What follows belongs to an exercise in optimizing a design on an open flow for small area, a short achievable clock period and few clock cycles per item; a production flow would make more cautious choices. RTL that was checked went through simulation tests only; none was proved equivalent to the original. Some runs may be left out. An edit can pass the tests and still lose a function that they never use. Only the layout flow was run in run 2; the RTL was not checked for function there.

[run.sh]
#!/bin/bash
# synth_recipe.tcl (not shown) runs the flow's synth.tcl, then flattens the netlist and writes it again
# the make line also repeats each setting of config.mk as NAME=value (left out here)
make -C /OpenROAD-flow-scripts/flow DESIGN_CONFIG=/design/flow/config.mk WORK_HOME=/design/flow/orfs CLKGATE_MAP_FILE= SYNTH_SCRIPT=/design/flow/synth_recipe.tcl finish
[config.mk]
export PLATFORM = sky130hd
export DESIGN_NAME = matrix
export DESIGN_NICKNAME = matrix
export VERILOG_FILES = /design/flow/design.v
export SDC_FILE = /design/flow/constraint.sdc
export NUM_CORES = 4
export LEC_CHECK = 0
export CAP_MARGIN = 20
export CORE_MARGIN = 2
export CORE_UTILIZATION = 40
export SLEW_MARGIN = 20
[constraint.sdc]
create_clock -name core_clock -period 5.0 [get_ports {clk}]
set_input_delay 1.0000 -clock core_clock [delete_from_list [all_inputs] [get_ports {clk}]]
set_output_delay 1.0000 -clock core_clock [all_outputs]
set_load 0.01 [all_outputs]
[design.v]
`timescale 1ns / 1ps
module calc_frac_bits(
    input [9:0] Frac_in,
    output [3:0] Frac_out
    );
    reg [3:0] frac;
    assign Frac_out = frac;
    always @(*) begin
        if(Frac_in[9]) frac <= Frac_in[8:5];
        else if(Frac_in[8]) frac <= Frac_in[7:4];
        else if(Frac_in[7]) frac <= Frac_in[6:3];
        else if(Frac_in[6]) frac <= Frac_in[5:2];
        else if(Frac_in[5]) frac <= Frac_in[4:1];
        else frac <= Frac_in[3:0];
    end
endmodule
`timescale 1ns / 1ps
module mac(
    input Clk,
    input [7:0] Ain,
    input [7:0] B,
    input [7:0] C,
    input Reset,
    input Load,
    output Done,
    output [7:0] Aout
    );
    reg [4:0] ns;
    wire [3:0] cs = ns[3:0];
    reg stop;
    wire [3:0] frac_wire;
    wire [7:0]BC;
    reg [2:0]expB;
    reg [2:0]expC;
    reg [12:0] sum;
    reg [12:0] operand;
    reg [2:0] sum_exp;
    reg sum_sign_bit;
    reg [2:0] shift;
    reg [9:0] product;
    reg [3:0] exp_adder;
    reg sign_bit;
    reg [3:0]sum_frac;
    reg [7:0] result;
    calc_frac_bits fraction(product, frac_wire);
    assign BC = {sign_bit, exp_adder[2:0], frac_wire};
    assign Aout = result;
    assign Done = stop;
    always @(posedge Clk) begin
        if(Reset) begin
            product <= 0;
            result <= Ain;
            sum <= 0;
            sum_exp <= 0;
            sum_sign_bit <= 0;
            exp_adder <= 0;
            sign_bit <= 0;
            expB <= 0;
            expC <= 0;
            ns <= 0;
        end
        else begin
            case(cs)
            0: begin
                stop <= 1;
                if(Load) ns <= 1;
                else ns <= 0;
                end
            1: begin 
                stop <= 0;
                if(B == 0 || C== 0) begin
                    sign_bit <= 0;
                    exp_adder <= 0;
                    product <= 0;
                    ns <= 3;
                end
                else begin 
                    product <= {7'h1, B[3:0]} * {7'h1, C[3:0]};
                    expB <= B[6:4]- 3;
                    expC <= C[6:4]- 3;
                    sign_bit <= B[7] ^ C[7];
                    ns <= 2;
                end
                end
            2: begin  
                ns <= 3;
                exp_adder <= expB + expC + 3 + product[9];
                end
            3: begin
                if(result == 0) begin 
                    result <= BC;
                    ns <= 0;
                end
                else if(BC == 0) begin
                    result <= result;
                    ns <= 0;
                end
                else begin
                    if(result[6:4] > BC[6:4])begin
                        sum <= {2'b01, result[3:0], 7'h00};
                        operand <= {2'b01, BC[3:0], 7'h00};
                        shift <= result[6:4] - BC[6:4];
                        sum_sign_bit <= result[7];
                        sum_exp <= result[6:4];
                    end
                    else if(BC[6:4] > result[6:4]) begin
                        sum <= {2'b01, BC[3:0], 7'h00};
                        operand <= {2'b01, result[3:0], 7'h00};
                        shift <= BC[6:4] - result[6:4];
                        sum_sign_bit <= BC[7];
                        sum_exp <= BC[6:4];
                    end
                    else if(result[3:0] > BC[3:0])begin
                        sum <= {2'b01, result[3:0], 7'h00};
                        operand <= {2'b01, BC[3:0], 7'h00};
                        shift <= result[6:4] - BC[6:4];
                        sum_sign_bit <= result[7];
                        sum_exp <= result[6:4];
                    end
                    else begin
                        sum <= {2'b01, BC[3:0], 7'h00};
                        operand <= {2'b01, result[3:0], 7'h00};
                        shift <= BC[6:4] - result[6:4];
                        sum_sign_bit <= BC[7];
                        sum_exp <= BC[6:4];
                    end
                    ns <= 7;
                end
                end
            4: begin 
                sum <= sum + operand;
                ns <= 6;
                end
            5: begin 
                sum <= sum - operand;
                ns <= 6;
                end
            6: begin 
                if(sum[12]) begin 
                    sum_exp <= sum_exp + 1;
                    sum_frac <= sum[11:8];
                end
                else if(sum[11]) begin
                    sum_exp <= sum_exp;
                    sum_frac <= sum[10:7];
                end
                else if(sum[10]) begin
                    sum_exp <= sum_exp - 1;
                    sum_frac <= sum[9:6];
                end
                else if(sum[9]) begin
                    sum_exp <= sum_exp - 2;
                    sum_frac <= sum[8:5];
                end
                else begin
                    sum_exp <= sum_exp - 3;
                    sum_frac <= sum[7:4];
                end
                ns <= 8;
                end
            7: begin 
                operand <= operand >> shift;
                if(result[7] == BC[7]) ns <= 4;
                else ns <= 5;
                end   
            8: begin 
                result <= {sum_sign_bit, sum_exp, sum_frac};
                ns <= 0;
            end
            default: begin
                ns <= 0;
                end
            endcase
        end
    end
endmodule
`timescale 1ns / 1ps
module matrix(
    input clk,
    input [7:0] A00,
    input [7:0] A01,
    input [7:0] A02,
    input [7:0] A10,
    input [7:0] A11,
    input [7:0] A12,
    input [7:0] A20,
    input [7:0] A21,
    input [7:0] A22,
    input [7:0] B00,
    input [7:0] B01,
    input [7:0] B02,
    input [7:0] B10,
    input [7:0] B11,
    input [7:0] B12,
    input [7:0] B20,
    input [7:0] B21,
    input [7:0] B22,
    output[7:0] Out00,
    output[7:0] Out01,
    output[7:0] Out02,
    output[7:0] Out10,
    output[7:0] Out11,
    output[7:0] Out12,
    output[7:0] Out20,
    output[7:0] Out21,
    output[7:0] Out22,
    input Reset,
    input Load,
    output reg Done
    );
    wire [7:0] Aout;
    reg [7:0] B_00;
    reg [7:0] B_01;
    reg [7:0] B_02;
    reg [7:0] B_10;
    reg [7:0] B_11;
    reg [7:0] B_12;
    reg [7:0] B_20;
    reg [7:0] B_21;
    reg [7:0] B_22;
    reg [7:0] C_00;
    reg [7:0] C_01;
    reg [7:0] C_02;
    reg [7:0] C_10;
    reg [7:0] C_11;
    reg [7:0] C_12;
    reg [7:0] C_20;
    reg [7:0] C_21;
    reg [7:0] C_22;
    reg [8:0] load_mac;
    wire [8:0] done_mac;
    reg [3:0] cs;
    reg [3:0] ns;
    reg [3:0] rs;
    mac mac_00(.Clk(clk), .Ain(8'd0), .B(B_00), .C(C_00), .Reset(Reset), .Load(load_mac[0]), .Done(done_mac[0]), .Aout(Out00));
    mac mac_01(.Clk(clk), .Ain(8'd0), .B(B_01), .C(C_01), .Reset(Reset), .Load(load_mac[1]), .Done(done_mac[1]), .Aout(Out01));
    mac mac_02(.Clk(clk), .Ain(8'd0), .B(B_02), .C(C_02), .Reset(Reset), .Load(load_mac[2]), .Done(done_mac[2]), .Aout(Out02));
    mac mac_10(.Clk(clk), .Ain(8'd0), .B(B_10), .C(C_10), .Reset(Reset), .Load(load_mac[3]), .Done(done_mac[3]), .Aout(Out10));
    mac mac_11(.Clk(clk), .Ain(8'd0), .B(B_11), .C(C_11), .Reset(Reset), .Load(load_mac[4]), .Done(done_mac[4]), .Aout(Out11));
    mac mac_12(.Clk(clk), .Ain(8'd0), .B(B_12), .C(C_12), .Reset(Reset), .Load(load_mac[5]), .Done(done_mac[5]), .Aout(Out12));
    mac mac_20(.Clk(clk), .Ain(8'd0), .B(B_20), .C(C_20), .Reset(Reset), .Load(load_mac[6]), .Done(done_mac[6]), .Aout(Out20));
    mac mac_21(.Clk(clk), .Ain(8'd0), .B(B_21), .C(C_21), .Reset(Reset), .Load(load_mac[7]), .Done(done_mac[7]), .Aout(Out21));
    mac mac_22(.Clk(clk), .Ain(8'd0), .B(B_22), .C(C_22), .Reset(Reset), .Load(load_mac[8]), .Done(done_mac[8]), .Aout(Out22));
    always @(*) begin
        ns = cs;
        load_mac = 9'b000000000;
        Done = (cs == 4'd0);
        if(Reset) begin
            ns = 4'd0;
        end
        else begin
            case(cs)
            0: ns = Load ? 4'd1 : 4'd0;
            1: begin
                load_mac = 9'b000000001;
                ns = 4'd8;
            end
            2: begin
                load_mac = 9'b000001011;
                ns = 4'd8;
            end
            3: begin
                load_mac = 9'b001011111;
                ns = 4'd8;
            end
            4: begin
                load_mac = 9'b011111110;
                ns = 4'd8;
            end
            5: begin
                load_mac = 9'b111110100;
                ns = 4'd8;
            end
            6: begin
                load_mac = 9'b110100000;
                ns = 4'd8;
            end
            7: begin
                load_mac = 9'b100000000;
                ns = 4'd8;
            end
            8: ns = 4'd9;
            9: ns = (done_mac == 9'h1FF) ? rs : 4'd9;
            default: ns = 4'd0;
            endcase
        end
    end
    always @(posedge clk) begin
        cs <= ns;
        case(cs)
            1: begin
                B_00 <= A00;
                C_00 <= B00;
                rs <= 4'd2;
            end
            2: begin
                B_00 <= B10;
                C_00 <= A01;
                B_01 <= B01;
                C_01 <= A00;
                B_10 <= B00;
                C_10 <= A10;
                rs <= 4'd3;
            end
            3: begin
                B_00 <= B20;
                C_00 <= A02;
                B_01 <= B11;
                C_01 <= A01;
                B_10 <= B10;
                C_10 <= A11;
                B_02 <= B02;
                C_02 <= A00;
                B_11 <= B01;
                C_11 <= A10;
                B_20 <= B00;
                C_20 <= A20;
                rs <= 4'd4;
            end
            4: begin
                B_01 <= B21;
                C_01 <= A02;
                B_10 <= B20;
                C_10 <= A12;
                B_02 <= B12;
                C_02 <= A01;
                B_11 <= B11;
                C_11 <= A11;
                B_20 <= B10;
                C_20 <= A21;
                B_12 <= B02;
                C_12 <= A10;
                B_21 <= B01;
                C_21 <= A20;
                rs <= 4'd5;
            end
            5: begin
                B_02 <= B22;
                C_02 <= A02;
                B_11 <= B21;
                C_11 <= A12;
                B_20 <= B20;
                C_20 <= A22;
                B_12 <= B12;
                C_12 <= A11;
                B_21 <= B11;
                C_21 <= A21;
                B_22 <= B02;
                C_22 <= A20;
                rs <= 4'd6;
            end
            6: begin
                B_12 <= B22;
                C_12 <= A12;
                B_21 <= B21;
                C_21 <= A22;
                B_22 <= B12;
                C_22 <= A21;
                rs <= 4'd7;
            end
            7: begin
                B_22 <= B22;
                C_22 <= A22;
                rs <= 4'd0;
            end
            default: ;
        endcase
    end
endmodule
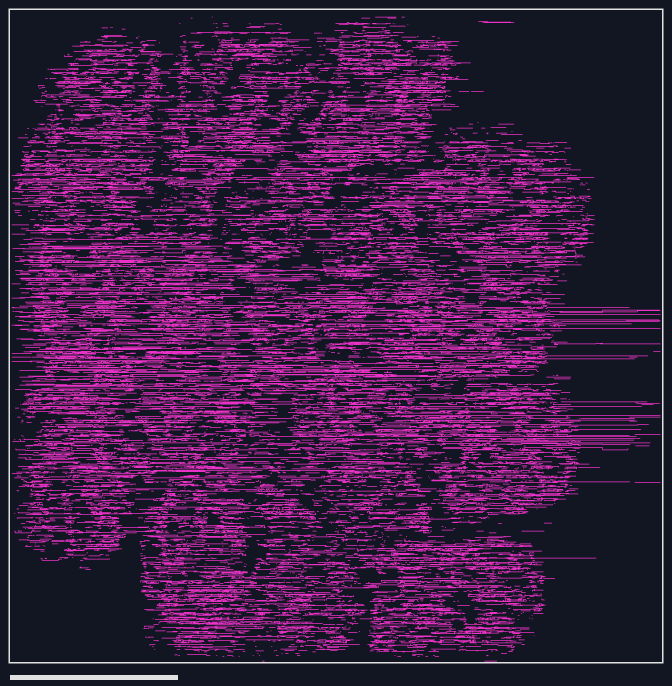
Figure 1: run 1, M1 wires.
Scale bar: 100 um.
main direction	horizontal
wire length on this layer	78.2 mm
longest straight run	172 um
share of all routed wire	46%
M1 GR Usage: 30.8%
final wirelength: 169,000 um

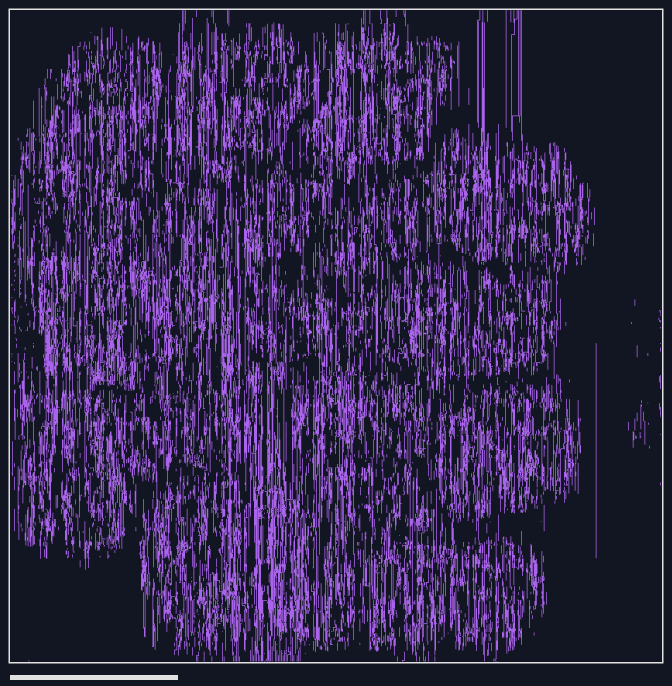
Figure 2: run 1, met2 routing.
Scale bar: 100 um.
nets with wire on the layer	6,081
share of all routed wire	45%
wire length on this layer	75.8 mm
longest straight run	141 um
main direction	vertical
grt met2 use: 34.8%
Vias: 50,000

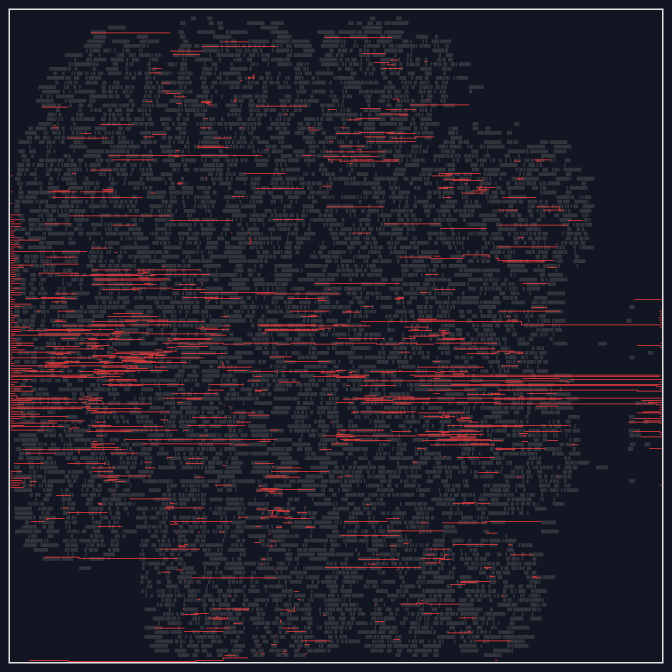
Figure 3: run 1, the metal 3 layer.
main direction	horizontal
nets with wire on the layer	555
share of all routed wire	6.8%
wire length on this layer	11,500 um
met3 Usage GRT: 3.72%

==> impl_metrics.json, run 1 <==
{
  "drtIter0Drc": 4015,
  "min_period_over_period_pct": 81.7,
  "fin_nets": 7473,
  "synth_area_per_cell_um2": 8.68,
  "cts_max_path_buffers": 3,
  "synth_top_cell_area_share_pct": 17.2,
  "status": "complete, no violations",
  "hold_class": "reg2reg",
  "endpoint_kind": "flop",
  "synth.area.top_cells": "edfxtp_1, dfxtp_1, ha_1, a21oi_1, fa_1",
  "skew_ns": 0.0452,
  "synth_flop_cell": "dfxtp_1",
  "cts-root-buf": "clkbuf_16",
  "drc": 0,
  "synth_seq_cells": 781,
  "cts_hold_buf": 0,
  "wl_per_cell_um": 19.3,
  "worstPathMaxFanout": 6,
  "required_ns": 5.63,
  "rsz0062_at_grt": "no",
  "vias_per_cell": 5.70,
  "hold_viol": 0,
  "design.core.area_mm2": 0.146,
  "synth_nets": 7474,
  "grt_pass1_vias": 47900,
  "firstDrtPassIters": 8,
  "fin_util_pct": 44.9,
  "cts_buffers": 96,
  "io_buffers": 219,
  "yosysSeqAreaShare_pct": 32.3,
  "cts_resized": 0,
  "worstMarginPinSlew_ns": 1.09,
  "n_fill_cell": 14200,
  "fmax_mhz": 245,
  "drv_slew": 0,
  "grt-ovfl-total": 0,
  "layout-drive-gt1-share_pct": 6.45,
  "synth-edff-count": 336,
  "area_delta_synth_final_pct": 11.5,
  "arrival_ns": 4.71,
  "critical_path_class": "reg2reg",
  "track_usage_pct": 22.0,
  "regArea_mm2": 0.0190,
  "max-cap-violations": 0,
  "hpwl_um": 127000,
  "critPathLaunchType": "flop",
  "multiInputGateArea_mm2": 0.0363,
  "synth_area_mm2": 0.0587,
  "tritoncts": "built",
  "place_congestion": 0.904,
  "setup_violations": 0,
  "timing.final.crit_period_ns": 4.09,
  "async_flop_share_pct": 0,
  "clkTransAtPathRegs_ns": 0.06,
  "rows": 140,
  "initial_core_util_pct": 40.3,
  "yosysMostFrequentCell": "nand2_1",
  "post_cts_buffers": 0,
  "die_area_mm2": 0.150,
  "synth_area_leader_cell": "edfxtp_1",
  "slew_headroom_pct": 27.4,
  "io_pins": 220,
  "antenna_found_initial": 29,
  "synth_common_cells": "nand2_1, nor2_1, a21oi_1",
  "yosysWarnings": 3,
  "die_w_um": 387,
  "finalSetupTns_ns": 0,
  "grt_max_degree": 108,
  "grt_pass1_wl_um": 269000,
  "cts.sinks": 781,
  "die_h_um": 387,
  "clock_latency_ns": 0.71,
  "ant_nets": 0,
  "synth_cell_types": 114,
  "syn_inst": 6769,
  "cts_max_level": 3
}
Testbench counts for the RTL of run 1, summed over its fixed seeds: cycles 9,048, items 128.
-- run 1: worst paths after layout --
| kind | startpoint | endpoint | slack (ns) | depth (start not counted) |
|---|---|---|---|---|
| setup / recovery | C_21[3] | mac_21.product[9] | 0.91 | 13 |
| hold / removal | mac_01.product[0] | mac_01.product[0] | 0.45 | 2 |
| setup reg to reg | C_21[3] | mac_21.product[9] | 0.91 | 13 |
| hold reg to reg | mac_01.product[0] | mac_01.product[0] | 0.45 | 2 |
-- run 1: through the flow --
stage	instance area [um2]	setup WS, ns	hold slack (ns)	instances
2_1_floorplan	58700	0.889	0.420	6769
3_3_place_gp	62400	1.08	0.429	8586
3_5_place_dp	62400	0.977	0.445	8586
4_1_cts	65500	0.929	0.454	8765
5_1_grt	65500	0.618	0.469	8767
6_report	65500	0.915	0.452	8771
-- run 1: layout by cell type (no fill, tap or decap), types with 153 or more instances in the layout --
master / count
nand3_1: 178
a21oi_1: 593
mux2i_1: 230
nor2_1: 601
xnor2_1: 210
inv_1: 519
ha_1: 441
dfxtp_1: 444
nand2_1: 609
nor3_1: 153
clkdlybuf4s50_1: 218
o21ai_0: 259
edfxtp_1: 336
-- run 1: final cells by class --
type,instances,area share [%]
well taps,1917,3.66
clock inverters,36,0.411
diodes,5,0.0191
inverters,527,3.02
repair buffers,282,4.12
flip-flops and latches,781,29.0
multi-input cells,5080,55.4
clock buffers,143,4.32
-- run 1: worst max-delay path, stage by stage (launching register included) --
cell and delay (ns):
edfxtp_1 0.49, and2_1 0.23, fa_1 0.50, inv_1 0.05, fa_1 0.50, fa_1 0.52
inv_1 0.05, ha_1 0.32, a21oi_1 0.22, o21bai_1 0.11, a2111oi_0 0.56, nor3_1 0.09
nand4b_1 0.19, a21oi_1 0.19
-- run 1: metal layers --
| metal | GRT usage, % | routed length [um] | vias up |
|---|---|---|---|
| met5 | 0 | 194 | - |
| met4 | 5.96 | 3700 | 30 |
| met3 | 3.72 | 11500 | 228 |
| met2 | 34.8 | 75800 | 1393 |
| met1 | 30.8 | 78200 | 23900 |
| li1 | - | - | 24400 |
-- run 1: cells by family after synthesis --
family / count (synthesis) / share of synthesized area [%]
AO/OA/AOI/OAI: 1673 / 18.9
buffers and inverters: 908 / 5.99
adder cells (fa/ha/maj): 558 / 13.4
XOR/XNOR: 291 / 4.34
AND/OR/NAND/NOR: 2230 / 18.4
multiplexers: 328 / 6.66
flip-flops: 781 / 32.3
==> run 1 -> run 2 <==
==> design.v (replaced) <==
module fmul(
    input  [7:0] b,
    input  [7:0] c,
    output [7:0] p,
    output       pz
    );
    wire       bz = (b == 8'd0) || (c == 8'd0);
    wire [9:0] m  = {1'b1, b[3:0]} * {1'b1, c[3:0]};
    wire [2:0] pe = b[6:4] + c[6:4] + 3'd5 + {2'b00, m[9]};
    wire [3:0] pf = m[9] ? m[8:5] : m[7:4];
    assign p  = {b[7] ^ c[7], pe, pf};
    assign pz = bz || (p == 8'd0);
endmodule
module calc_frac_bits(
    input  [7:0] r,
    input  [7:0] p,
    input        pz,
    output [7:0] y
    );
    wire rz = (r == 8'd0);
    wire r_big = pz || (!rz && (r[6:0] > p[6:0]));
    wire kill  = pz || rz;
    wire [2:0] eb = r_big ? r[6:4] : p[6:4];
    wire [3:0] fb = r_big ? r[3:0] : p[3:0];
    wire [3:0] fs = r_big ? p[3:0] : r[3:0];
    wire [2:0] d  = r_big ? r[6:4] - p[6:4] : p[6:4] - r[6:4];
    wire       sb = r_big ? r[7] : p[7];
    wire       sub = (r[7] != p[7]) && !kill;
    wire [4:0]  ms = kill ? 5'd0 : {1'b1, fs};
    wire [15:0] ysh = {1'b0, ms, 10'd0} >> d;    
    wire [8:0]  yv  = ysh[15:7];
    wire        stk = |ysh[6:0];
    wire [8:0]  xv  = {1'b0, 1'b1, fb, 3'd0};
    wire [8:0]  t   = sub ? xv - yv - {8'd0, stk} : xv + yv;
    reg [2:0] ne;
    reg [3:0] nf;
    always @(*) begin
        if (t[8])      begin ne = eb + 3'd1; nf = t[7:4]; end
        else if (t[7]) begin ne = eb;        nf = t[6:3]; end
        else if (t[6]) begin ne = eb - 3'd1; nf = t[5:2]; end
        else if (t[5]) begin ne = eb - 3'd2; nf = t[4:1]; end
        else           begin ne = eb - 3'd3; nf = t[3:0]; end
    end
    assign y = {sb, ne, nf};
endmodule
module mac(
    input            Clk,
    input            Reset,
    input            go,
    input      [7:0] B,
    input      [7:0] C,
    output reg [7:0] Aout
    );
    wire [7:0] p;
    wire       pz;
    reg  [7:0] P;
    reg        Pz;
    wire [7:0] nxt;
    fmul u_mul(.b(B), .c(C), .p(p), .pz(pz));
    calc_frac_bits u_step(.r(Aout), .p(P), .pz(Pz), .y(nxt));
    always @(posedge Clk) begin
        P  <= p;
        Pz <= pz || !go;
        if (Reset) Aout <= 8'd0;
        else       Aout <= nxt;
    end
endmodule
module matrix(
    input clk,
    input [7:0] A00,
    input [7:0] A01,
    input [7:0] A02,
    input [7:0] A10,
    input [7:0] A11,
    input [7:0] A12,
    input [7:0] A20,
    input [7:0] A21,
    input [7:0] A22,
    input [7:0] B00,
    input [7:0] B01,
    input [7:0] B02,
    input [7:0] B10,
    input [7:0] B11,
    input [7:0] B12,
    input [7:0] B20,
    input [7:0] B21,
    input [7:0] B22,
    output[7:0] Out00,
    output[7:0] Out01,
    output[7:0] Out02,
    output[7:0] Out10,
    output[7:0] Out11,
    output[7:0] Out12,
    output[7:0] Out20,
    output[7:0] Out21,
    output[7:0] Out22,
    input Reset,
    input Load,
    output Done
    );
    reg [1:0] ph;
    assign Done = (ph == 2'd0);
    wire go = !Reset && (Done ? Load : (ph != 2'd3));
    always @(posedge clk) begin
        if (Reset)     ph <= 2'd0;
        else if (Done) ph <= Load ? 2'd1 : 2'd0;
        else           ph <= ph + 2'd1;
    end
    wire s1 = (ph == 2'd1);
    wire s2 = (ph == 2'd2);
    wire [7:0] a0 = s1 ? A01 : s2 ? A02 : A00;
    wire [7:0] a1 = s1 ? A11 : s2 ? A12 : A10;
    wire [7:0] a2 = s1 ? A21 : s2 ? A22 : A20;
    wire [7:0] b0 = s1 ? B10 : s2 ? B20 : B00;
    wire [7:0] b1 = s1 ? B11 : s2 ? B21 : B01;
    wire [7:0] b2 = s1 ? B12 : s2 ? B22 : B02;
    mac mac_00(.Clk(clk), .Reset(Reset), .go(go), .B(a0), .C(b0), .Aout(Out00));
    mac mac_01(.Clk(clk), .Reset(Reset), .go(go), .B(a0), .C(b1), .Aout(Out01));
    mac mac_02(.Clk(clk), .Reset(Reset), .go(go), .B(a0), .C(b2), .Aout(Out02));
    mac mac_10(.Clk(clk), .Reset(Reset), .go(go), .B(a1), .C(b0), .Aout(Out10));
    mac mac_11(.Clk(clk), .Reset(Reset), .go(go), .B(a1), .C(b1), .Aout(Out11));
    mac mac_12(.Clk(clk), .Reset(Reset), .go(go), .B(a1), .C(b2), .Aout(Out12));
    mac mac_20(.Clk(clk), .Reset(Reset), .go(go), .B(a2), .C(b0), .Aout(Out20));
    mac mac_21(.Clk(clk), .Reset(Reset), .go(go), .B(a2), .C(b1), .Aout(Out21));
    mac mac_22(.Clk(clk), .Reset(Reset), .go(go), .B(a2), .C(b2), .Aout(Out22));
endmodule
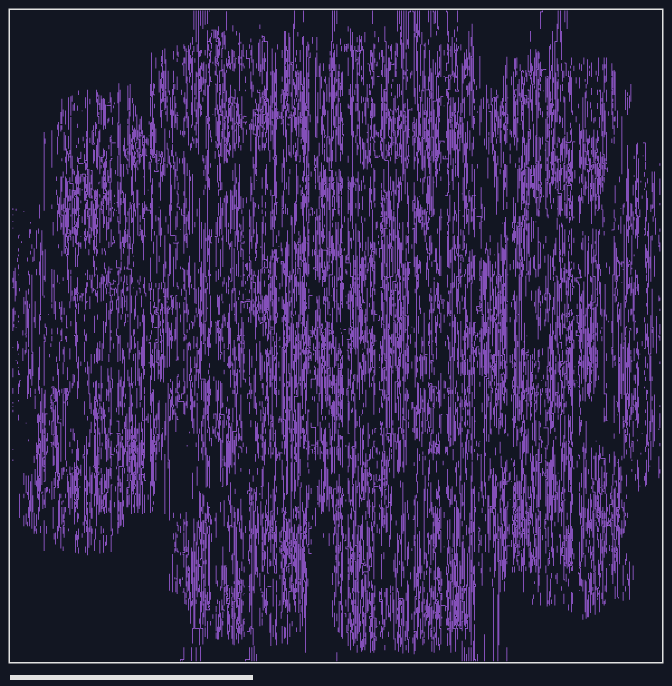
Figure 4: run 2, met2 routing.
Scale bar: 100 um.
share of all routed wire	46%
nets with wire on the layer	4,634
wire length on this layer	45.2 mm
main direction	vertical
longest straight run	80.9 um
grt met2 use: 42.7%
Vias: 30,800

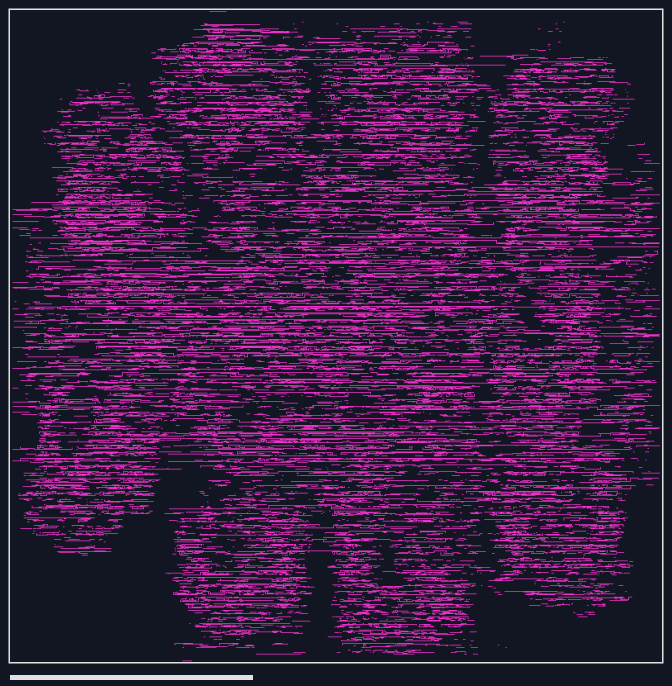
Figure 5: run 2, M1 wires.
Scale bar: 100 um.
wire length on this layer	45.0 mm
main direction	horizontal
share of all routed wire	46%
nets with wire on the layer	5,098
final wirelength: 98,600 um
M1 GR Usage: 35.2%

==> run 2 against run 1 <==
Effect of this change: the layout now fails its checks (setup timing); non-clock buffer count rose by 891; sequential share of layout area down 22 points; register-to-register slack got worse by 2.2 ns; clock skew decreased by 0.036 ns; highest routed layer is now met4.
==> impl_metrics.json, run 2 <==
{
  "status": "finished with violations",
  "failed_checks": "setup timing",
  "worst_hold_startpoint": "mac_10.P[7]",
  "slew_headroom_pct": 33.7,
  "setup_ws_ns": -1.33,
  "dp.cells": 5528,
  "cts-root-buf": "clkbuf_16",
  "multiInputGateArea_mm2": 0.0260,
  "rows": 96,
  "cts_hold_buf": 0,
  "yosysMostFrequentCell": "inv_1",
  "synth_flop_cell": "dfxtp_1",
  "synth_area_per_cell_um2": 7.51,
  "hold_path_depth": 2,
  "grt-ovfl-total": 0,
  "synth_nets": 4395,
  "yosysSeqAreaShare_pct": 11.1,
  "antenna_found_initial": 1,
  "cts_max_level": 4,
  "reg2reg_from": "ph[0]",
  "layout-drive-gt1-share_pct": 35.5,
  "synth_top_cell_area_share_pct": 19.0,
  "clock_latency_ns": 0.51,
  "final_cell_mix": "buf_4, inv_1, ha_1, nor2_1, nand2_1",
  "hold_viol": 0,
  "endpoint_kind": "flop",
  "grt_pass1_vias": 29300,
  "preCtsSetupSlack_ns": -1.95,
  "required_ns": 5.44,
  "setup_violations": 49,
  "min_period_over_period_pct": 127,
  "synth.area.top_cells": "ha_1, dfxtp_1, fa_1, inv_1, a21oi_1",
  "drtIter0Drc": 1939,
  "fin_cells": 5736,
  "drc": 0,
  "initial_core_util_pct": 40.5,
  "critPathLaunchType": "flop",
  "ant_nets": 0,
  "max-cap-violations": 0,
  "ff2ff_path_depth": 27,
  "regArea_mm2": 0.00318,
  "clkTransAtPathRegs_ns": 0.07,
  "critical_path_class": "reg2reg",
  "fin_nets": 5465,
  "n_fill_cell": 5991,
  "rrSetupSlack_ns": -1.33,
  "grt_max_degree": 35,
  "hpwl_um": 76000,
  "place_congestion": 0.940,
  "whs_endpoint": "mac_10.Aout[7]",
  "cts.sinks": 155,
  "cts_buffers": 17,
  "synth_seq_cells": 155,
  "yosysWarnings": 3,
  "die_w_um": 268,
  "synth_cell_types": 114,
  "cp_slowest_cell": "fa_2",
  "crit_top_cell": "buf_12"
}
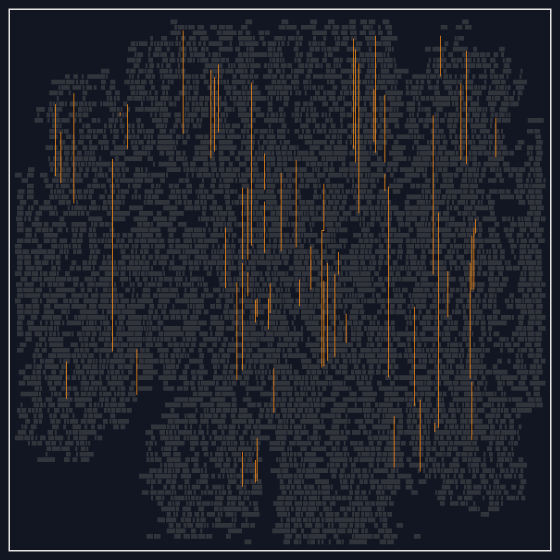
Figure 6: run 2, M4 wires.
longest straight run	107 um
share of all routed wire	2.3%
nets with wire on the layer	54
main direction	vertical
wire length on this layer	2,270 um

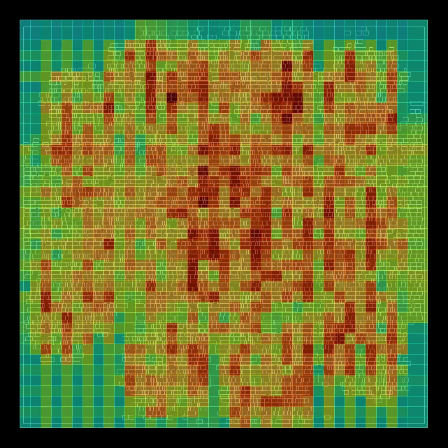
Figure 7: run 2, congestion heat map.
GRT Total Usage: 25.9%
met3 Usage GRT: 3.76%
Routed WL per cell: 17.2 um

run 2: cell count changes in the layout (fill, tap and decap cells not counted), moves of 287 or more:
cell,delta
nor2_1,-287
edfxtp_1,-336
dfxtp_1,-338
nand2_1,-313
buf_4,+790
a21oi_1,-393
run 2: worst max-delay path, delay by kind of cell (launching register included):
family	cells	cell delay (ns)
buffers and inverters	7	0.70
xor gates and xnor gates	4	0.58
and+or+nand+nor	4	1.21
DFF	1	0.33
muxes	1	0.16
adders and majority gates	7	2.56
AOI/OAI and AO/OA	4	0.71
run 2: cell families after synthesis:
| kind of cell | after synthesis | synth area share (%) |
|---|---|---|
| xor+xnor | 143 | 4.59 |
| buf+inv | 604 | 8.35 |
| fa+ha+maj | 526 | 26.3 |
| simple gates | 1121 | 19.2 |
| flops | 155 | 11.1 |
| compound gates | 999 | 23.8 |
| mux | 174 | 6.67 |
run 2: stage by stage:
| stage | cell area [um2] | hold WS, ns |
|---|---|---|
| 4_1_cts | 40000 | 0.481 |
| 5_1_grt | 42700 | 0.498 |
| 2_1_floorplan | 28700 | 0.443 |
| 6_report | 42700 | 0.472 |
| 3_5_place_dp | 37400 | 0.468 |
| 3_3_place_gp | 37400 | 0.462 |
run 2: how the worst max path moves through the flow:
stage / startpoint / end
floorplan: ph[1] / mac_02.Pz
global placement: B20[2] / mac_00.Pz
detailed placement: B20[2] / mac_00.Pz
CTS: ph[0] / mac_21.Pz
global route: ph[0] / mac_01.Pz
finish: ph[0] / mac_20.Pz
run 2: routing by layer:
layer | vias up | global-route usage [%] | share of wire (%)
li1 | 15200 | - | -
met1 | 14600 | 35.2 | 46
met2 | 906 | 42.7 | 46
met3 | 136 | 3.76 | 6.2
met4 | 0 | 7.03 | 2.3
met5 | - | 0 | 0
run 2: cell type report:
cell class	instances	area share [%]
multi-input combinational	2964	60.9
clock inverter	14	0.354
tap	931	2.73
clock buffer	18	1.03
sequential	155	7.46
inverter	481	4.36
timing repair buffer	1173	23.2
run 2: what timing repair did:
action	CTS	global route
setup buffers	109	103
resized for setup	284	520
pin swaps	143	274
setup endpoints to repair	90	127
gates cloned	1	3
--- run 3 (changed files replaced; the others as in run 2) ---
==> design.v <==
module fmul(
    input  [7:0] b,
    input  [7:0] c,
    output [7:0] p,
    output       pz
    );
    wire [3:0] u = b[3:0];
    wire [3:0] v = c[3:0];
    wire [7:0] uv = {u, v};
    wire s0 = (u[1] & v[3]) ^ (u[2] & v[2]);
    wire c0 = (u[1] & v[3]) & (u[2] & v[2]);
    wire s1 = (u[2] & v[3]) ^ (u[3] & v[2]);
    wire c1 = (u[2] & v[3]) & (u[3] & v[2]);
    wire s2 = (u[0] & v[3]) ^ (u[1] & v[2]);
    wire c2 = (u[0] & v[3]) & (u[1] & v[2]);
    wire s3 = (u[3] & v[1]) ^ u[0] ^ v[0];
    wire c3 = ((u[3] & v[1]) & u[0]) | ((u[3] & v[1]) & v[0]) | ((u[0] & v[0]));
    wire s4 = u[1] ^ v[1] ^ c0;
    wire c4 = ((u[1] & v[1])) | (u[1] & c0) | (v[1] & c0);
    wire s5 = (u[3] & v[3]) ^ u[2] ^ v[2];
    wire c5 = ((u[3] & v[3]) & u[2]) | ((u[3] & v[3]) & v[2]) | ((u[2] & v[2]));
    wire s6 = (u[0] & v[2]) ^ (u[1] & v[1]);
    wire c6 = (u[0] & v[2]) & (u[1] & v[1]);
    wire s7 = (u[2] & v[1]) ^ (u[3] & v[0]) ^ s2;
    wire c7 = ((u[2] & v[1]) & (u[3] & v[0])) | ((u[2] & v[1]) & s2) | ((u[3] & v[0]) & s2);
    wire s8 = s0 ^ c2 ^ s3;
    wire c8 = (s0 & c2) | (s0 & s3) | (c2 & s3);
    wire s9 = s1 ^ c3 ^ s4;
    wire c9 = (s1 & c3) | (s1 & s4) | (c3 & s4);
    wire s10 = c1 ^ c4 ^ s5;
    wire c10 = (c1 & c4) | (c1 & s5) | (c4 & s5);
    wire s11 = u[3] ^ v[3] ^ c5;
    wire c11 = ((u[3] & v[3])) | (u[3] & c5) | (v[3] & c5);
    wire [9:0] r0 = {1'b0, 1'b1, c10, c9, c8, c7, c6, (u[2] & v[0]), (u[0] & v[1]), (u[0] & v[0])};
    wire [9:0] r1 = {1'b0, c11, s11, s10, s9, s8, s7, s6, (u[1] & v[0]), 1'b0};
    wire [9:0] m = r0 + r1;
    wire [2:0] es  = b[6:4] + c[6:4];
    wire [2:0] pe0 = es + 3'd5;
    wire [2:0] pe1 = es + 3'd6;
    assign p = {b[7] ^ c[7], m[9] ? pe1 : pe0, m[9] ? m[8:5] : m[7:4]};
    wire f0n = (uv == 8'h00);
    wire f0s = (uv == 8'h1f) ||
        (uv == 8'h2d) ||
        (uv == 8'h2e) ||
        (uv == 8'h3b) ||
        (uv == 8'h3c) ||
        (uv == 8'h4a) ||
        (uv == 8'h4b) ||
        (uv == 8'h59) ||
        (uv == 8'h68) ||
        (uv == 8'h77) ||
        (uv == 8'h86) ||
        (uv == 8'h95) ||
        (uv == 8'ha4) ||
        (uv == 8'hb3) ||
        (uv == 8'hb4) ||
        (uv == 8'hc3) ||
        (uv == 8'hd2) ||
        (uv == 8'he2) ||
        (uv == 8'hf1);
    assign pz = (b == 8'd0) || (c == 8'd0) ||
                (!(b[7] ^ c[7]) && ((f0n && es == 3'd3) || (f0s && es == 3'd2)));
endmodule
module calc_frac_bits(
    input  [7:0] r,
    input  [7:0] p,
    input        pz,
    output [7:0] y
    );
    wire rz = (r == 8'd0);
    wire r_big = pz || (!rz && (r[6:0] > p[6:0]));
    wire kill  = pz || rz;
    wire [2:0] eb = r_big ? r[6:4] : p[6:4];
    wire [3:0] fb = r_big ? r[3:0] : p[3:0];
    wire [3:0] fs = r_big ? p[3:0] : r[3:0];
    wire [2:0] d  = r_big ? r[6:4] - p[6:4] : p[6:4] - r[6:4];
    wire       sb = r_big ? r[7] : p[7];
    wire       sub = (r[7] != p[7]) && !kill;
    wire [4:0]  ms = kill ? 5'd0 : {1'b1, fs};
    wire [15:0] ysh = {1'b0, ms, 10'd0} >> d;    
    wire [8:0]  yv  = ysh[15:7];
    wire        stk = |ysh[6:0];
    wire [8:0]  xv  = {1'b0, 1'b1, fb, 3'd0};
    wire [8:0]  t   = xv + (yv ^ {9{sub}}) + {8'd0, sub & !stk};
    reg [2:0] ne;
    reg [3:0] nf;
    always @(*) begin
        if (t[8])      begin ne = eb + 3'd1; nf = t[7:4]; end
        else if (t[7]) begin ne = eb;        nf = t[6:3]; end
        else if (t[6]) begin ne = eb - 3'd1; nf = t[5:2]; end
        else if (t[5]) begin ne = eb - 3'd2; nf = t[4:1]; end
        else           begin ne = eb - 3'd3; nf = t[3:0]; end
    end
    assign y = {sb, ne, nf};
endmodule
module mac(
    input            Clk,
    input            Reset,
    input            go,
    input      [7:0] B,
    input      [7:0] C,
    output reg [7:0] Aout
    );
    wire [7:0] p;
    wire       pz;
    reg  [7:0] P;
    reg        Pz;
    wire [7:0] nxt;
    fmul u_mul(.b(B), .c(C), .p(p), .pz(pz));
    calc_frac_bits u_step(.r(Aout), .p(P), .pz(Pz), .y(nxt));
    always @(posedge Clk) begin
        P  <= p;
        Pz <= pz || !go;
        if (Reset) Aout <= 8'd0;
        else       Aout <= nxt;
    end
endmodule
module matrix(
    input clk,
    input [7:0] A00,
    input [7:0] A01,
    input [7:0] A02,
    input [7:0] A10,
    input [7:0] A11,
    input [7:0] A12,
    input [7:0] A20,
    input [7:0] A21,
    input [7:0] A22,
    input [7:0] B00,
    input [7:0] B01,
    input [7:0] B02,
    input [7:0] B10,
    input [7:0] B11,
    input [7:0] B12,
    input [7:0] B20,
    input [7:0] B21,
    input [7:0] B22,
    output[7:0] Out00,
    output[7:0] Out01,
    output[7:0] Out02,
    output[7:0] Out10,
    output[7:0] Out11,
    output[7:0] Out12,
    output[7:0] Out20,
    output[7:0] Out21,
    output[7:0] Out22,
    input Reset,
    input Load,
    output Done
    );
    reg [1:0] ph;
    assign Done = (ph == 2'd0);
    wire go = !Reset && (Done ? Load : (ph != 2'd3));
    reg [1:0] ph_n;
    always @(*) begin
        if (Reset)     ph_n = 2'd0;
        else if (Done) ph_n = Load ? 2'd1 : 2'd0;
        else           ph_n = ph + 2'd1;
    end
    reg s0, s1, s2;
    always @(posedge clk) begin
        ph <= ph_n;
        s0 <= (ph_n == 2'd0) || (ph_n == 2'd3);
        s1 <= (ph_n == 2'd1);
        s2 <= (ph_n == 2'd2);
    end
    wire [7:0] a0 = ({8{s0}} & A00) | ({8{s1}} & A01) | ({8{s2}} & A02);
    wire [7:0] a1 = ({8{s0}} & A10) | ({8{s1}} & A11) | ({8{s2}} & A12);
    wire [7:0] a2 = ({8{s0}} & A20) | ({8{s1}} & A21) | ({8{s2}} & A22);
    wire [7:0] b0 = ({8{s0}} & B00) | ({8{s1}} & B10) | ({8{s2}} & B20);
    wire [7:0] b1 = ({8{s0}} & B01) | ({8{s1}} & B11) | ({8{s2}} & B21);
    wire [7:0] b2 = ({8{s0}} & B02) | ({8{s1}} & B12) | ({8{s2}} & B22);
    mac mac_00(.Clk(clk), .Reset(Reset), .go(go), .B(a0), .C(b0), .Aout(Out00));
    mac mac_01(.Clk(clk), .Reset(Reset), .go(go), .B(a0), .C(b1), .Aout(Out01));
    mac mac_02(.Clk(clk), .Reset(Reset), .go(go), .B(a0), .C(b2), .Aout(Out02));
    mac mac_10(.Clk(clk), .Reset(Reset), .go(go), .B(a1), .C(b0), .Aout(Out10));
    mac mac_11(.Clk(clk), .Reset(Reset), .go(go), .B(a1), .C(b1), .Aout(Out11));
    mac mac_12(.Clk(clk), .Reset(Reset), .go(go), .B(a1), .C(b2), .Aout(Out12));
    mac mac_20(.Clk(clk), .Reset(Reset), .go(go), .B(a2), .C(b0), .Aout(Out20));
    mac mac_21(.Clk(clk), .Reset(Reset), .go(go), .B(a2), .C(b1), .Aout(Out21));
    mac mac_22(.Clk(clk), .Reset(Reset), .go(go), .B(a2), .C(b2), .Aout(Out22));
endmodule
==> config.mk <==
export PLATFORM = sky130hd
export DESIGN_NAME = matrix
export DESIGN_NICKNAME = matrix
export VERILOG_FILES = /design/flow/design.v
export SDC_FILE = /design/flow/constraint.sdc
export NUM_CORES = 4
export LEC_CHECK = 0
export ABC_AREA = 1
export CAP_MARGIN = 20
export CORE_MARGIN = 2
export CORE_UTILIZATION = 40
export SLEW_MARGIN = 20
==> run 3 against run 2 <==
Effect of this change: now clean on timing, DRC and antenna; sequential cell count up 3; die area down 5.5%; core utilization is 16 points lower; global-route usage shrank 1.7 points; non-clock buffer count down 899; highest routed layer unchanged.
==> impl_metrics.json, run 3 <==
{
  "ff2ff_path_depth": 29,
  "drv_slew": 0,
  "setup_ws_ns": 0.502,
  "initial_core_util_pct": 40.3,
  "rrSetupSlack_ns": 0.50,
  "firstDrtPassIters": 5,
  "mostFrequentLayoutCell": "nand2_1",
  "critPathLaunch": "mac_11.Aout[4]",
  "antenna_found_initial": 0,
  "cts_max_level": 4,
  "synth_cell_types": 60,
  "fin_worst_hold_slack_ns": 0.523,
  "crit_family": "simple AND/OR/NAND/NOR gates",
  "cpPeakStageDelay_ns": 0.48,
  "fin_cells": 5256,
  "synth_area_mm2": 0.0264,
  "required_ns": 5.36,
  "synth-edff-count": 0,
  "cp_slowest_cell": "dfxtp_1",
  "yosysSeqAreaShare_pct": 12.0,
  "synth_top_cell_area_share_pct": 15.6,
  "synth_area_per_cell_um2": 6.32,
  "grt_max_degree": 52,
  "async_flop_share_pct": 0,
  "crit_top_cell": "nand2_1",
  "place_congestion": 0.963,
  "final_cell_area_mm2": 0.0302,
  "arrival_ns": 4.86,
  "endpoint": "mac_11.Aout[5]",
  "post_cts_buffers": 0,
  "min_period_over_period_pct": 90.0,
  "hold_class": "reg2reg",
  "r2r_end": "mac_11.Aout[5]",
  "critPathLaunchType": "flop",
  "fmax_mhz": 222,
  "status": "complete, no violations",
  "vias_per_cell": 5.10,
  "grt_pass1_wl_um": 132000,
  "drc": 0,
  "io_pins": 220,
  "ant_nets": 0,
  "n_fill_cell": 6864,
  "grt_pass1_vias": 25100,
  "synth_seq_cells": 158,
  "synth_area_leader_cell": "nand2_1",
  "hold_viol": 0,
  "io_buffers": 219,
  "synth_common_cells": "nand2_1, inv_1, nand3_1",
  "yosysWarnings": 3,
  "synth_nets": 4732,
  "clock_latency_ns": 0.49,
  "max-cap-violations": 0,
  "layout-drive-gt1-share_pct": 7.51,
  "die_w_um": 261,
  "rows": 94,
  "timing.final.crit_period_ns": 4.50,
  "path_buf_inv": 5,
  "setup_violations": 0,
  "cts-root-buf": "clkbuf_16",
  "synth_flop_cell": "dfxtp_1",
  "area_delta_synth_final_pct": 14.5,
  "worstMarginPinSlew_ns": 0.841,
  "drtIter0Drc": 2098,
  "skew_ns": 0.0141,
  "cts_max_path_buffers": 2
}
Testbench counts for the RTL of run 3, summed over its fixed seeds: cycles 512, items 128.
## run 3: cell types whose count changed in the layout (fill, tap and decap cells not counted), sizes merged, moves of 52 or more
cell,delta
nand2b,-58
xor2,+82
buf,-899
inv,+247
ha,-114
nor2b,-52
nand3,+361
nor2,-69
a21o,-56
a21oi,-78
nor3,-59
nand2,+874
mux2i,-123
## run 3: routing by layer
layer  routed length, um  track usage [%]  part of all wire (%)
met1               39600             34.0                    48
met2               36100             39.0                    44
met3                4940             3.54                   6.0
met4                1380             5.48                   1.7
met5                   0                0                     0
## run 3: area by class of cell
type	count	area, um2	share of cell area, %
clock buffer	22	464	1.54
clock inverter	10	138	0.456
inverter	735	2770	9.17
multi-input combinational	3193	19900	65.9
sequential	158	3170	10.5
tap	864	1080	3.58
timing repair buffer	274	2690	8.91
## run 3: worst min-delay path by stage
stage,endpoint,cells past startpoint
global placement,ph[0],1
finish,ph[0],1
global route,mac_11.Aout[7],2
floorplan,ph[0],1
CTS,ph[0],1
detailed placement,ph[0],1
## run 3: what timing repair did
action / 4_1_cts / 5_1_grt
hold buffers: 0 / 0
gates resized for setup: 0 / 8
setup endpoints to repair: 0 / 22
## run 3: logic make-up (layout without fill, tap and decap cells)
group	count (synthesis)	in the layout	share of synthesized area, %
adders and majority gates	409	409	22.2
and+or+nand+nor	2004	2004	33.7
AOI/OAI and AO/OA	579	579	12.7
xor gates and xnor gates	201	201	6.70
DFF	158	158	12.0
buffers and inverters	825	1041	12.7
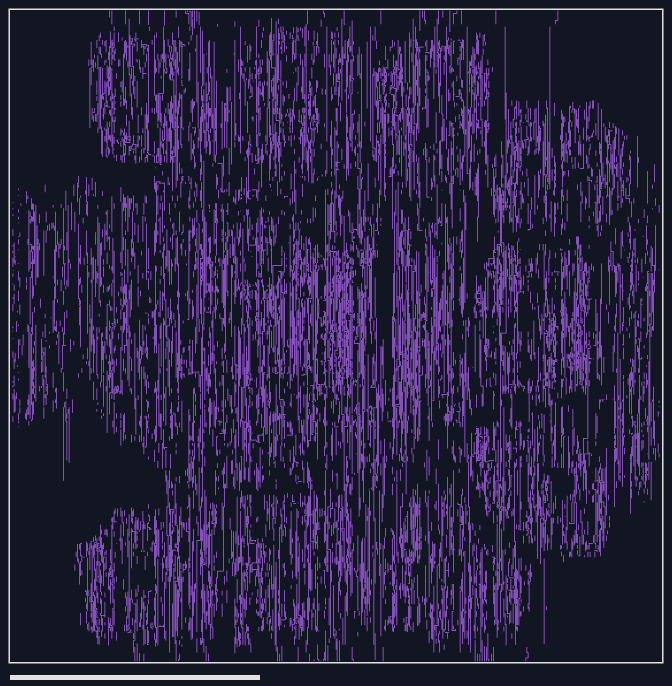
Figure 8: run 3, met2 routing.
Scale bar: 100 um.
share of all routed wire	44%
main direction	vertical
longest straight run	70.9 um
wire length on this layer	36.1 mm
nets with wire on the layer	3,725
final wirelength: 82,000 um
Vias: 26,800
grt met2 use: 39.0%

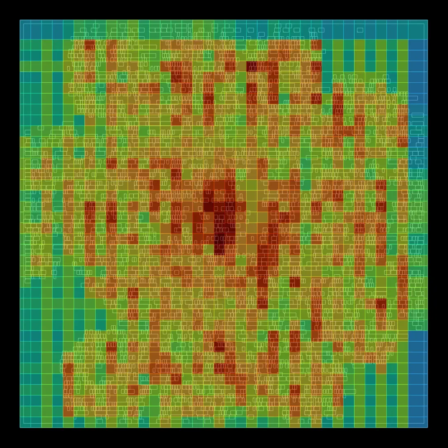
Figure 9: run 3, congestion heat map.
GRT Total Usage: 24.2%
busiest grt layer: met2
M1 GR Usage: 34.0%

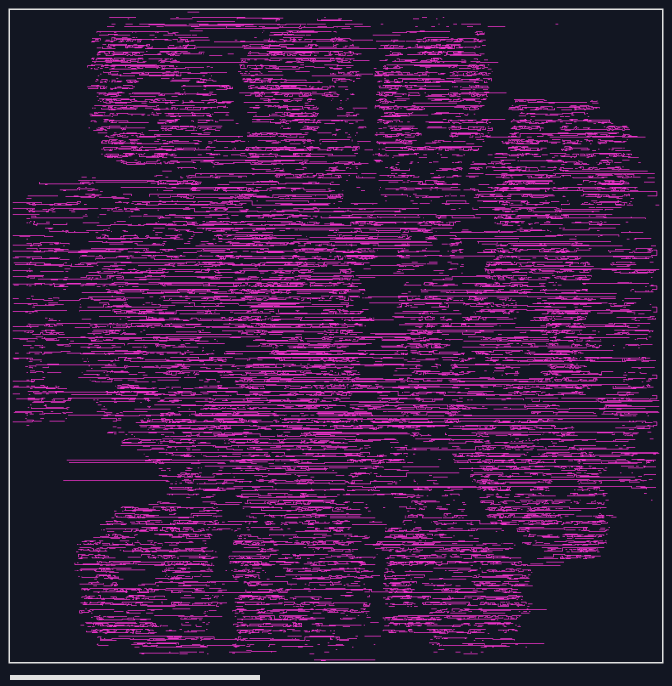
Figure 10: run 3, M1 wires.
Scale bar: 100 um.
longest straight run	87.4 um
main direction	horizontal
share of all routed wire	48%
nets with wire on the layer	4,566
wire length on this layer	39.6 mm

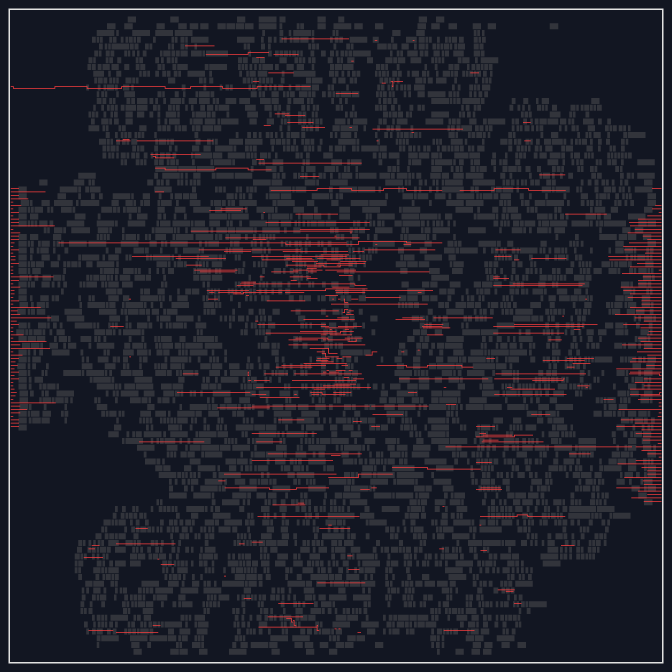
Figure 11: run 3, the metal 3 layer.
wire length on this layer	4,940 um
main direction	horizontal
met3 Usage GRT: 3.54%

==> run 3 -> run 4 <==
--- a/design.v
+++ b/design.v
@@ -70,17 +70,17 @@
     wire rz = (r == 8'd0);
     wire r_big = pz || (!rz && (r[6:0] > p[6:0]));
-    wire kill  = pz || rz;
+    wire [2:0] d_rp = r[6:4] - p[6:4];
+    wire [2:0] d_pr = p[6:4] - r[6:4];
+    wire [15:0] ya = {1'b0, !pz, p[3:0] & {4{!pz}}, 10'd0} >> d_rp;
+    wire [15:0] yb = {1'b0, !rz, r[3:0], 10'd0} >> d_pr;
+    wire [15:0] ysh = r_big ? ya : yb;
+    wire [8:0]  yv  = ysh[15:7];
+    wire        stk = |ysh[6:0];
     wire [2:0] eb = r_big ? r[6:4] : p[6:4];
     wire [3:0] fb = r_big ? r[3:0] : p[3:0];
-    wire [3:0] fs = r_big ? p[3:0] : r[3:0];
-    wire [2:0] d  = r_big ? r[6:4] - p[6:4] : p[6:4] - r[6:4];
     wire       sb = r_big ? r[7] : p[7];
-    wire       sub = (r[7] != p[7]) && !kill;
-    wire [4:0]  ms = kill ? 5'd0 : {1'b1, fs};
-    wire [15:0] ysh = {1'b0, ms, 10'd0} >> d;    
-    wire [8:0]  yv  = ysh[15:7];
-    wire        stk = |ysh[6:0];
-    wire [8:0]  xv  = {1'b0, 1'b1, fb, 3'd0};
-    wire [8:0]  t   = xv + (yv ^ {9{sub}}) + {8'd0, sub & !stk};
+    wire       sub = r[7] ^ p[7];
+    wire [8:0] xv = {1'b0, 1'b1, fb, 3'd0};
+    wire [8:0] t  = sub ? xv - yv - {8'd0, stk} : xv + yv;
     reg [2:0] ne;
     reg [3:0] nf;
--- a/config.mk
+++ b/config.mk
@@ -6,5 +6,4 @@
 export NUM_CORES = 4
 export LEC_CHECK = 0
-export ABC_AREA = 1
 export CAP_MARGIN = 20
 export CORE_MARGIN = 2
==> run 4 against run 3 <==
Effect of this change: critical endpoint is now mac_01.P[3]; critical path type is now in2reg; synthesized cell count is 2.8% lower; global-route usage is 1.3 points higher; sequential share of layout area is 1.7 points lower; setup slack worse by 0.31 ns; clock skew is 0.0034 ns lower.
==> impl_metrics.json, run 4 <==
{
  "final_cell_area_mm2": 0.0361,
  "hold_viol": 0,
  "die_h_um": 275,
  "min_period_over_period_pct": 96.2,
  "timing.final.crit_period_ns": 4.81,
  "antenna_found_initial": 1,
  "hold_class": "reg2reg",
  "grt_max_degree": 39,
  "layout-drive-gt1-share_pct": 13.1,
  "synth_seq_cells": 158,
  "drtIter0Drc": 2896,
  "fin_util_pct": 49.6,
  "syn_inst": 4060,
  "yosysWarnings": 3,
  "grt-ovfl-total": 0,
  "synth_area_leader_cell": "ha_1",
  "cts_hold_buf": 0,
  "area_delta_synth_final_pct": 23.0,
  "slew_headroom_pct": 32.7,
  "n_fill_cell": 7343,
  "drc": 0,
  "clkTransAtPathRegs_ns": 0.06,
  "fin_nets": 5190,
  "arrival_ns": 5.24,
  "yosysSeqAreaShare_pct": 10.8,
  "place_congestion": 0.983,
  "fin_cells": 5498,
  "design.core.area_mm2": 0.0728,
  "drv_slew": 0,
  "grt_pass1_vias": 29500,
  "clock_latency_ns": 0.49,
  "placed_cell_area_mm2": 0.0353,
  "critPathLaunchType": "input port",
  "grt-busiest-layer": "met2",
  "die_w_um": 275,
  "skew_ns": 0.0107,
  "dp.cells": 5461,
  "synth_common_cells": "inv_1, ha_1, nor2_1",
  "preCtsSetupSlack_ns": -0.232,
  "critical_path_class": "in2reg",
  "cts_max_level": 4,
  "initial_core_util_pct": 40.3,
  "firstDrtPassIters": 6,
  "cts_max_path_buffers": 2,
  "ant_nets": 0,
  "max-cap-violations": 0,
  "fmax_mhz": 208,
  "setup_violations": 0,
  "vias_per_cell": 5.70,
  "cts.sinks": 158,
  "io_buffers": 219,
  "tritoncts": "built",
  "final_cell_mix": "inv_1, buf_4, ha_1, nor2_1, nand2_1",
  "required_ns": 5.43,
  "mostFrequentLayoutCell": "inv_1",
  "synth_area_per_cell_um2": 7.23,
  "synth_top_cell_area_share_pct": 17.4,
  "cts-root-buf": "clkbuf_16",
  "status": "complete, no violations",
  "synth_area_mm2": 0.0294,
  "synth_cell_types": 83,
  "yosysMostFrequentCell": "inv_1",
  "worstPathMaxFanout": 4,
  "n_antenna_cell": 0,
  "io_pins": 220,
  "worstMarginPinSlew_ns": 1.00,
  "hpwl_um": 79700,
  "async_flop_share_pct": 0,
  "cts_buffers": 17,
  "endpoint_kind": "flop",
  "die_area_mm2": 0.0756,
  "synth-edff-count": 0,
  "synth_nets": 4724,
  "setup_ws_ns": 0.191,
  "rows": 99,
  "synth_flop_cell": "dfxtp_1",
  "grt_pass1_wl_um": 156000,
  "synth.area.top_cells": "ha_1, dfxtp_1, fa_1, inv_1, nor2_1"
}
Testbench counts for the RTL of run 4, summed over its fixed seeds: cycles 512, items 128.
run 4: area by class of cell:
type	instances	area (um2)	share of cell area, %
Sequential cell	158	3170	8.78
Multi-Input combinational cell	3258	24000	66.5
Clock buffer	19	443	1.23
Timing Repair Buffer	641	5440	15.1
Inverter	450	1690	4.68
Clock inverter	13	165	0.457
Tap cell	959	1200	3.32
run 4: cells by family (layout without fill, tap and decap cells):
group	count (synthesis)	count (layout)	share of synthesized area (%)
multiplexers	136	136	4.78
flip-flops	158	158	10.8
XOR/XNOR	181	181	5.40
AND/OR/NAND/NOR	1299	1299	20.7
buffers and inverters	645	1123	8.28
adder cells (fa/ha/maj)	517	517	24.8
AO/OA/AOI/OAI	1124	1125	25.3
run 4: worst max-delay path, stage by stage:
cell             delay [ns]
clkdlybuf4s50_1        0.39
a222oi_1               0.50
buf_4                  0.22
clkinv_1               0.12
nand2_1                0.10
fa_1                   0.41
inv_1                  0.08
fa_1                   0.42
ha_1                   0.35
nand2_1                0.07
nor3_1                 0.04
a311o_1                0.40
a21o_1                 0.20
and2_1                 0.16
o21a_1                 0.22
or4_1                  0.47
nand2_1                0.07
run 4: timing repair:
item                       in CTS  in global routing
resized for setup               0                 64
setup endpoints to repair       0                 51
buffers inserted                0                  3
run 4: metal layers:
layer | vias up | part of all wire (%)
met4 | 2 | 2.2
met3 | 145 | 7.5
met5 | - | 0.0091
met1 | 14600 | 46
li1 | 15400 | -
met2 | 1091 | 44
run 4: worst paths after layout:
check,to,cells after the start,slack [ns],from
worst max register to register,mac_01.Aout[6],23,0.24,mac_01.P[4]
worst min register to register,mac_12.Aout[7],2,0.50,mac_12.P[7]
worst max-delay path,mac_01.P[3],17,0.19,B21[1]
worst min-delay path,mac_12.Aout[7],2,0.50,mac_12.P[7]
run 4: through the flow:
| step | setup TNS (ns) | hold slack (ns) |
|---|---|---|
| 2_1_floorplan | -0.0363 | 0.469 |
| 3_3_place_gp | -1.25 | 0.489 |
| 3_5_place_dp | -2.54 | 0.495 |
| 4_1_cts | 0 | 0.504 |
| 5_1_grt | -0.0627 | 0.538 |
| 6_report | 0 | 0.504 |
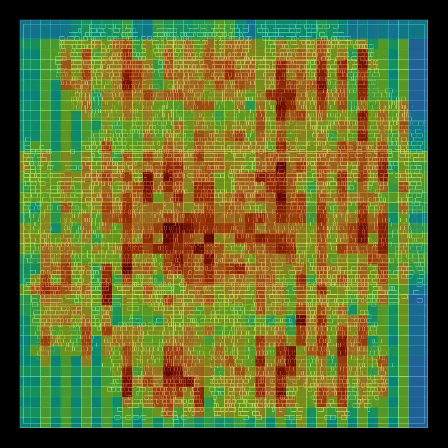
Figure 12: run 4, congestion heat map.
met3 Usage GRT: 4.08%
GRT Total Usage: 25.5%
M1 GR Usage: 35.9%
Routed WL per cell: 17.9 um
grt met2 use: 40.3%

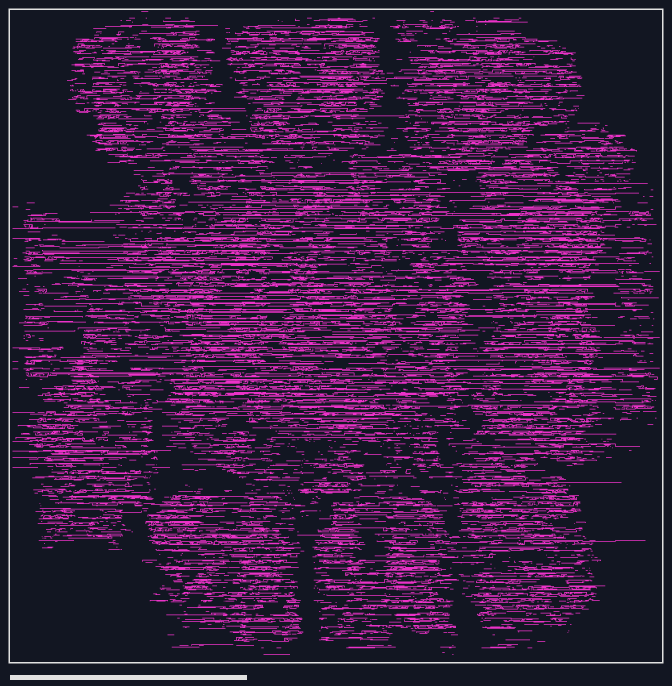
Figure 13: run 4, M1 wires.
Scale bar: 100 um.
nets with wire on the layer	4,760
share of all routed wire	46%
wire length on this layer	45.5 mm
longest straight run	92.0 um
main direction	horizontal
Vias: 31,300
final wirelength: 98,500 um

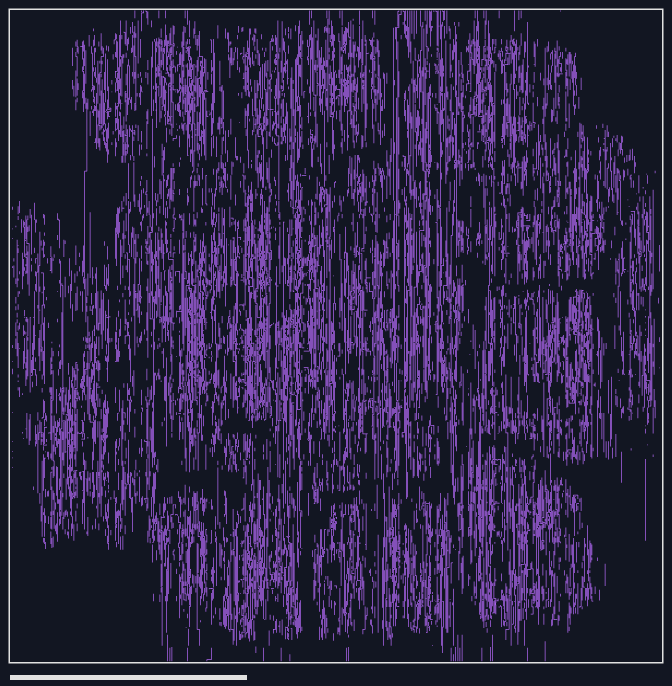
Figure 14: run 4, met2 routing.
Scale bar: 100 um.
main direction	vertical
longest straight run	80.6 um

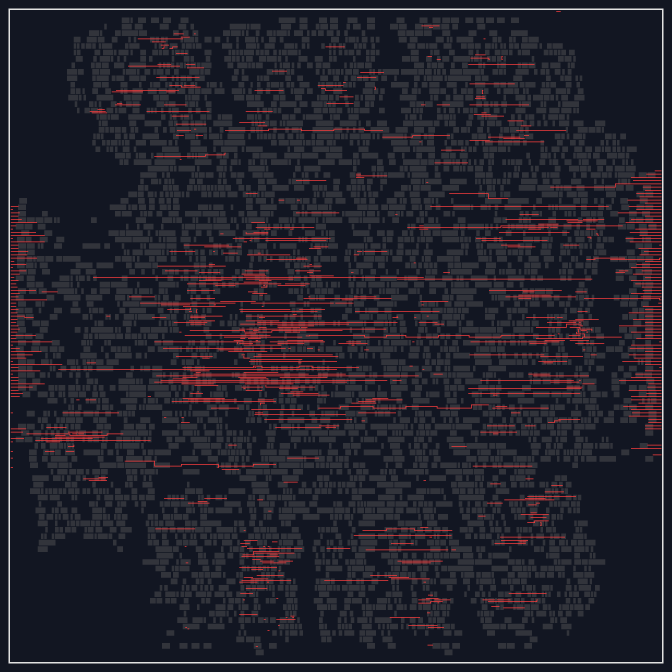
Figure 15: run 4, the metal 3 layer.
share of all routed wire	7.5%
main direction	horizontal
longest straight run	139 um
wire length on this layer	7,350 um

Figure 16. M4 wires (run 4).
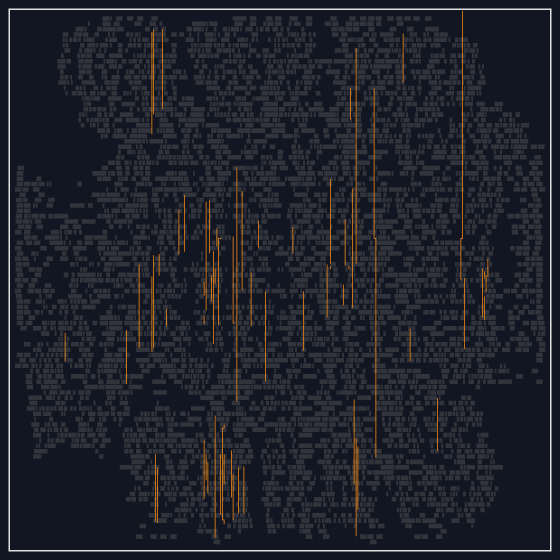

==> run 4 -> run 5 <==
--- a/design.v
+++ b/design.v
@@ -70,25 +70,25 @@
     wire rz = (r == 8'd0);
     wire r_big = pz || (!rz && (r[6:0] > p[6:0]));
-    wire [2:0] d_rp = r[6:4] - p[6:4];
-    wire [2:0] d_pr = p[6:4] - r[6:4];
-    wire [15:0] ya = {1'b0, !pz, p[3:0] & {4{!pz}}, 10'd0} >> d_rp;
-    wire [15:0] yb = {1'b0, !rz, r[3:0], 10'd0} >> d_pr;
-    wire [15:0] ysh = r_big ? ya : yb;
-    wire [8:0]  yv  = ysh[15:7];
-    wire        stk = |ysh[6:0];
+    wire kill  = pz || rz;
     wire [2:0] eb = r_big ? r[6:4] : p[6:4];
     wire [3:0] fb = r_big ? r[3:0] : p[3:0];
+    wire [3:0] fs = r_big ? p[3:0] : r[3:0];
+    wire [2:0] d  = r_big ? r[6:4] - p[6:4] : p[6:4] - r[6:4];
     wire       sb = r_big ? r[7] : p[7];
     wire       sub = r[7] ^ p[7];
-    wire [8:0] xv = {1'b0, 1'b1, fb, 3'd0};
-    wire [8:0] t  = sub ? xv - yv - {8'd0, stk} : xv + yv;
+    wire [4:0]  ms  = kill ? 5'd0 : {1'b1, fs};
+    wire [12:0] ysh = {ms, 8'd0} >> d;     
+    wire [6:0]  yv  = {1'b0, ysh[12:7]};
+    wire        stk = |ysh[6:0];
+    wire [6:0]  xv  = {1'b0, 1'b1, fb, 1'b0};
+    wire [6:0]  t   = xv + (yv ^ {7{sub}}) + {6'd0, sub & !stk};
     reg [2:0] ne;
     reg [3:0] nf;
     always @(*) begin
-        if (t[8])      begin ne = eb + 3'd1; nf = t[7:4]; end
-        else if (t[7]) begin ne = eb;        nf = t[6:3]; end
-        else if (t[6]) begin ne = eb - 3'd1; nf = t[5:2]; end
-        else if (t[5]) begin ne = eb - 3'd2; nf = t[4:1]; end
-        else           begin ne = eb - 3'd3; nf = t[3:0]; end
+        if (t[6])      begin ne = eb + 3'd1; nf = t[5:2]; end
+        else if (t[5]) begin ne = eb;        nf = t[4:1]; end
+        else if (t[4]) begin ne = eb - 3'd1; nf = t[3:0]; end
+        else if (t[3]) begin ne = eb - 3'd2; nf = {t[2:0], 1'b0}; end
+        else           begin ne = eb - 3'd3; nf = {t[1:0], 2'b00}; end
     end
     assign y = {sb, ne, nf};
--- a/config.mk
+++ b/config.mk
@@ -6,4 +6,5 @@
 export NUM_CORES = 4
 export LEC_CHECK = 0
+export ABC_AREA = 1
 export CAP_MARGIN = 20
 export CORE_MARGIN = 2
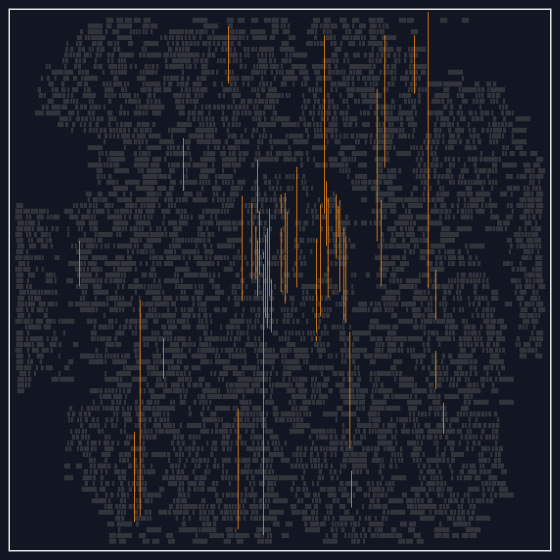
Figure 17: run 5, M4 wires.
wire length on this layer	1,830 um
nets with wire on the layer	38
share of all routed wire	2.4%
main direction	vertical
Vias: 24,900
final wirelength: 76,700 um

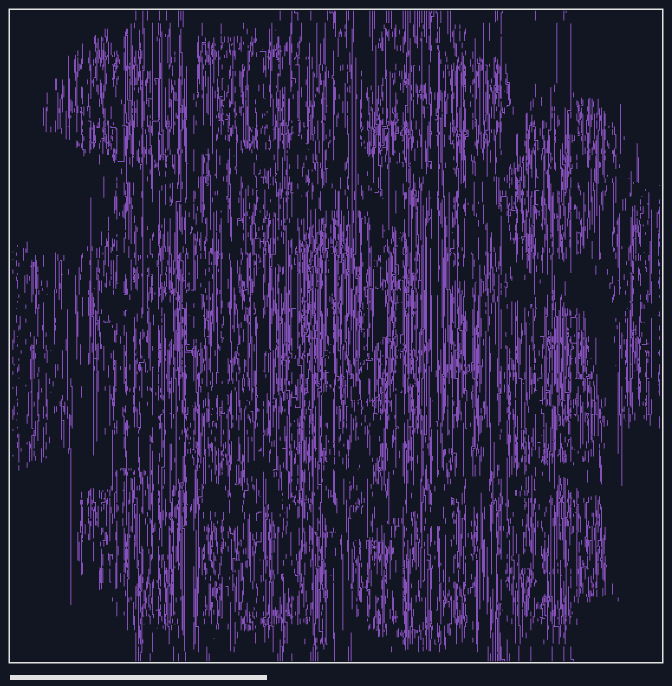
Figure 18: run 5, met2 routing.
Scale bar: 100 um.
share of all routed wire	45%
longest straight run	95.2 um
main direction	vertical
grt met2 use: 39.0%

==> run 5 against run 4 <==
Effect of this change: still clean; setup slack better by 0.26 ns; global-route usage is 1.5 points lower; register-to-register slack improved by 0.21 ns; maximum frequency is 5.7% higher; clock skew rose by 0.0036 ns; cell count down 8.8%; sequential share of layout area grew 2.1 points; worst hold slack worse by 0.0036 ns; sequential cell count stayed put; wire length shrank 22%; via count decreased by 20%; highest routed layer is now met4.
==> impl_metrics.json, run 5 <==
{
  "worst_hold_startpoint": "mac_10.P[7]",
  "cts-root-buf": "clkbuf_16",
  "syn_inst": 3911,
  "cts.sinks": 158,
  "whs_endpoint": "mac_10.Aout[7]",
  "ff2ff_path_depth": 28,
  "slew_headroom_pct": 46.9,
  "grt-ovfl-total": 0,
  "place_congestion": 1.00,
  "skew_ns": 0.0143,
  "critPathLaunchType": "flop",
  "synth_cell_types": 47,
  "synth_seq_cells": 158,
  "hold_class": "reg2reg",
  "drtIter0Drc": 1589,
  "arrival_ns": 4.94,
  "layout-drive-gt1-share_pct": 6.49,
  "clkTransAtPathRegs_ns": 0.07,
  "reg2reg_from": "mac_00.Aout[4]",
  "die_w_um": 254,
  "io_buffers": 219,
  "clock_latency_ns": 0.49,
  "io_pins": 220,
  "grt_pass1_wl_um": 122000,
  "timing.final.crit_period_ns": 4.55,
  "grt_pass1_vias": 23300,
  "vias_per_cell": 4.97,
  "synth_common_cells": "nand2_1, inv_1, nand3_1",
  "cts_max_level": 4,
  "synth_flop_cell": "dfxtp_1",
  "cts_hold_buf": 0,
  "rows": 91,
  "critical_path_class": "reg2reg",
  "tritoncts": "built",
  "synth_area_per_cell_um2": 6.38,
  "drv_slew": 0,
  "synth.area.top_cells": "ha_1, nand2_1, dfxtp_1, inv_1, fa_1",
  "synth-compound-area-share_pct": 11.3,
  "hpwl_um": 63100,
  "initial_core_util_pct": 40.4,
  "synthSimpleGateAreaFrac_pct": 34.2,
  "setup_ws_ns": 0.452,
  "design.core.area_mm2": 0.0617,
  "setup_violations": 0,
  "fmax_mhz": 220,
  "n_antenna_cell": 0,
  "grt_max_degree": 60,
  "synth_area_leader_cell": "ha_1",
  "min_period_over_period_pct": 91.0,
  "synth_top_family_by_area": "simple AND/OR/NAND/NOR gates",
  "yosysWarnings": 3,
  "synth_area_mm2": 0.0249,
  "worstMarginPinSlew_ns": 0.797,
  "final_cell_mix": "nand2_1, inv_1, nand3_1, ha_1, nor2_1",
  "antenna_found_initial": 1,
  "die_area_mm2": 0.0644,
  "status": "complete, no violations",
  "hold_path_depth": 2,
  "synth_nets": 4467,
  "synth_top_cell_area_share_pct": 15.1,
  "endpoint_kind": "flop",
  "async_flop_share_pct": 0,
  "cp_slowest_cell": "dfxtp_1",
  "preCtsSetupSlack_ns": 0.0900
}
Testbench counts for the RTL of run 5, summed over its fixed seeds: cycles 512, items 128.
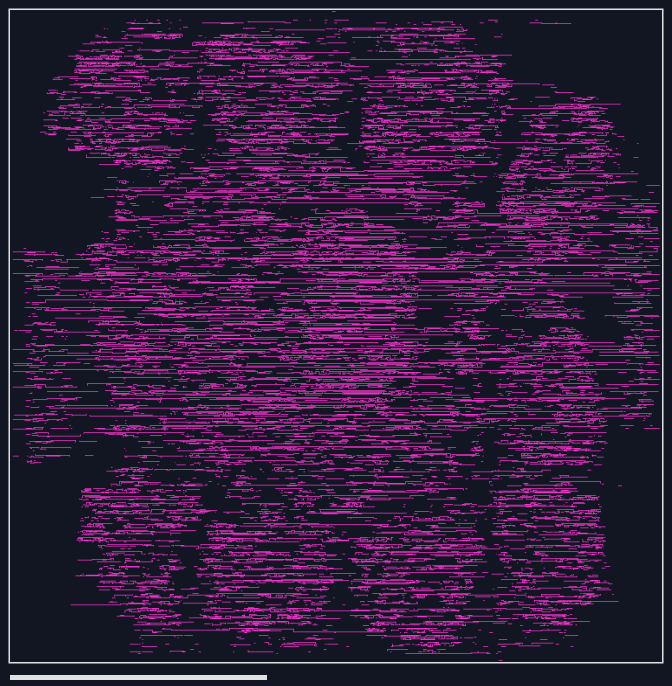
Figure 19: run 5, M1 wires.
Scale bar: 100 um.
nets with wire on the layer	4,357
wire length on this layer	35.8 mm
M1 GR Usage: 32.2%

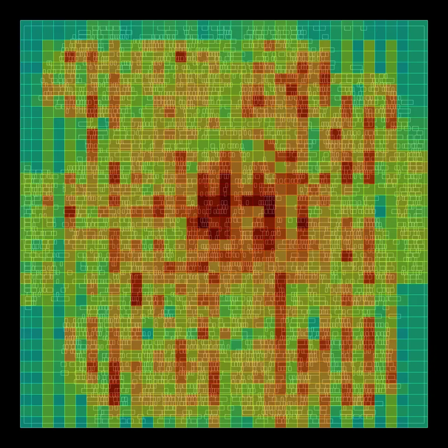
Figure 20: run 5, congestion heat map.
Core Util, Final: 47.1%
GRT Total Usage: 24.0%
met3 Usage GRT: 4.36%
Routed WL per cell: 15.3 um

-- run 5: cell count changes in the layout (fill, tap and decap cells not counted), moves of 49 or more --
cell / before / now
xnor2_1: 122 / 53
xor2_1: 56 / 111
nor3_1: 133 / 23
nand2_1: 316 / 996
inv_1: 434 / 667
a31oi_1: 52 / 0
nor2_1: 401 / 300
ha_1: 405 / 301
nand3_1: 122 / 359
mux2i_1: 101 / 0
a21o_1: 57 / 8
buf_4: 415 / 70
a21oi_1: 290 / 172
-- run 5: how the worst max path moves through the flow --
| stage | to | slack, ns | start |
|---|---|---|---|
| global placement | mac_20.P[0] | 0.15 | B10[3] |
| floorplan | mac_10.P[0] | 0.68 | B20[3] |
| global route | mac_00.Aout[3] | -0.002 | mac_00.Aout[4] |
| CTS | mac_00.Aout[6] | 0.37 | mac_00.Aout[4] |
| detailed placement | mac_10.P[0] | 0.09 | B20[3] |
| finish | mac_00.Aout[1] | 0.45 | mac_00.Aout[4] |
-- run 5: cell families after synthesis --
kind of cell	Yosys count
AO/OA/AOI/OAI	510
XOR/XNOR	168
adder cells (fa/ha/maj)	409
buffers and inverters	754
flip-flops	158
AND/OR/NAND/NOR	1912
-- run 5: final cells by class --
class                   instances  area, um2
clock buffers                  17        425
well taps                     837       1050
inverters                     694       2610
clock inverters                15        218
fillers                      6489      32700
multi-input cells            2999      18800
flip-flops and latches        158       3170
repair buffers                292       2780
-- run 5: repair_timing --
action / in CTS / in global routing
endpoints found under the setup margin: 0 / 5
gates resized for setup: 0 / 3
buffers inserted: 0 / 4
-- run 5: critical path: cells and delay by family (launching register included) --
family	cells	cell delay, ns
compound gates	6	0.80
xor+xnor	2	0.42
simple gates	12	1.31
buf+inv	5	0.43
fa+ha+maj	3	1.06
flops	1	0.42
-- run 5: metal layers --
layer,track usage [%],vias up,wire (um)
met2,39.0,665,34200
li1,-,13000,-
met5,0,-,0
met1,32.2,11200,35800
met3,4.36,101,4850
met4,7.21,0,1830
-- run 5: stage by stage --
step                      area (um2)  hold WS [ns]
after global placement         28400         0.490
after detailed placement       28400         0.487
after floorplan                24900         0.474
after CTS                      29000         0.501
after global routing           29000         0.541
final                          29000         0.501
Figure 21. The metal 3 layer (run 5).
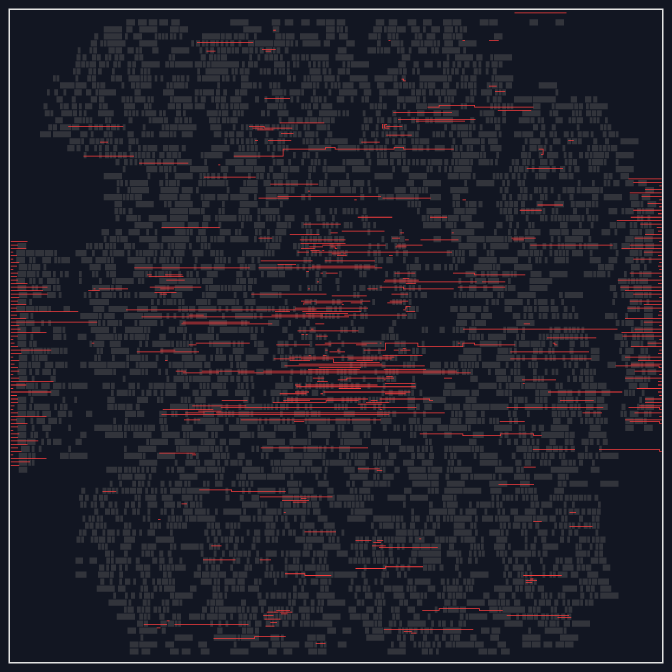

==> run 5 -> run 6 <==
--- a/config.mk
+++ b/config.mk
@@ -10,3 +10,4 @@
 export CORE_MARGIN = 2
 export CORE_UTILIZATION = 40
+export GPL_TIMING_DRIVEN = 0
 export SLEW_MARGIN = 20
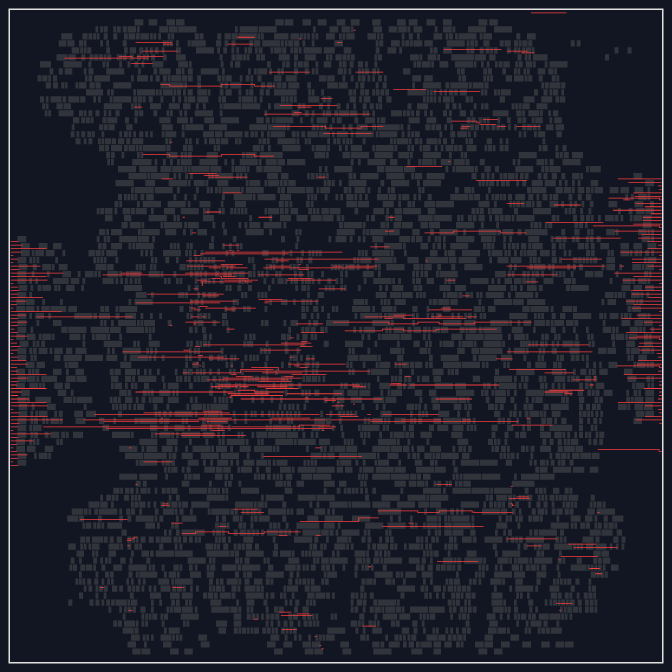
Figure 22: run 6, the metal 3 layer.
wire length on this layer	4,730 um
main direction	horizontal
share of all routed wire	5.9%
longest straight run	94.3 um
final wirelength: 79,800 um
met3 Usage GRT: 4.13%
Vias: 25,000

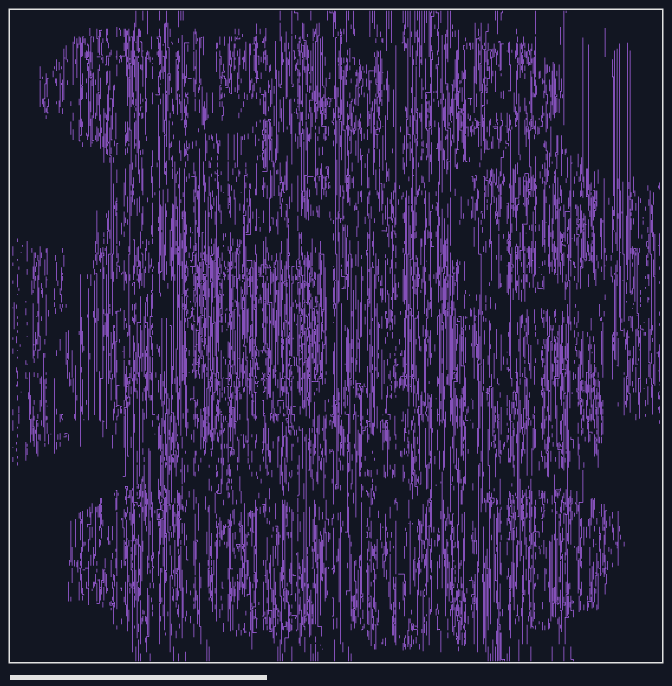
Figure 23: run 6, met2 routing.
Scale bar: 100 um.
wire length on this layer	35.3 mm
longest straight run	106 um
main direction	vertical
share of all routed wire	44%
grt met2 use: 39.8%

==> run 6 against run 5 <==
Effect of this change: still clean on timing, DRC and antenna; via count up 0.51%; critical path depth down 7; first-iteration DRC count up 17%; clock skew about the same; register-to-register slack worse by 0.02 ns; cell area down 0.61%; global-route usage up 0.84 points; die area unchanged.
==> impl_metrics.json, run 6 <==
{
  "timing.final.crit_period_ns": 4.71,
  "synth_seq_cells": 158,
  "synth_area_per_cell_um2": 6.38,
  "clock_latency_ns": 0.49,
  "rsz0062_at_grt": "no",
  "hold_class": "reg2reg",
  "drv_slew": 0,
  "setup_ws_ns": 0.286,
  "placed_cell_area_mm2": 0.0282,
  "cts_hold_buf": 0,
  "cts-root-buf": "clkbuf_16",
  "min_period_over_period_pct": 94.3,
  "die_area_mm2": 0.0644,
  "die_h_um": 254,
  "drc": 0,
  "synth_cell_types": 47,
  "cts_max_path_buffers": 2,
  "hpwl_um": 65400,
  "tritoncts": "built",
  "fin_nets": 4705,
  "setup_violations": 0,
  "n_antenna_cell": 0,
  "required_ns": 5.41,
  "cts_max_level": 4,
  "dp.cells": 4967,
  "antenna_found_initial": 3,
  "yosysSeqAreaShare_pct": 12.7,
  "die_w_um": 254,
  "mostFrequentLayoutCell": "nand2_1",
  "n_fill_cell": 6608,
  "synth_area_mm2": 0.0249,
  "finalSetupTns_ns": 0,
  "status": "complete, no violations",
  "fmax_mhz": 212,
  "worstMarginPinSlew_ns": 1.17,
  "yosysWarnings": 3,
  "place_congestion": 1.06,
  "grt-ovfl-total": 0,
  "preCtsSetupSlack_ns": -0.580,
  "final_cell_mix": "nand2_1, inv_1, nand3_1, ha_1, nor2_1",
  "yosysMostFrequentCell": "nand2_1",
  "grt_pass1_vias": 23400,
  "io_pins": 220,
  "max-cap-violations": 0,
  "synth_common_cells": "nand2_1, inv_1, nand3_1",
  "layout-drive-gt1-share_pct": 6.03
}
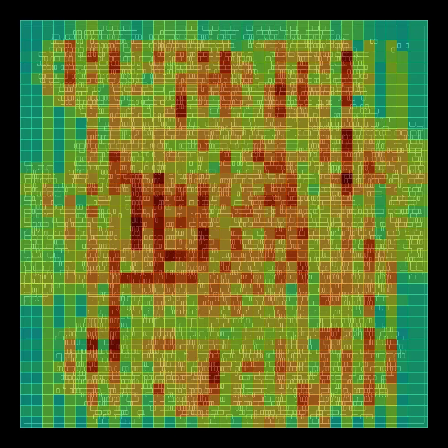
Figure 24: run 6, congestion heat map.
Core Util, Final: 46.8%
GRT Total Usage: 24.8%
Routed WL per cell: 16.0 um
M1 GR Usage: 34.2%

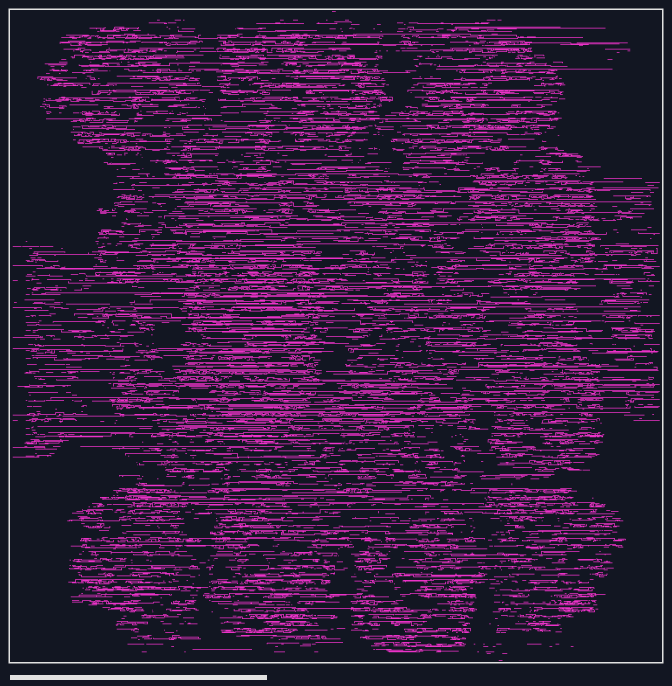
Figure 25: run 6, M1 wires.
Scale bar: 100 um.
nets with wire on the layer	4,333
wire length on this layer	37.7 mm
longest straight run	89.5 um
share of all routed wire	47%
main direction	horizontal

run 6: worst paths after layout:
check	start	cells after the start	slack [ns]	end
setup / recovery	B12[3]	21	0.29	mac_12.P[0]
hold / removal	mac_20.Aout[7]	2	0.51	mac_20.Aout[7]
setup reg to reg	mac_01.Aout[4]	25	0.43	mac_01.Aout[0]
hold reg to reg	mac_20.Aout[7]	2	0.51	mac_20.Aout[7]
run 6: area by class of cell:
cell class	count	area (um2)	share of cell area, %
buffer	58	402	1.39
clock buffer	17	425	1.47
clock inverter	15	150	0.520
inverter	694	2610	9.02
multi-input combinational	2999	18900	65.4
sequential	158	3170	11.0
tap	837	1050	3.63
timing repair buffer	221	2210	7.64
run 6: stage by stage:
step	hold WS [ns]
after floorplan	0.474
after global placement	0.487
after detailed placement	0.503
after CTS	0.513
after global routing	0.535
final	0.511
run 6: what timing repair did:
action	CTS	global route
resized for setup	1	45
buffers inserted	0	2
setup endpoints to repair	4	69
pin swaps	0	2
run 6: kinds of logic after synthesis:
| family | Yosys count | synth area share [%] |
|---|---|---|
| buffers and inverters | 754 | 12.0 |
| AND/OR/NAND/NOR | 1912 | 34.2 |
| adder cells (fa/ha/maj) | 409 | 23.8 |
| AO/OA/AOI/OAI | 510 | 11.3 |
| flip-flops | 158 | 12.7 |
| XOR/XNOR | 168 | 5.99 |
run 6: critical path, stage by stage:
cell             delay (ns)
clkdlybuf4s50_1        0.45
nand2_1                0.05
nand3_1                0.24
buf_2                  0.44
nand2_1                0.11
inv_1                  0.07
ha_1                   0.13
inv_1                  0.05
fa_1                   0.47
fa_1                   0.50
inv_1                  0.04
ha_1                   0.32
a21oi_1                0.14
o21a_1                 0.13
nand2_1                0.09
a21o_1                 0.19
a21oi_1                0.15
nand2_1                0.18
inv_2                  0.18
nand2_1                0.06
o21ai_1                0.11
run 6: metal layers:
metal	vias to the layer above	routed length, um	GRT usage, %
met5	-	11	0
met1	11400	37700	34.2
met2	647	35300	39.8
met3	94	4730	4.13
met4	2	1970	6.94
li1	12900	-	-
Figure 26. M4 wires (run 6).
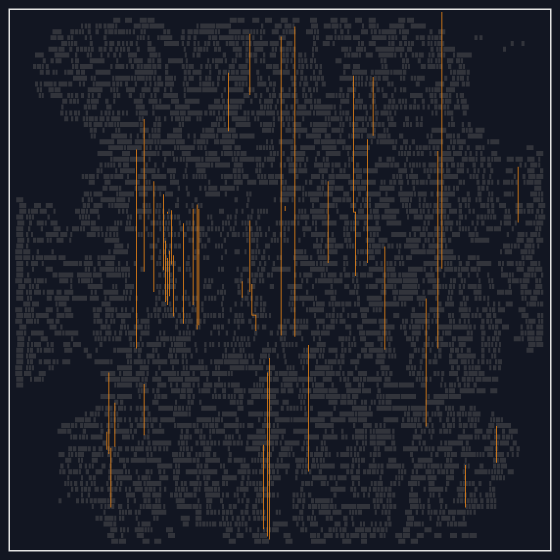

==> run 6 -> run 7 <==
--- a/design.v
+++ b/design.v
@@ -7,5 +7,4 @@
     wire [3:0] u = b[3:0];
     wire [3:0] v = c[3:0];
-    wire [7:0] uv = {u, v};
     wire s0 = (u[1] & v[3]) ^ (u[2] & v[2]);
     wire c0 = (u[1] & v[3]) & (u[2] & v[2]);
@@ -39,26 +38,5 @@
     wire [2:0] pe1 = es + 3'd6;
     assign p = {b[7] ^ c[7], m[9] ? pe1 : pe0, m[9] ? m[8:5] : m[7:4]};
-    wire f0n = (uv == 8'h00);
-    wire f0s = (uv == 8'h1f) ||
-        (uv == 8'h2d) ||
-        (uv == 8'h2e) ||
-        (uv == 8'h3b) ||
-        (uv == 8'h3c) ||
-        (uv == 8'h4a) ||
-        (uv == 8'h4b) ||
-        (uv == 8'h59) ||
-        (uv == 8'h68) ||
-        (uv == 8'h77) ||
-        (uv == 8'h86) ||
-        (uv == 8'h95) ||
-        (uv == 8'ha4) ||
-        (uv == 8'hb3) ||
-        (uv == 8'hb4) ||
-        (uv == 8'hc3) ||
-        (uv == 8'hd2) ||
-        (uv == 8'he2) ||
-        (uv == 8'hf1);
-    assign pz = (b == 8'd0) || (c == 8'd0) ||
-                (!(b[7] ^ c[7]) && ((f0n && es == 3'd3) || (f0s && es == 3'd2)));
+    assign pz = (b == 8'd0) || (c == 8'd0) || (p == 8'd0);
 endmodule
 module calc_frac_bits(
--- a/config.mk
+++ b/config.mk
@@ -10,4 +10,3 @@
 export CORE_MARGIN = 2
 export CORE_UTILIZATION = 40
-export GPL_TIMING_DRIVEN = 0
 export SLEW_MARGIN = 20
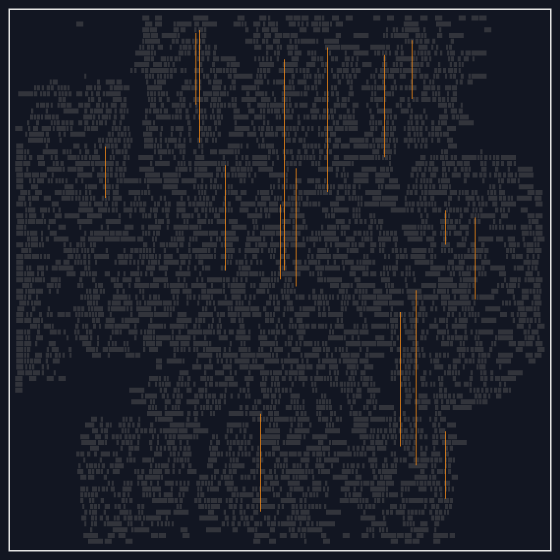
Figure 27: run 7, M4 wires.
wire length on this layer	764 um
main direction	vertical
nets with wire on the layer	13
longest straight run	98.6 um
share of all routed wire	1.1%
final wirelength: 67,900 um
Vias: 24,300

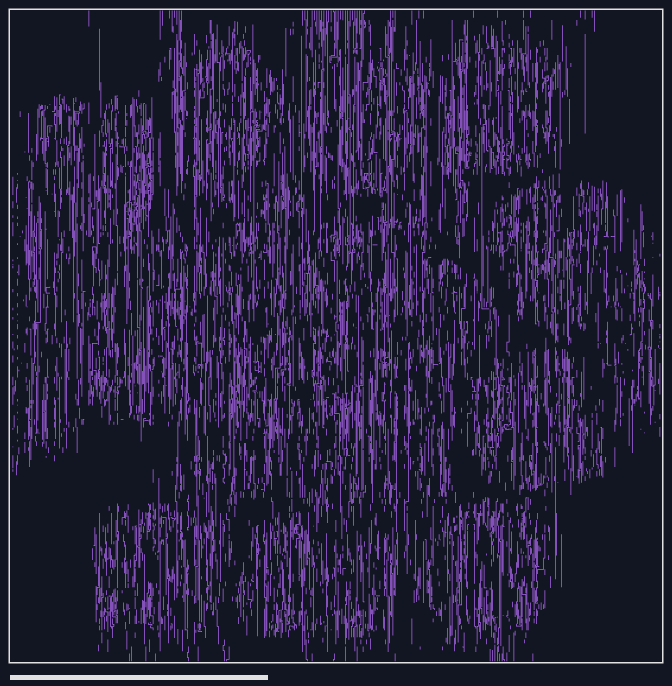
Figure 28: run 7, met2 routing.
Scale bar: 100 um.
main direction	vertical
wire length on this layer	30.9 mm
share of all routed wire	45%
longest straight run	75.6 um
grt met2 use: 35.7%

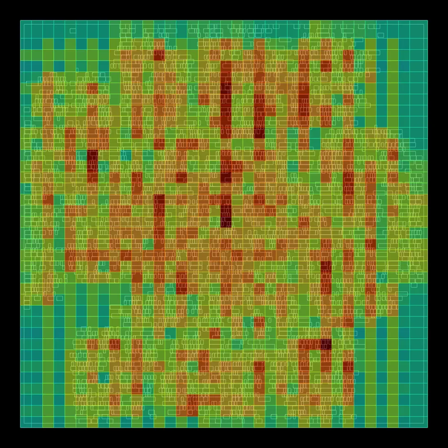
Figure 29: run 7, congestion heat map.
Routed WL per cell: 13.8 um
met3 Usage GRT: 3.90%
GRT Total Usage: 21.5%

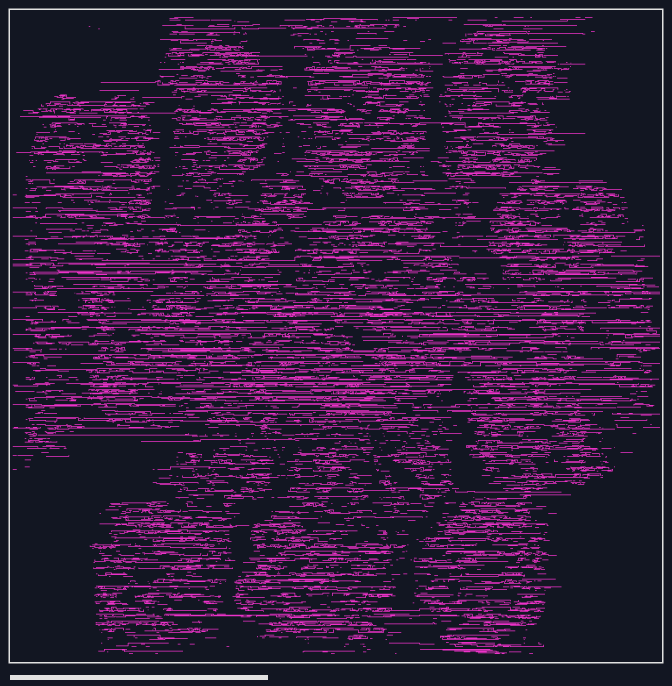
Figure 30: run 7, M1 wires.
Scale bar: 100 um.
share of all routed wire	49%
main direction	horizontal
nets with wire on the layer	4,284
wire length on this layer	33.1 mm
longest straight run	70.8 um
M1 GR Usage: 29.2%

==> run 7 against run 6 <==
Effect of this change: wire length decreased by 15%; clock skew increased by 0.0045 ns; still clean on timing, DRC and antenna; die area decreased by 0.82%; critical path depth increased by 9; maximum frequency increased by 2.2%; critical path type is now reg2reg; setup slack improved by 0.10 ns; sequential share of layout area increased by 0.12 points; register-to-register slack got worse by 0.04 ns; core utilization decreased by 0.22 points.
==> impl_metrics.json, run 7 <==
{
  "clkTransAtPathRegs_ns": 0.08,
  "vias_per_cell": 4.94,
  "ff2ff_path_depth": 30,
  "max-cap-violations": 0,
  "wl_met3_um": 3210,
  "fmax_mhz": 217,
  "antenna_found_initial": 0,
  "synth.area.top_cells": "nand2_1, ha_1, dfxtp_1, inv_1, fa_1",
  "status": "complete, no violations",
  "crit_family": "simple AND/OR/NAND/NOR gates",
  "area_delta_synth_final_pct": 15.5,
  "place_congestion": 0.885,
  "cts_buffers": 17,
  "synth_area_leader_cell": "nand2_1",
  "cts-root-buf": "clkbuf_16",
  "slew_headroom_pct": 42.7,
  "fin_nets": 4648,
  "grt_max_degree": 36,
  "firstDrtPassIters": 7,
  "synth_cell_types": 45,
  "n_antenna_cell": 0,
  "drtIter0Drc": 1494,
  "cts.sinks": 158,
  "synth_area_per_cell_um2": 6.36,
  "wl_met2_um": 30900,
  "syn_inst": 3890,
  "io_buffers": 219,
  "preCtsSetupSlack_ns": 0.143,
  "synth_common_cells": "nand2_1, inv_1, nand3_1",
  "clock_latency_ns": 0.51,
  "endpoint": "mac_21.Aout[2]",
  "synth-edff-count": 0,
  "cp_slowest_cell": "fa_1",
  "die_h_um": 253,
  "cts_max_level": 4,
  "yosysWarnings": 3,
  "synth_seq_cells": 158,
  "hold_class": "reg2reg",
  "die_w_um": 253,
  "synth_area_mm2": 0.0247,
  "design.core.area_mm2": 0.0614,
  "die_area_mm2": 0.0638,
  "cts_hold_buf": 0,
  "fin_util_pct": 46.6,
  "grt-ovfl-total": 0,
  "hpwl_um": 56000,
  "critPathLaunch": "mac_21.Aout[4]",
  "setup_violations": 0,
  "initial_core_util_pct": 40.3,
  "crit_top_cell": "nand2_1",
  "synth_nets": 4428,
  "critical_path_class": "reg2reg",
  "synth_flop_cell": "dfxtp_1",
  "path_buf_inv": 5
}
Testbench counts for the RTL of run 7, summed over its fixed seeds: cycles 512, items 128.
-- run 7: kinds of logic after synthesis --
kind of cell    share of synthesized area [%]
compound gates                           11.2
xor+xnor                                 5.03
flops                                    12.8
fa+ha+maj                                23.1
simple gates                             34.0
mux                                    0.0405
buf+inv                                  13.8
-- run 7: stage by stage --
stage | area (um2) | std cells
2_1_floorplan | 24700 | 3890
3_3_place_gp | 28000 | 4881
3_5_place_dp | 28000 | 4881
4_1_cts | 28600 | 4913
5_1_grt | 28600 | 4913
6_report | 28600 | 4913
-- run 7: worst min path at each step --
stage                start              to  slack, ns  cells past startpoint
6_report       mac_12.P[7]  mac_12.Aout[7]       0.50                      2
4_1_cts        mac_22.P[7]  mac_22.Aout[7]       0.51                      2
5_1_grt        mac_22.P[7]  mac_22.Aout[7]       0.51                      2
3_5_place_dp   mac_12.P[7]  mac_12.Aout[7]       0.50                      2
2_1_floorplan  mac_20.P[7]  mac_20.Aout[7]       0.47                      2
3_3_place_gp   mac_01.P[7]  mac_01.Aout[7]       0.49                      2
-- run 7: worst min-delay path, stage by stage, from the launching register on --
cell and delay [ns]:
dfxtp_1 0.32, nand3_1 0.08, a21oi_1 0.06
-- run 7: final cells by class --
class / count / area [um2]
fillers: 6460 / 32800
multi-input cells: 2881 / 18200
flip-flops and latches: 158 / 3170
inverters: 774 / 2910
repair buffers: 278 / 2750
well taps: 790 / 988
clock buffers: 19 / 443
clock inverters: 13 / 156
-- run 7: layer usage --
metal	vias to the layer above	global-route usage (%)
met5	-	0
met4	0	3.92
met3	43	3.90
met2	486	35.7
met1	11000	29.2
li1	12800	-
==> run 7 -> run 8 <==
==> flow/run.sh (new file) <==
#!/bin/bash
# The standard layout, with each port buffered by a sky130_fd_sc_hd__buf_1
# instead of the default port buffer cell.
set -euo pipefail
export BUFFER_PORTS_ARGS="-buffer_cell sky130_fd_sc_hd__buf_1"
bash standard.sh finish > standard_flow.log 2>&1
==> standard.sh (new file) <==
#!/bin/bash
# synth_recipe.tcl (not shown) runs the flow's synth.tcl, then flattens the netlist and writes it again
# the make line also repeats each setting of config.mk as NAME=value (left out here)
make -C /OpenROAD-flow-scripts/flow DESIGN_CONFIG=/design/flow/config.mk WORK_HOME=/design/flow/orfs CLKGATE_MAP_FILE= SYNTH_SCRIPT=/design/flow/synth_recipe.tcl "${@:-finish}"
removed: run.sh
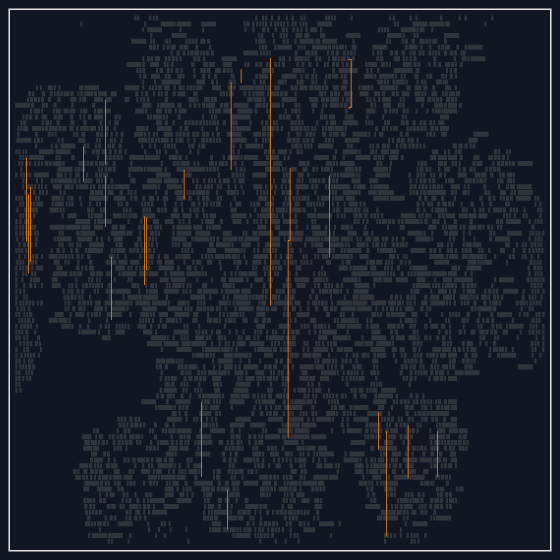
Figure 31: run 8, M4 wires.
main direction	vertical
share of all routed wire	1.2%
longest straight run	116 um
wire length on this layer	796 um
final wirelength: 67,100 um
Vias: 24,200

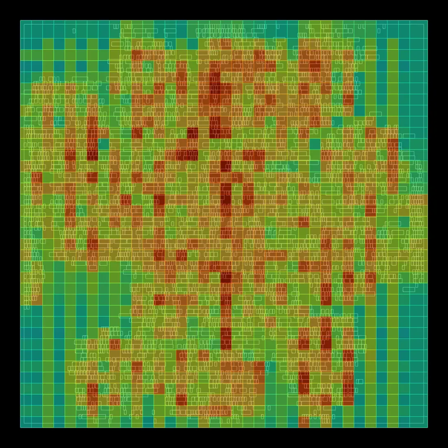
Figure 32: run 8, congestion heat map.
M1 GR Usage: 29.0%
Routed WL per cell: 13.6 um

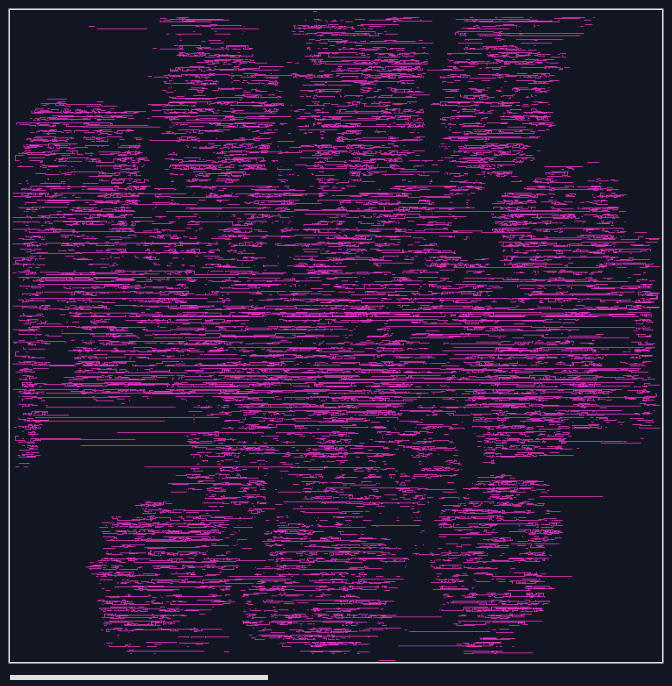
Figure 33: run 8, M1 wires.
Scale bar: 100 um.
wire length on this layer	32.9 mm
main direction	horizontal
share of all routed wire	49%
nets with wire on the layer	4,260

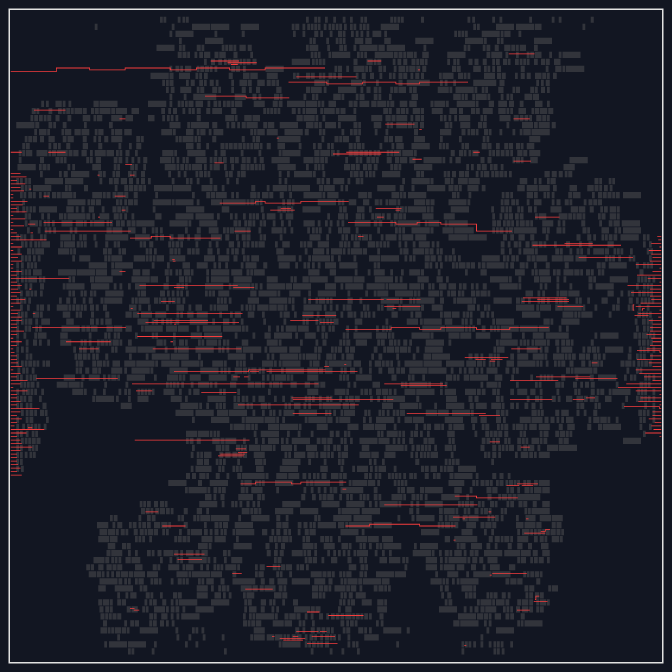
Figure 34: run 8, the metal 3 layer.
main direction	horizontal
wire length on this layer	2,810 um
met3 Usage GRT: 3.08%

==> run 8 against run 7 <==
Effect of this change: count of clock-buffer cells in the layout shrank 2; wire length is 1.2% lower; register-to-register slack better by 0.05 ns; critical path type unchanged.
==> impl_metrics.json, run 8 <==
{
  "synth_cell_types": 45,
  "synth_area_per_cell_um2": 6.36,
  "die_h_um": 253,
  "grt-ovfl-total": 0,
  "synth.area.top_cells": "nand2_1, ha_1, dfxtp_1, inv_1, fa_1",
  "fmax_mhz": 219,
  "preCtsSetupSlack_ns": 0.262,
  "drtIter0Drc": 1467,
  "timing.final.crit_period_ns": 4.56,
  "tritoncts": "built",
  "place_congestion": 0.892,
  "cts_max_level": 4,
  "cts_resized": 0,
  "post_cts_buffers": 0,
  "synth_top_cell_area_share_pct": 15.0,
  "vias_per_cell": 4.92,
  "layout-drive-gt1-share_pct": 6.51,
  "die_area_mm2": 0.0638,
  "design.core.area_mm2": 0.0614,
  "hold_class": "reg2reg",
  "synth_area_mm2": 0.0247,
  "n_fill_cell": 6552,
  "hold_viol": 0,
  "arrival_ns": 4.93,
  "fin_cells": 4919,
  "cts_max_path_buffers": 2,
  "cts-root-buf": "clkbuf_16",
  "area_delta_synth_final_pct": 9.58,
  "grt_max_degree": 66,
  "critPathLaunchType": "flop",
  "finalSetupTns_ns": 0,
  "required_ns": 5.37,
  "setup_violations": 0,
  "synth_common_cells": "nand2_1, inv_1, nand3_1",
  "synth-edff-count": 0,
  "skew_ns": 0.0125,
  "grt_pass1_vias": 22100,
  "syn_inst": 3890,
  "yosysWarnings": 3,
  "track_usage_pct": 21.2,
  "initial_core_util_pct": 40.3,
  "clkTransAtPathRegs_ns": 0.07,
  "cts_hold_buf": 0,
  "synth_flop_cell": "dfxtp_1",
  "cts_buffers": 17,
  "fin_worst_hold_slack_ns": 0.506,
  "drv_slew": 0,
  "max-cap-violations": 0,
  "ant_nets": 0,
  "async_flop_share_pct": 0,
  "fin_nets": 4654,
  "drc": 0,
  "die_w_um": 253,
  "yosysSeqAreaShare_pct": 12.8,
  "critical_path_class": "reg2reg",
  "synth_area_leader_cell": "nand2_1",
  "placed_cell_area_mm2": 0.0265,
  "endpoint_kind": "flop",
  "cts.sinks": 158,
  "clock_latency_ns": 0.49,
  "rsz0062_at_grt": "yes",
  "hpwl_um": 55700,
  "mostFrequentLayoutCell": "nand2_1",
  "yosysMostFrequentCell": "nand2_1",
  "synth_seq_cells": 158,
  "grt_pass1_wl_um": 109000,
  "io_buffers": 219,
  "worstPathMaxFanout": 28,
  "synth_nets": 4428,
  "dp.cells": 4887,
  "antenna_found_initial": 0,
  "fin_util_pct": 44.2,
  "firstDrtPassIters": 5,
  "rows": 91,
  "final_cell_mix": "nand2_1, inv_1, nand3_1, ha_1, buf_1",
  "worstMarginPinSlew_ns": 0.930,
  "n_antenna_cell": 0,
  "setup_ws_ns": 0.443,
  "io_pins": 220,
  "status": "complete, no violations"
}
[run 8: cell counts after synthesis]
No cell type changed its count.
[run 8: cells by family after synthesis]
group | synth area share, %
AO/OA/AOI/OAI | 11.2
XOR/XNOR | 5.03
adder cells (fa/ha/maj) | 23.1
buffers and inverters | 13.8
flip-flops | 12.8
multiplexers | 0.0405
AND/OR/NAND/NOR | 34.0
[run 8: worst paths after layout]
check              startpoint              to  slack, ns  depth (start not counted)
setup / recovery           s2       mac_10.Pz       0.44                         20
hold reg to reg   mac_22.P[7]  mac_22.Aout[7]       0.51                          2
hold / removal    mac_22.P[7]  mac_22.Aout[7]       0.51                          2
setup reg to reg           s2       mac_10.Pz       0.44                         20
[run 8: final cells by class]
cell class	instances	area [um2]	share of cell area, %
clock buffer	17	425	1.57
tap	790	988	3.65
clock inverter	15	125	0.462
sequential	158	3170	11.7
inverter	774	2910	10.7
multi-input combinational	2881	18200	67.0
timing repair buffer	284	1340	4.93
[run 8: critical path, stage by stage (launching register included)]
cell and delay (ns):
dfxtp_2 0.83, buf_4 0.28, nand2_1 0.06, nand3_1 0.39, inv_1 0.23, fa_1 0.54
inv_1 0.05, fa_1 0.46, ha_1 0.37, nand2_1 0.11, nor2_1 0.06, a211oi_1 0.20
nand2_1 0.14, nand2_2 0.11, nand3_4 0.13, o21ai_1 0.19, inv_1 0.05, nand2_1 0.05
nor2_1 0.04, nand2_1 0.06, nand2_1 0.05
[run 8: layer usage]
metal / global-route usage, % / up-vias / routed length (um) / part of all wire [%]
li1: - / 12800 / - / -
met1: 29.0 / 11000 / 32900 / 49
met2: 35.4 / 453 / 30600 / 46
met3: 3.08 / 51 / 2810 / 4.2
met4: 4.01 / 0 / 796 / 1.2
met5: 0 / - / 0 / 0
==> run 8 -> run 9 <==
--- a/config.mk
+++ b/config.mk
@@ -10,3 +10,4 @@
 export CORE_MARGIN = 2
 export CORE_UTILIZATION = 40
+export SETUP_SLACK_MARGIN = 0.3
 export SLEW_MARGIN = 20
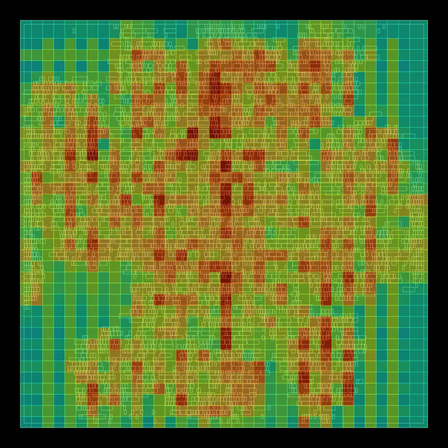
Figure 35: run 9, congestion heat map.
Routed WL per cell: 13.7 um
grt met2 use: 35.4%
GRT Total Usage: 21.2%

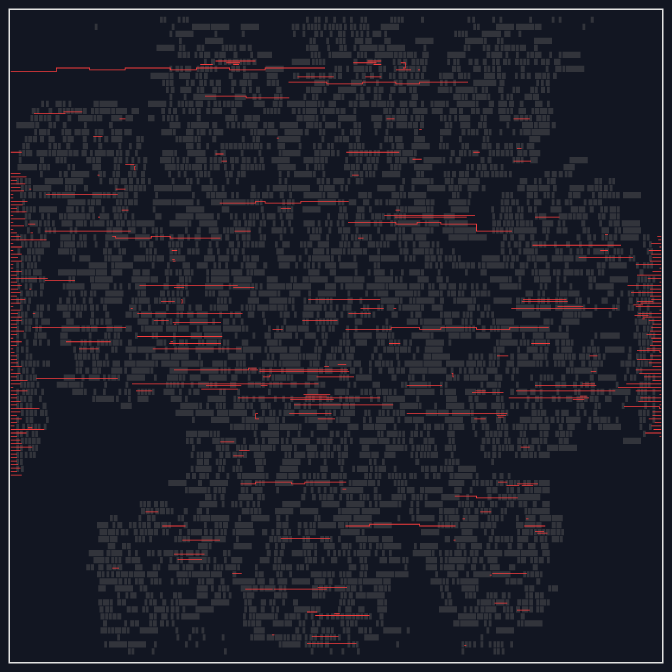
Figure 36: run 9, the metal 3 layer.
longest straight run	72.0 um
main direction	horizontal
share of all routed wire	4.3%
final wirelength: 67,200 um
Vias: 24,300

==> run 9 against run 8 <==
Effect of this change: still clean; global-route usage stayed put; core utilization grew 0.23 points; wire length increased by 0.16%; first-iteration DRC count down 9.9%; sequential cell count unchanged; clock skew about the same; maximum frequency grew 5.6%; non-clock buffer count grew 1; synthesized cell count stayed put; die area unchanged; critical path type unchanged.
==> impl_metrics.json, run 9 <==
{
  "synth_flop_cell": "dfxtp_1",
  "grt-ovfl-total": 0,
  "die_area_mm2": 0.0638,
  "drc": 0,
  "drtIter0Drc": 1322,
  "arrival_ns": 4.69,
  "ant_nets": 0,
  "grt_pass1_vias": 22100,
  "io_pins": 220,
  "cp_slowest_cell": "dfxtp_2",
  "hold_path_depth": 2,
  "rrSetupSlack_ns": 0.68,
  "timing.final.crit_period_ns": 4.32,
  "worstPathMaxFanout": 27,
  "cts_max_path_buffers": 2,
  "async_flop_share_pct": 0,
  "status": "complete, no violations",
  "crit_family": "adder cells",
  "endpoint_kind": "flop",
  "die_w_um": 253,
  "r2r_end": "mac_10.Pz",
  "hold_viol": 0,
  "critical_path_class": "reg2reg",
  "syn_inst": 3890,
  "fin_worst_hold_slack_ns": 0.506,
  "rsz0062_at_grt": "no",
  "synth_top_cell_area_share_pct": 15.0,
  "initial_core_util_pct": 40.3,
  "area_delta_synth_final_pct": 10.2,
  "cts_hold_buf": 0,
  "setup_violations": 0,
  "synth_area_per_cell_um2": 6.36,
  "final_cell_mix": "nand2_1, inv_1, nand3_1, ha_1, buf_1",
  "ff2ff_path_depth": 23,
  "synth_nets": 4428,
  "vias_per_cell": 4.93,
  "cts.sinks": 158,
  "hold_class": "reg2reg",
  "yosysSeqAreaShare_pct": 12.8,
  "worst_hold_startpoint": "mac_22.P[7]",
  "min_period_over_period_pct": 86.3,
  "fin_nets": 4655,
  "drv_slew": 0,
  "antenna_found_initial": 0,
  "synth_seq_cells": 158,
  "cts_buffers": 17,
  "critPathLaunchType": "flop",
  "synth_area_leader_cell": "nand2_1",
  "mostFrequentLayoutCell": "nand2_1",
  "fin_cells": 4920,
  "max-cap-violations": 0,
  "clkTransAtPathRegs_ns": 0.07,
  "fmax_mhz": 232,
  "die_h_um": 253,
  "io_buffers": 219,
  "yosysMostFrequentCell": "nand2_1",
  "n_antenna_cell": 0
}
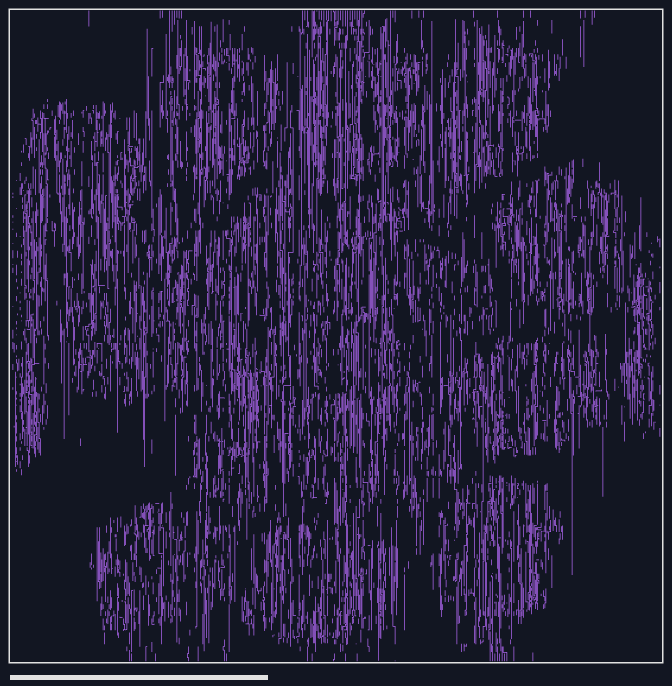
Figure 37: run 9, met2 routing.
Scale bar: 100 um.
share of all routed wire	46%
longest straight run	93.5 um
nets with wire on the layer	3,532
wire length on this layer	30.7 mm
main direction	vertical

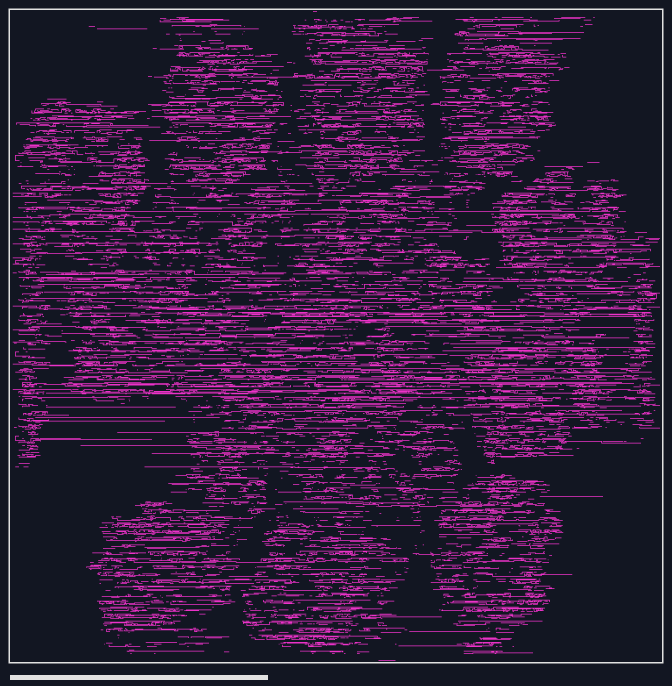
Figure 38: run 9, M1 wires.
Scale bar: 100 um.
main direction	horizontal
longest straight run	110 um
wire length on this layer	32.8 mm
nets with wire on the layer	4,270

[run 9: cell types whose count changed in the layout (fill, tap and decap cells not counted), moves of 3 or more]
cell     change
xor2_2       +6
ha_2         +4
dfxtp_2      +6
ha_1         -4
o21ai_1      +4
nand2_1      -9
dfxtp_1      -7
nand2_2      +8
a21oi_2      +3
a21oi_1      -3
xor2_1       -6
o21ai_0      -4
[run 9: area by class of cell]
type / count / area [um2]
Timing Repair Buffer: 285 / 1340
Clock buffer: 17 / 425
Tap cell: 790 / 988
Fill cell: 6549 / 34100
Inverter: 774 / 2910
Clock inverter: 15 / 125
Sequential cell: 158 / 3180
Multi-Input combinational cell: 2881 / 18300
[run 9: how the worst max path moves through the flow]
stage	start	end	slack, ns	cells past startpoint
global route	mac_00.Aout[4]	mac_00.Aout[5]	0.30	28
floorplan	B12[3]	mac_02.Pz	0.70	22
detailed placement	A20[2]	mac_22.Pz	0.26	23
global placement	A21[2]	mac_22.Pz	0.27	23
CTS	mac_21.Aout[4]	mac_21.Aout[4]	0.38	28
finish	s0	mac_10.Pz	0.68	23
[run 9: timing repair]
action,in CTS,in global routing
setup buffers,0,1
gates resized for setup,0,42
setup endpoints to repair,0,55
[run 9: tightest hold or removal path, cell delays in order, from the launching register on]
cell and delay, ns:
dfxtp_1 0.33, nand3_1 0.08, a21oi_1 0.06
[run 9: kinds of logic (layout without fill, tap and decap cells)]
group | after synthesis | count (layout) | synth area share, %
AO/OA/AOI/OAI | 504 | 504 | 11.2
XOR/XNOR | 137 | 137 | 5.03
adder cells (fa/ha/maj) | 391 | 391 | 23.1
buffers and inverters | 851 | 1091 | 13.8
flip-flops | 158 | 158 | 12.8
multiplexers | 1 | 1 | 0.0405
AND/OR/NAND/NOR | 1848 | 1848 | 34.0
[run 9: routing by layer]
metal	share of wire, %	global-route usage, %	vias up
met3	4.3	3.08	51
li1	-	-	12800
met2	46	35.4	484
met5	0	0	-
met1	49	29.0	11000
met4	1.2	4.01	0
[run 9: through the flow]
stage / instance area, um2 / utilization (%) / worst slack, ns
detailed placement: 26500 / 43.3 / 0.262
finish: 27200 / 44.4 / 0.683
CTS: 27100 / 44.2 / 0.382
global placement: 26500 / 43.3 / 0.272
floorplan: 24700 / - / 0.695
global route: 27200 / 44.4 / 0.301
==> run 9 -> run 10 <==
--- a/config.mk
+++ b/config.mk
@@ -9,5 +9,5 @@
 export CAP_MARGIN = 20
 export CORE_MARGIN = 2
-export CORE_UTILIZATION = 40
-export SETUP_SLACK_MARGIN = 0.3
+export CORE_UTILIZATION = 60
+export PLACE_DENSITY = 0.7
 export SLEW_MARGIN = 20
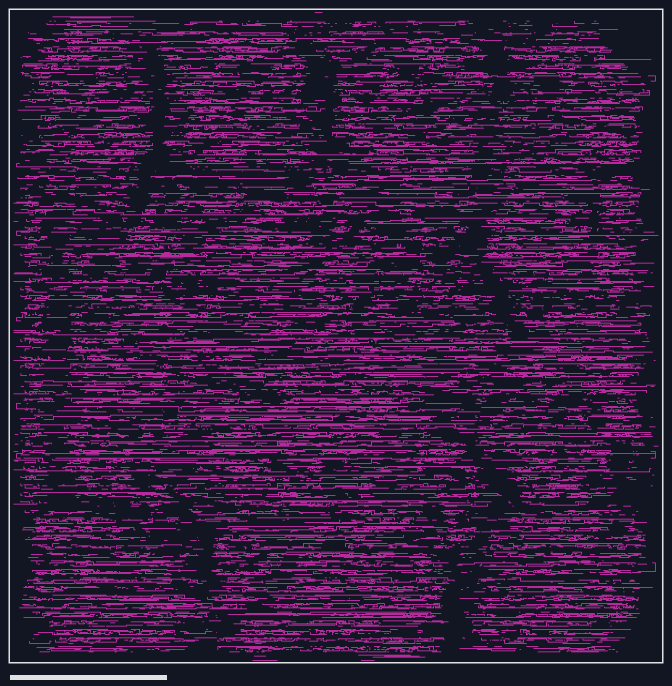
Figure 39: run 10, M1 wires.
Scale bar: 50 um.
longest straight run	53.8 um
main direction	horizontal
wire length on this layer	30.7 mm
share of all routed wire	48%
nets with wire on the layer	4,281
final wirelength: 64,200 um
M1 GR Usage: 41.9%
Vias: 24,200

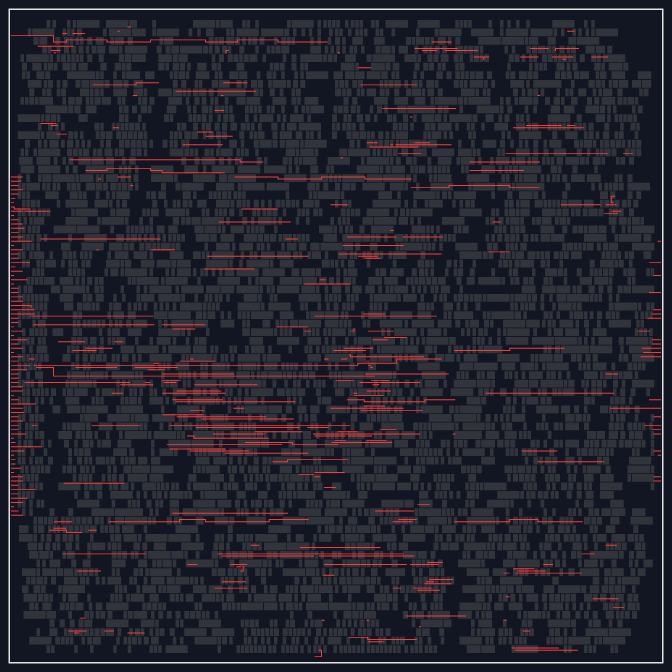
Figure 40: run 10, the metal 3 layer.
nets with wire on the layer	277
longest straight run	103 um
share of all routed wire	5.4%
wire length on this layer	3,480 um
met3 Usage GRT: 4.18%

==> run 10 against run 9 <==
Effect of this change: wire length shrank 4.5%; setup slack worse by 0.25 ns; still clean on timing, DRC and antenna; first-iteration DRC count up 19%; non-clock buffer count decreased by 9.
==> impl_metrics.json, run 10 <==
{
  "status": "complete, no violations",
  "critPathLaunchType": "flop",
  "clock_latency_ns": 0.49,
  "crit_top_cell": "nand2_1",
  "syn_inst": 3890,
  "cts-root-buf": "clkbuf_16",
  "endpoint": "mac_21.Aout[6]",
  "n_fill_cell": 3957,
  "slew_headroom_pct": 35.8,
  "synth_area_mm2": 0.0247,
  "reg2reg_from": "mac_21.Aout[4]",
  "layout-drive-gt1-share_pct": 6.38,
  "fin_nets": 4646,
  "post_cts_buffers": 0,
  "drv_slew": 0,
  "die_w_um": 207,
  "hpwl_um": 52500,
  "max-cap-violations": 0,
  "cpPeakStageDelay_ns": 0.41,
  "die_area_mm2": 0.0429,
  "async_flop_share_pct": 0,
  "rrSetupSlack_ns": 0.43,
  "setup_violations": 0,
  "die_h_um": 207,
  "grt_max_degree": 66,
  "worstMarginPinSlew_ns": 0.955,
  "worstPathMaxFanout": 14,
  "rsz0062_at_grt": "no",
  "drtIter0Drc": 1575,
  "ff2ff_path_depth": 30,
  "grt-ovfl-total": 0,
  "rows": 74,
  "synth_flop_cell": "dfxtp_1",
  "yosysSeqAreaShare_pct": 12.8,
  "cts.sinks": 158,
  "synth_nets": 4428,
  "cp_slowest_cell": "dfxtp_1",
  "yosysMostFrequentCell": "nand2_1",
  "cts_resized": 0,
  "r2r_end": "mac_21.Aout[6]",
  "final_cell_mix": "nand2_1, inv_1, nand3_1, ha_1, buf_1",
  "synth_common_cells": "nand2_1, inv_1, nand3_1",
  "grt_pass1_wl_um": 107000,
  "synth_area_leader_cell": "nand2_1",
  "cts_buffers": 17,
  "clkTransAtPathRegs_ns": 0.08,
  "hold_viol": 0,
  "timing.final.crit_period_ns": 4.57,
  "cts_max_level": 4,
  "synth_area_per_cell_um2": 6.36,
  "skew_ns": 0.0135,
  "initial_core_util_pct": 60.7,
  "ant_nets": 0,
  "critPathLaunch": "mac_21.Aout[4]",
  "mostFrequentLayoutCell": "nand2_1",
  "firstDrtPassIters": 5,
  "tritoncts": "built",
  "n_antenna_cell": 0,
  "design.core.area_mm2": 0.0407,
  "arrival_ns": 4.95
}
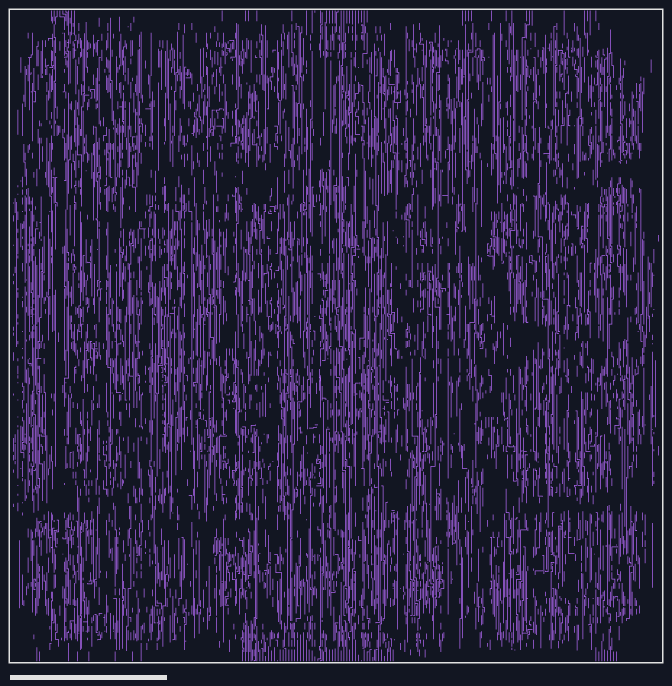
Figure 41: run 10, met2 routing.
Scale bar: 50 um.
longest straight run	70.5 um
main direction	vertical
share of all routed wire	45%
grt met2 use: 48.9%

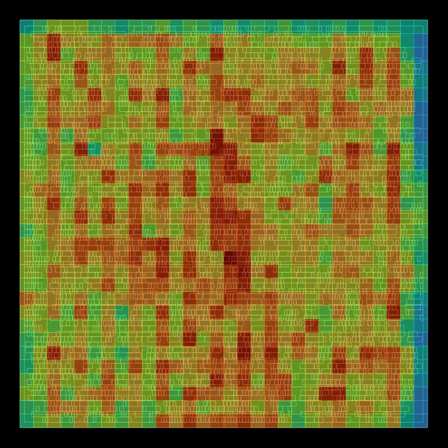
Figure 42: run 10, congestion heat map.
Routed WL per cell: 13.8 um
GRT Total Usage: 30.1%
Core Util, Final: 65.6%

run 10: cell counts after synthesis:
No cell type changed its count.
run 10: routing by layer:
metal	global-route usage, %	vias to the layer above	wire length [um]
li1	-	12700	-
met1	41.9	10800	30700
met2	48.9	591	28800
met5	0	-	0
met4	8.20	0	1290
met3	4.18	63	3480
run 10: layout make-up:
class	instances	area (um2)	share of cell area, %
multi-input combinational	2881	18200	68.0
sequential	158	3170	11.9
inverter	774	2910	10.9
timing repair buffer	276	1250	4.68
tap	532	666	2.49
clock buffer	18	439	1.64
clock inverter	14	123	0.459
run 10: kinds of logic after synthesis:
family / count (synthesis) / synth area share, %
mux: 1 / 0.0405
fa+ha+maj: 391 / 23.1
xor+xnor: 137 / 5.03
buf+inv: 851 / 13.8
simple gates: 1848 / 34.0
flops: 158 / 12.8
compound gates: 504 / 11.2
run 10: stage by stage:
step           cell area (um2)  hold slack (ns)  setup slack (ns)  instances
2_1_floorplan            24700            0.470             0.695       3890
3_3_place_gp             26100            0.492             0.372       4621
3_5_place_dp             26100            0.501             0.296       4621
4_1_cts                  26700            0.513             0.356       4653
5_1_grt                  26700            0.523         0.0000422       4653
6_report                 26700            0.509             0.432       4653
run 10: worst min-delay path by stage:
| stage | startpoint | endpoint | depth (start not counted) | slack [ns] |
|---|---|---|---|---|
| 2_1_floorplan | mac_20.P[7] | mac_20.Aout[7] | 2 | 0.47 |
| 3_3_place_gp | mac_10.P[7] | mac_10.Aout[7] | 2 | 0.49 |
| 3_5_place_dp | mac_20.P[7] | mac_20.Aout[7] | 2 | 0.50 |
| 4_1_cts | mac_01.P[7] | mac_01.Aout[7] | 2 | 0.51 |
| 5_1_grt | mac_10.P[7] | mac_10.Aout[7] | 2 | 0.52 |
| 6_report | mac_01.P[7] | mac_01.Aout[7] | 2 | 0.51 |
run 10: worst max-delay path: cells and delay by family (launching register included):
kind,cells,cell delay [ns]
adders and majority gates,3,1.04
xor gates and xnor gates,1,0.10
and+or+nand+nor,18,2.20
AOI/OAI and AO/OA,4,0.40
buffers and inverters,4,0.32
DFF,1,0.41

## port drivers added, routing unchanged
Ports are ideal in the flow. The routed layouts listed here were re-timed in OpenROAD. Step 1 sets driving cells, clkbuf_16 on the clock port and buf_2 on the other inputs (assumed; they add their load-dependent delay and slew). Step 2 times the ports against the registers' clock, not the clock port: input delays grow and output delays shrink by t, the midpoint of the rising clock arrivals with the driver on. Three values: ideal, step 1, step 2; two values: the first two.
run	shift t [ns]	setup WS [ns]	worst hold slack (ns)	clock arrival spread, ns	cell pins on the clock port's net
run 1	0.762	0.915 / 0.915 / 0.915	0.452 / 0.452 / 0.452	0.046 / 0.047	1
run 2	0.560	-1.325 / -1.450 / -2.011	0.472 / 0.472 / 0.472	0.013 / 0.013	1
run 3	0.544	0.502 / 0.502 / 0.027	0.523 / 0.523 / 0.523	0.016 / 0.015	1
run 4	0.548	0.191 / 0.235 / -0.314	0.504 / 0.504 / 0.504	0.011 / 0.011	1
run 5	0.546	0.452 / 0.452 / 0.025	0.501 / 0.501 / 0.501	0.015 / 0.015	1
run 6	0.546	0.286 / 0.320 / -0.226	0.511 / 0.511 / 0.511	0.018 / 0.017	1
run 7	0.561	0.388 / 0.388 / 0.111	0.498 / 0.498 / 0.498	0.019 / 0.020	1
run 8	0.548	0.443 / 0.443 / 0.209	0.506 / 0.506 / 0.506	0.017 / 0.017	1
run 9	0.550	0.683 / 0.683 / 0.275	0.506 / 0.506 / 0.506	0.017 / 0.017	1
run 10	0.544	0.432 / 0.432 / 0.298	0.509 / 0.509 / 0.509	0.016 / 0.015	1
With both steps, setup timing fails in run 4 and run 6, where it was met with ideal ports. The setup slack of run 2, which loses most, moves by -0.125 ns with the drivers and by -0.686 ns with both steps.
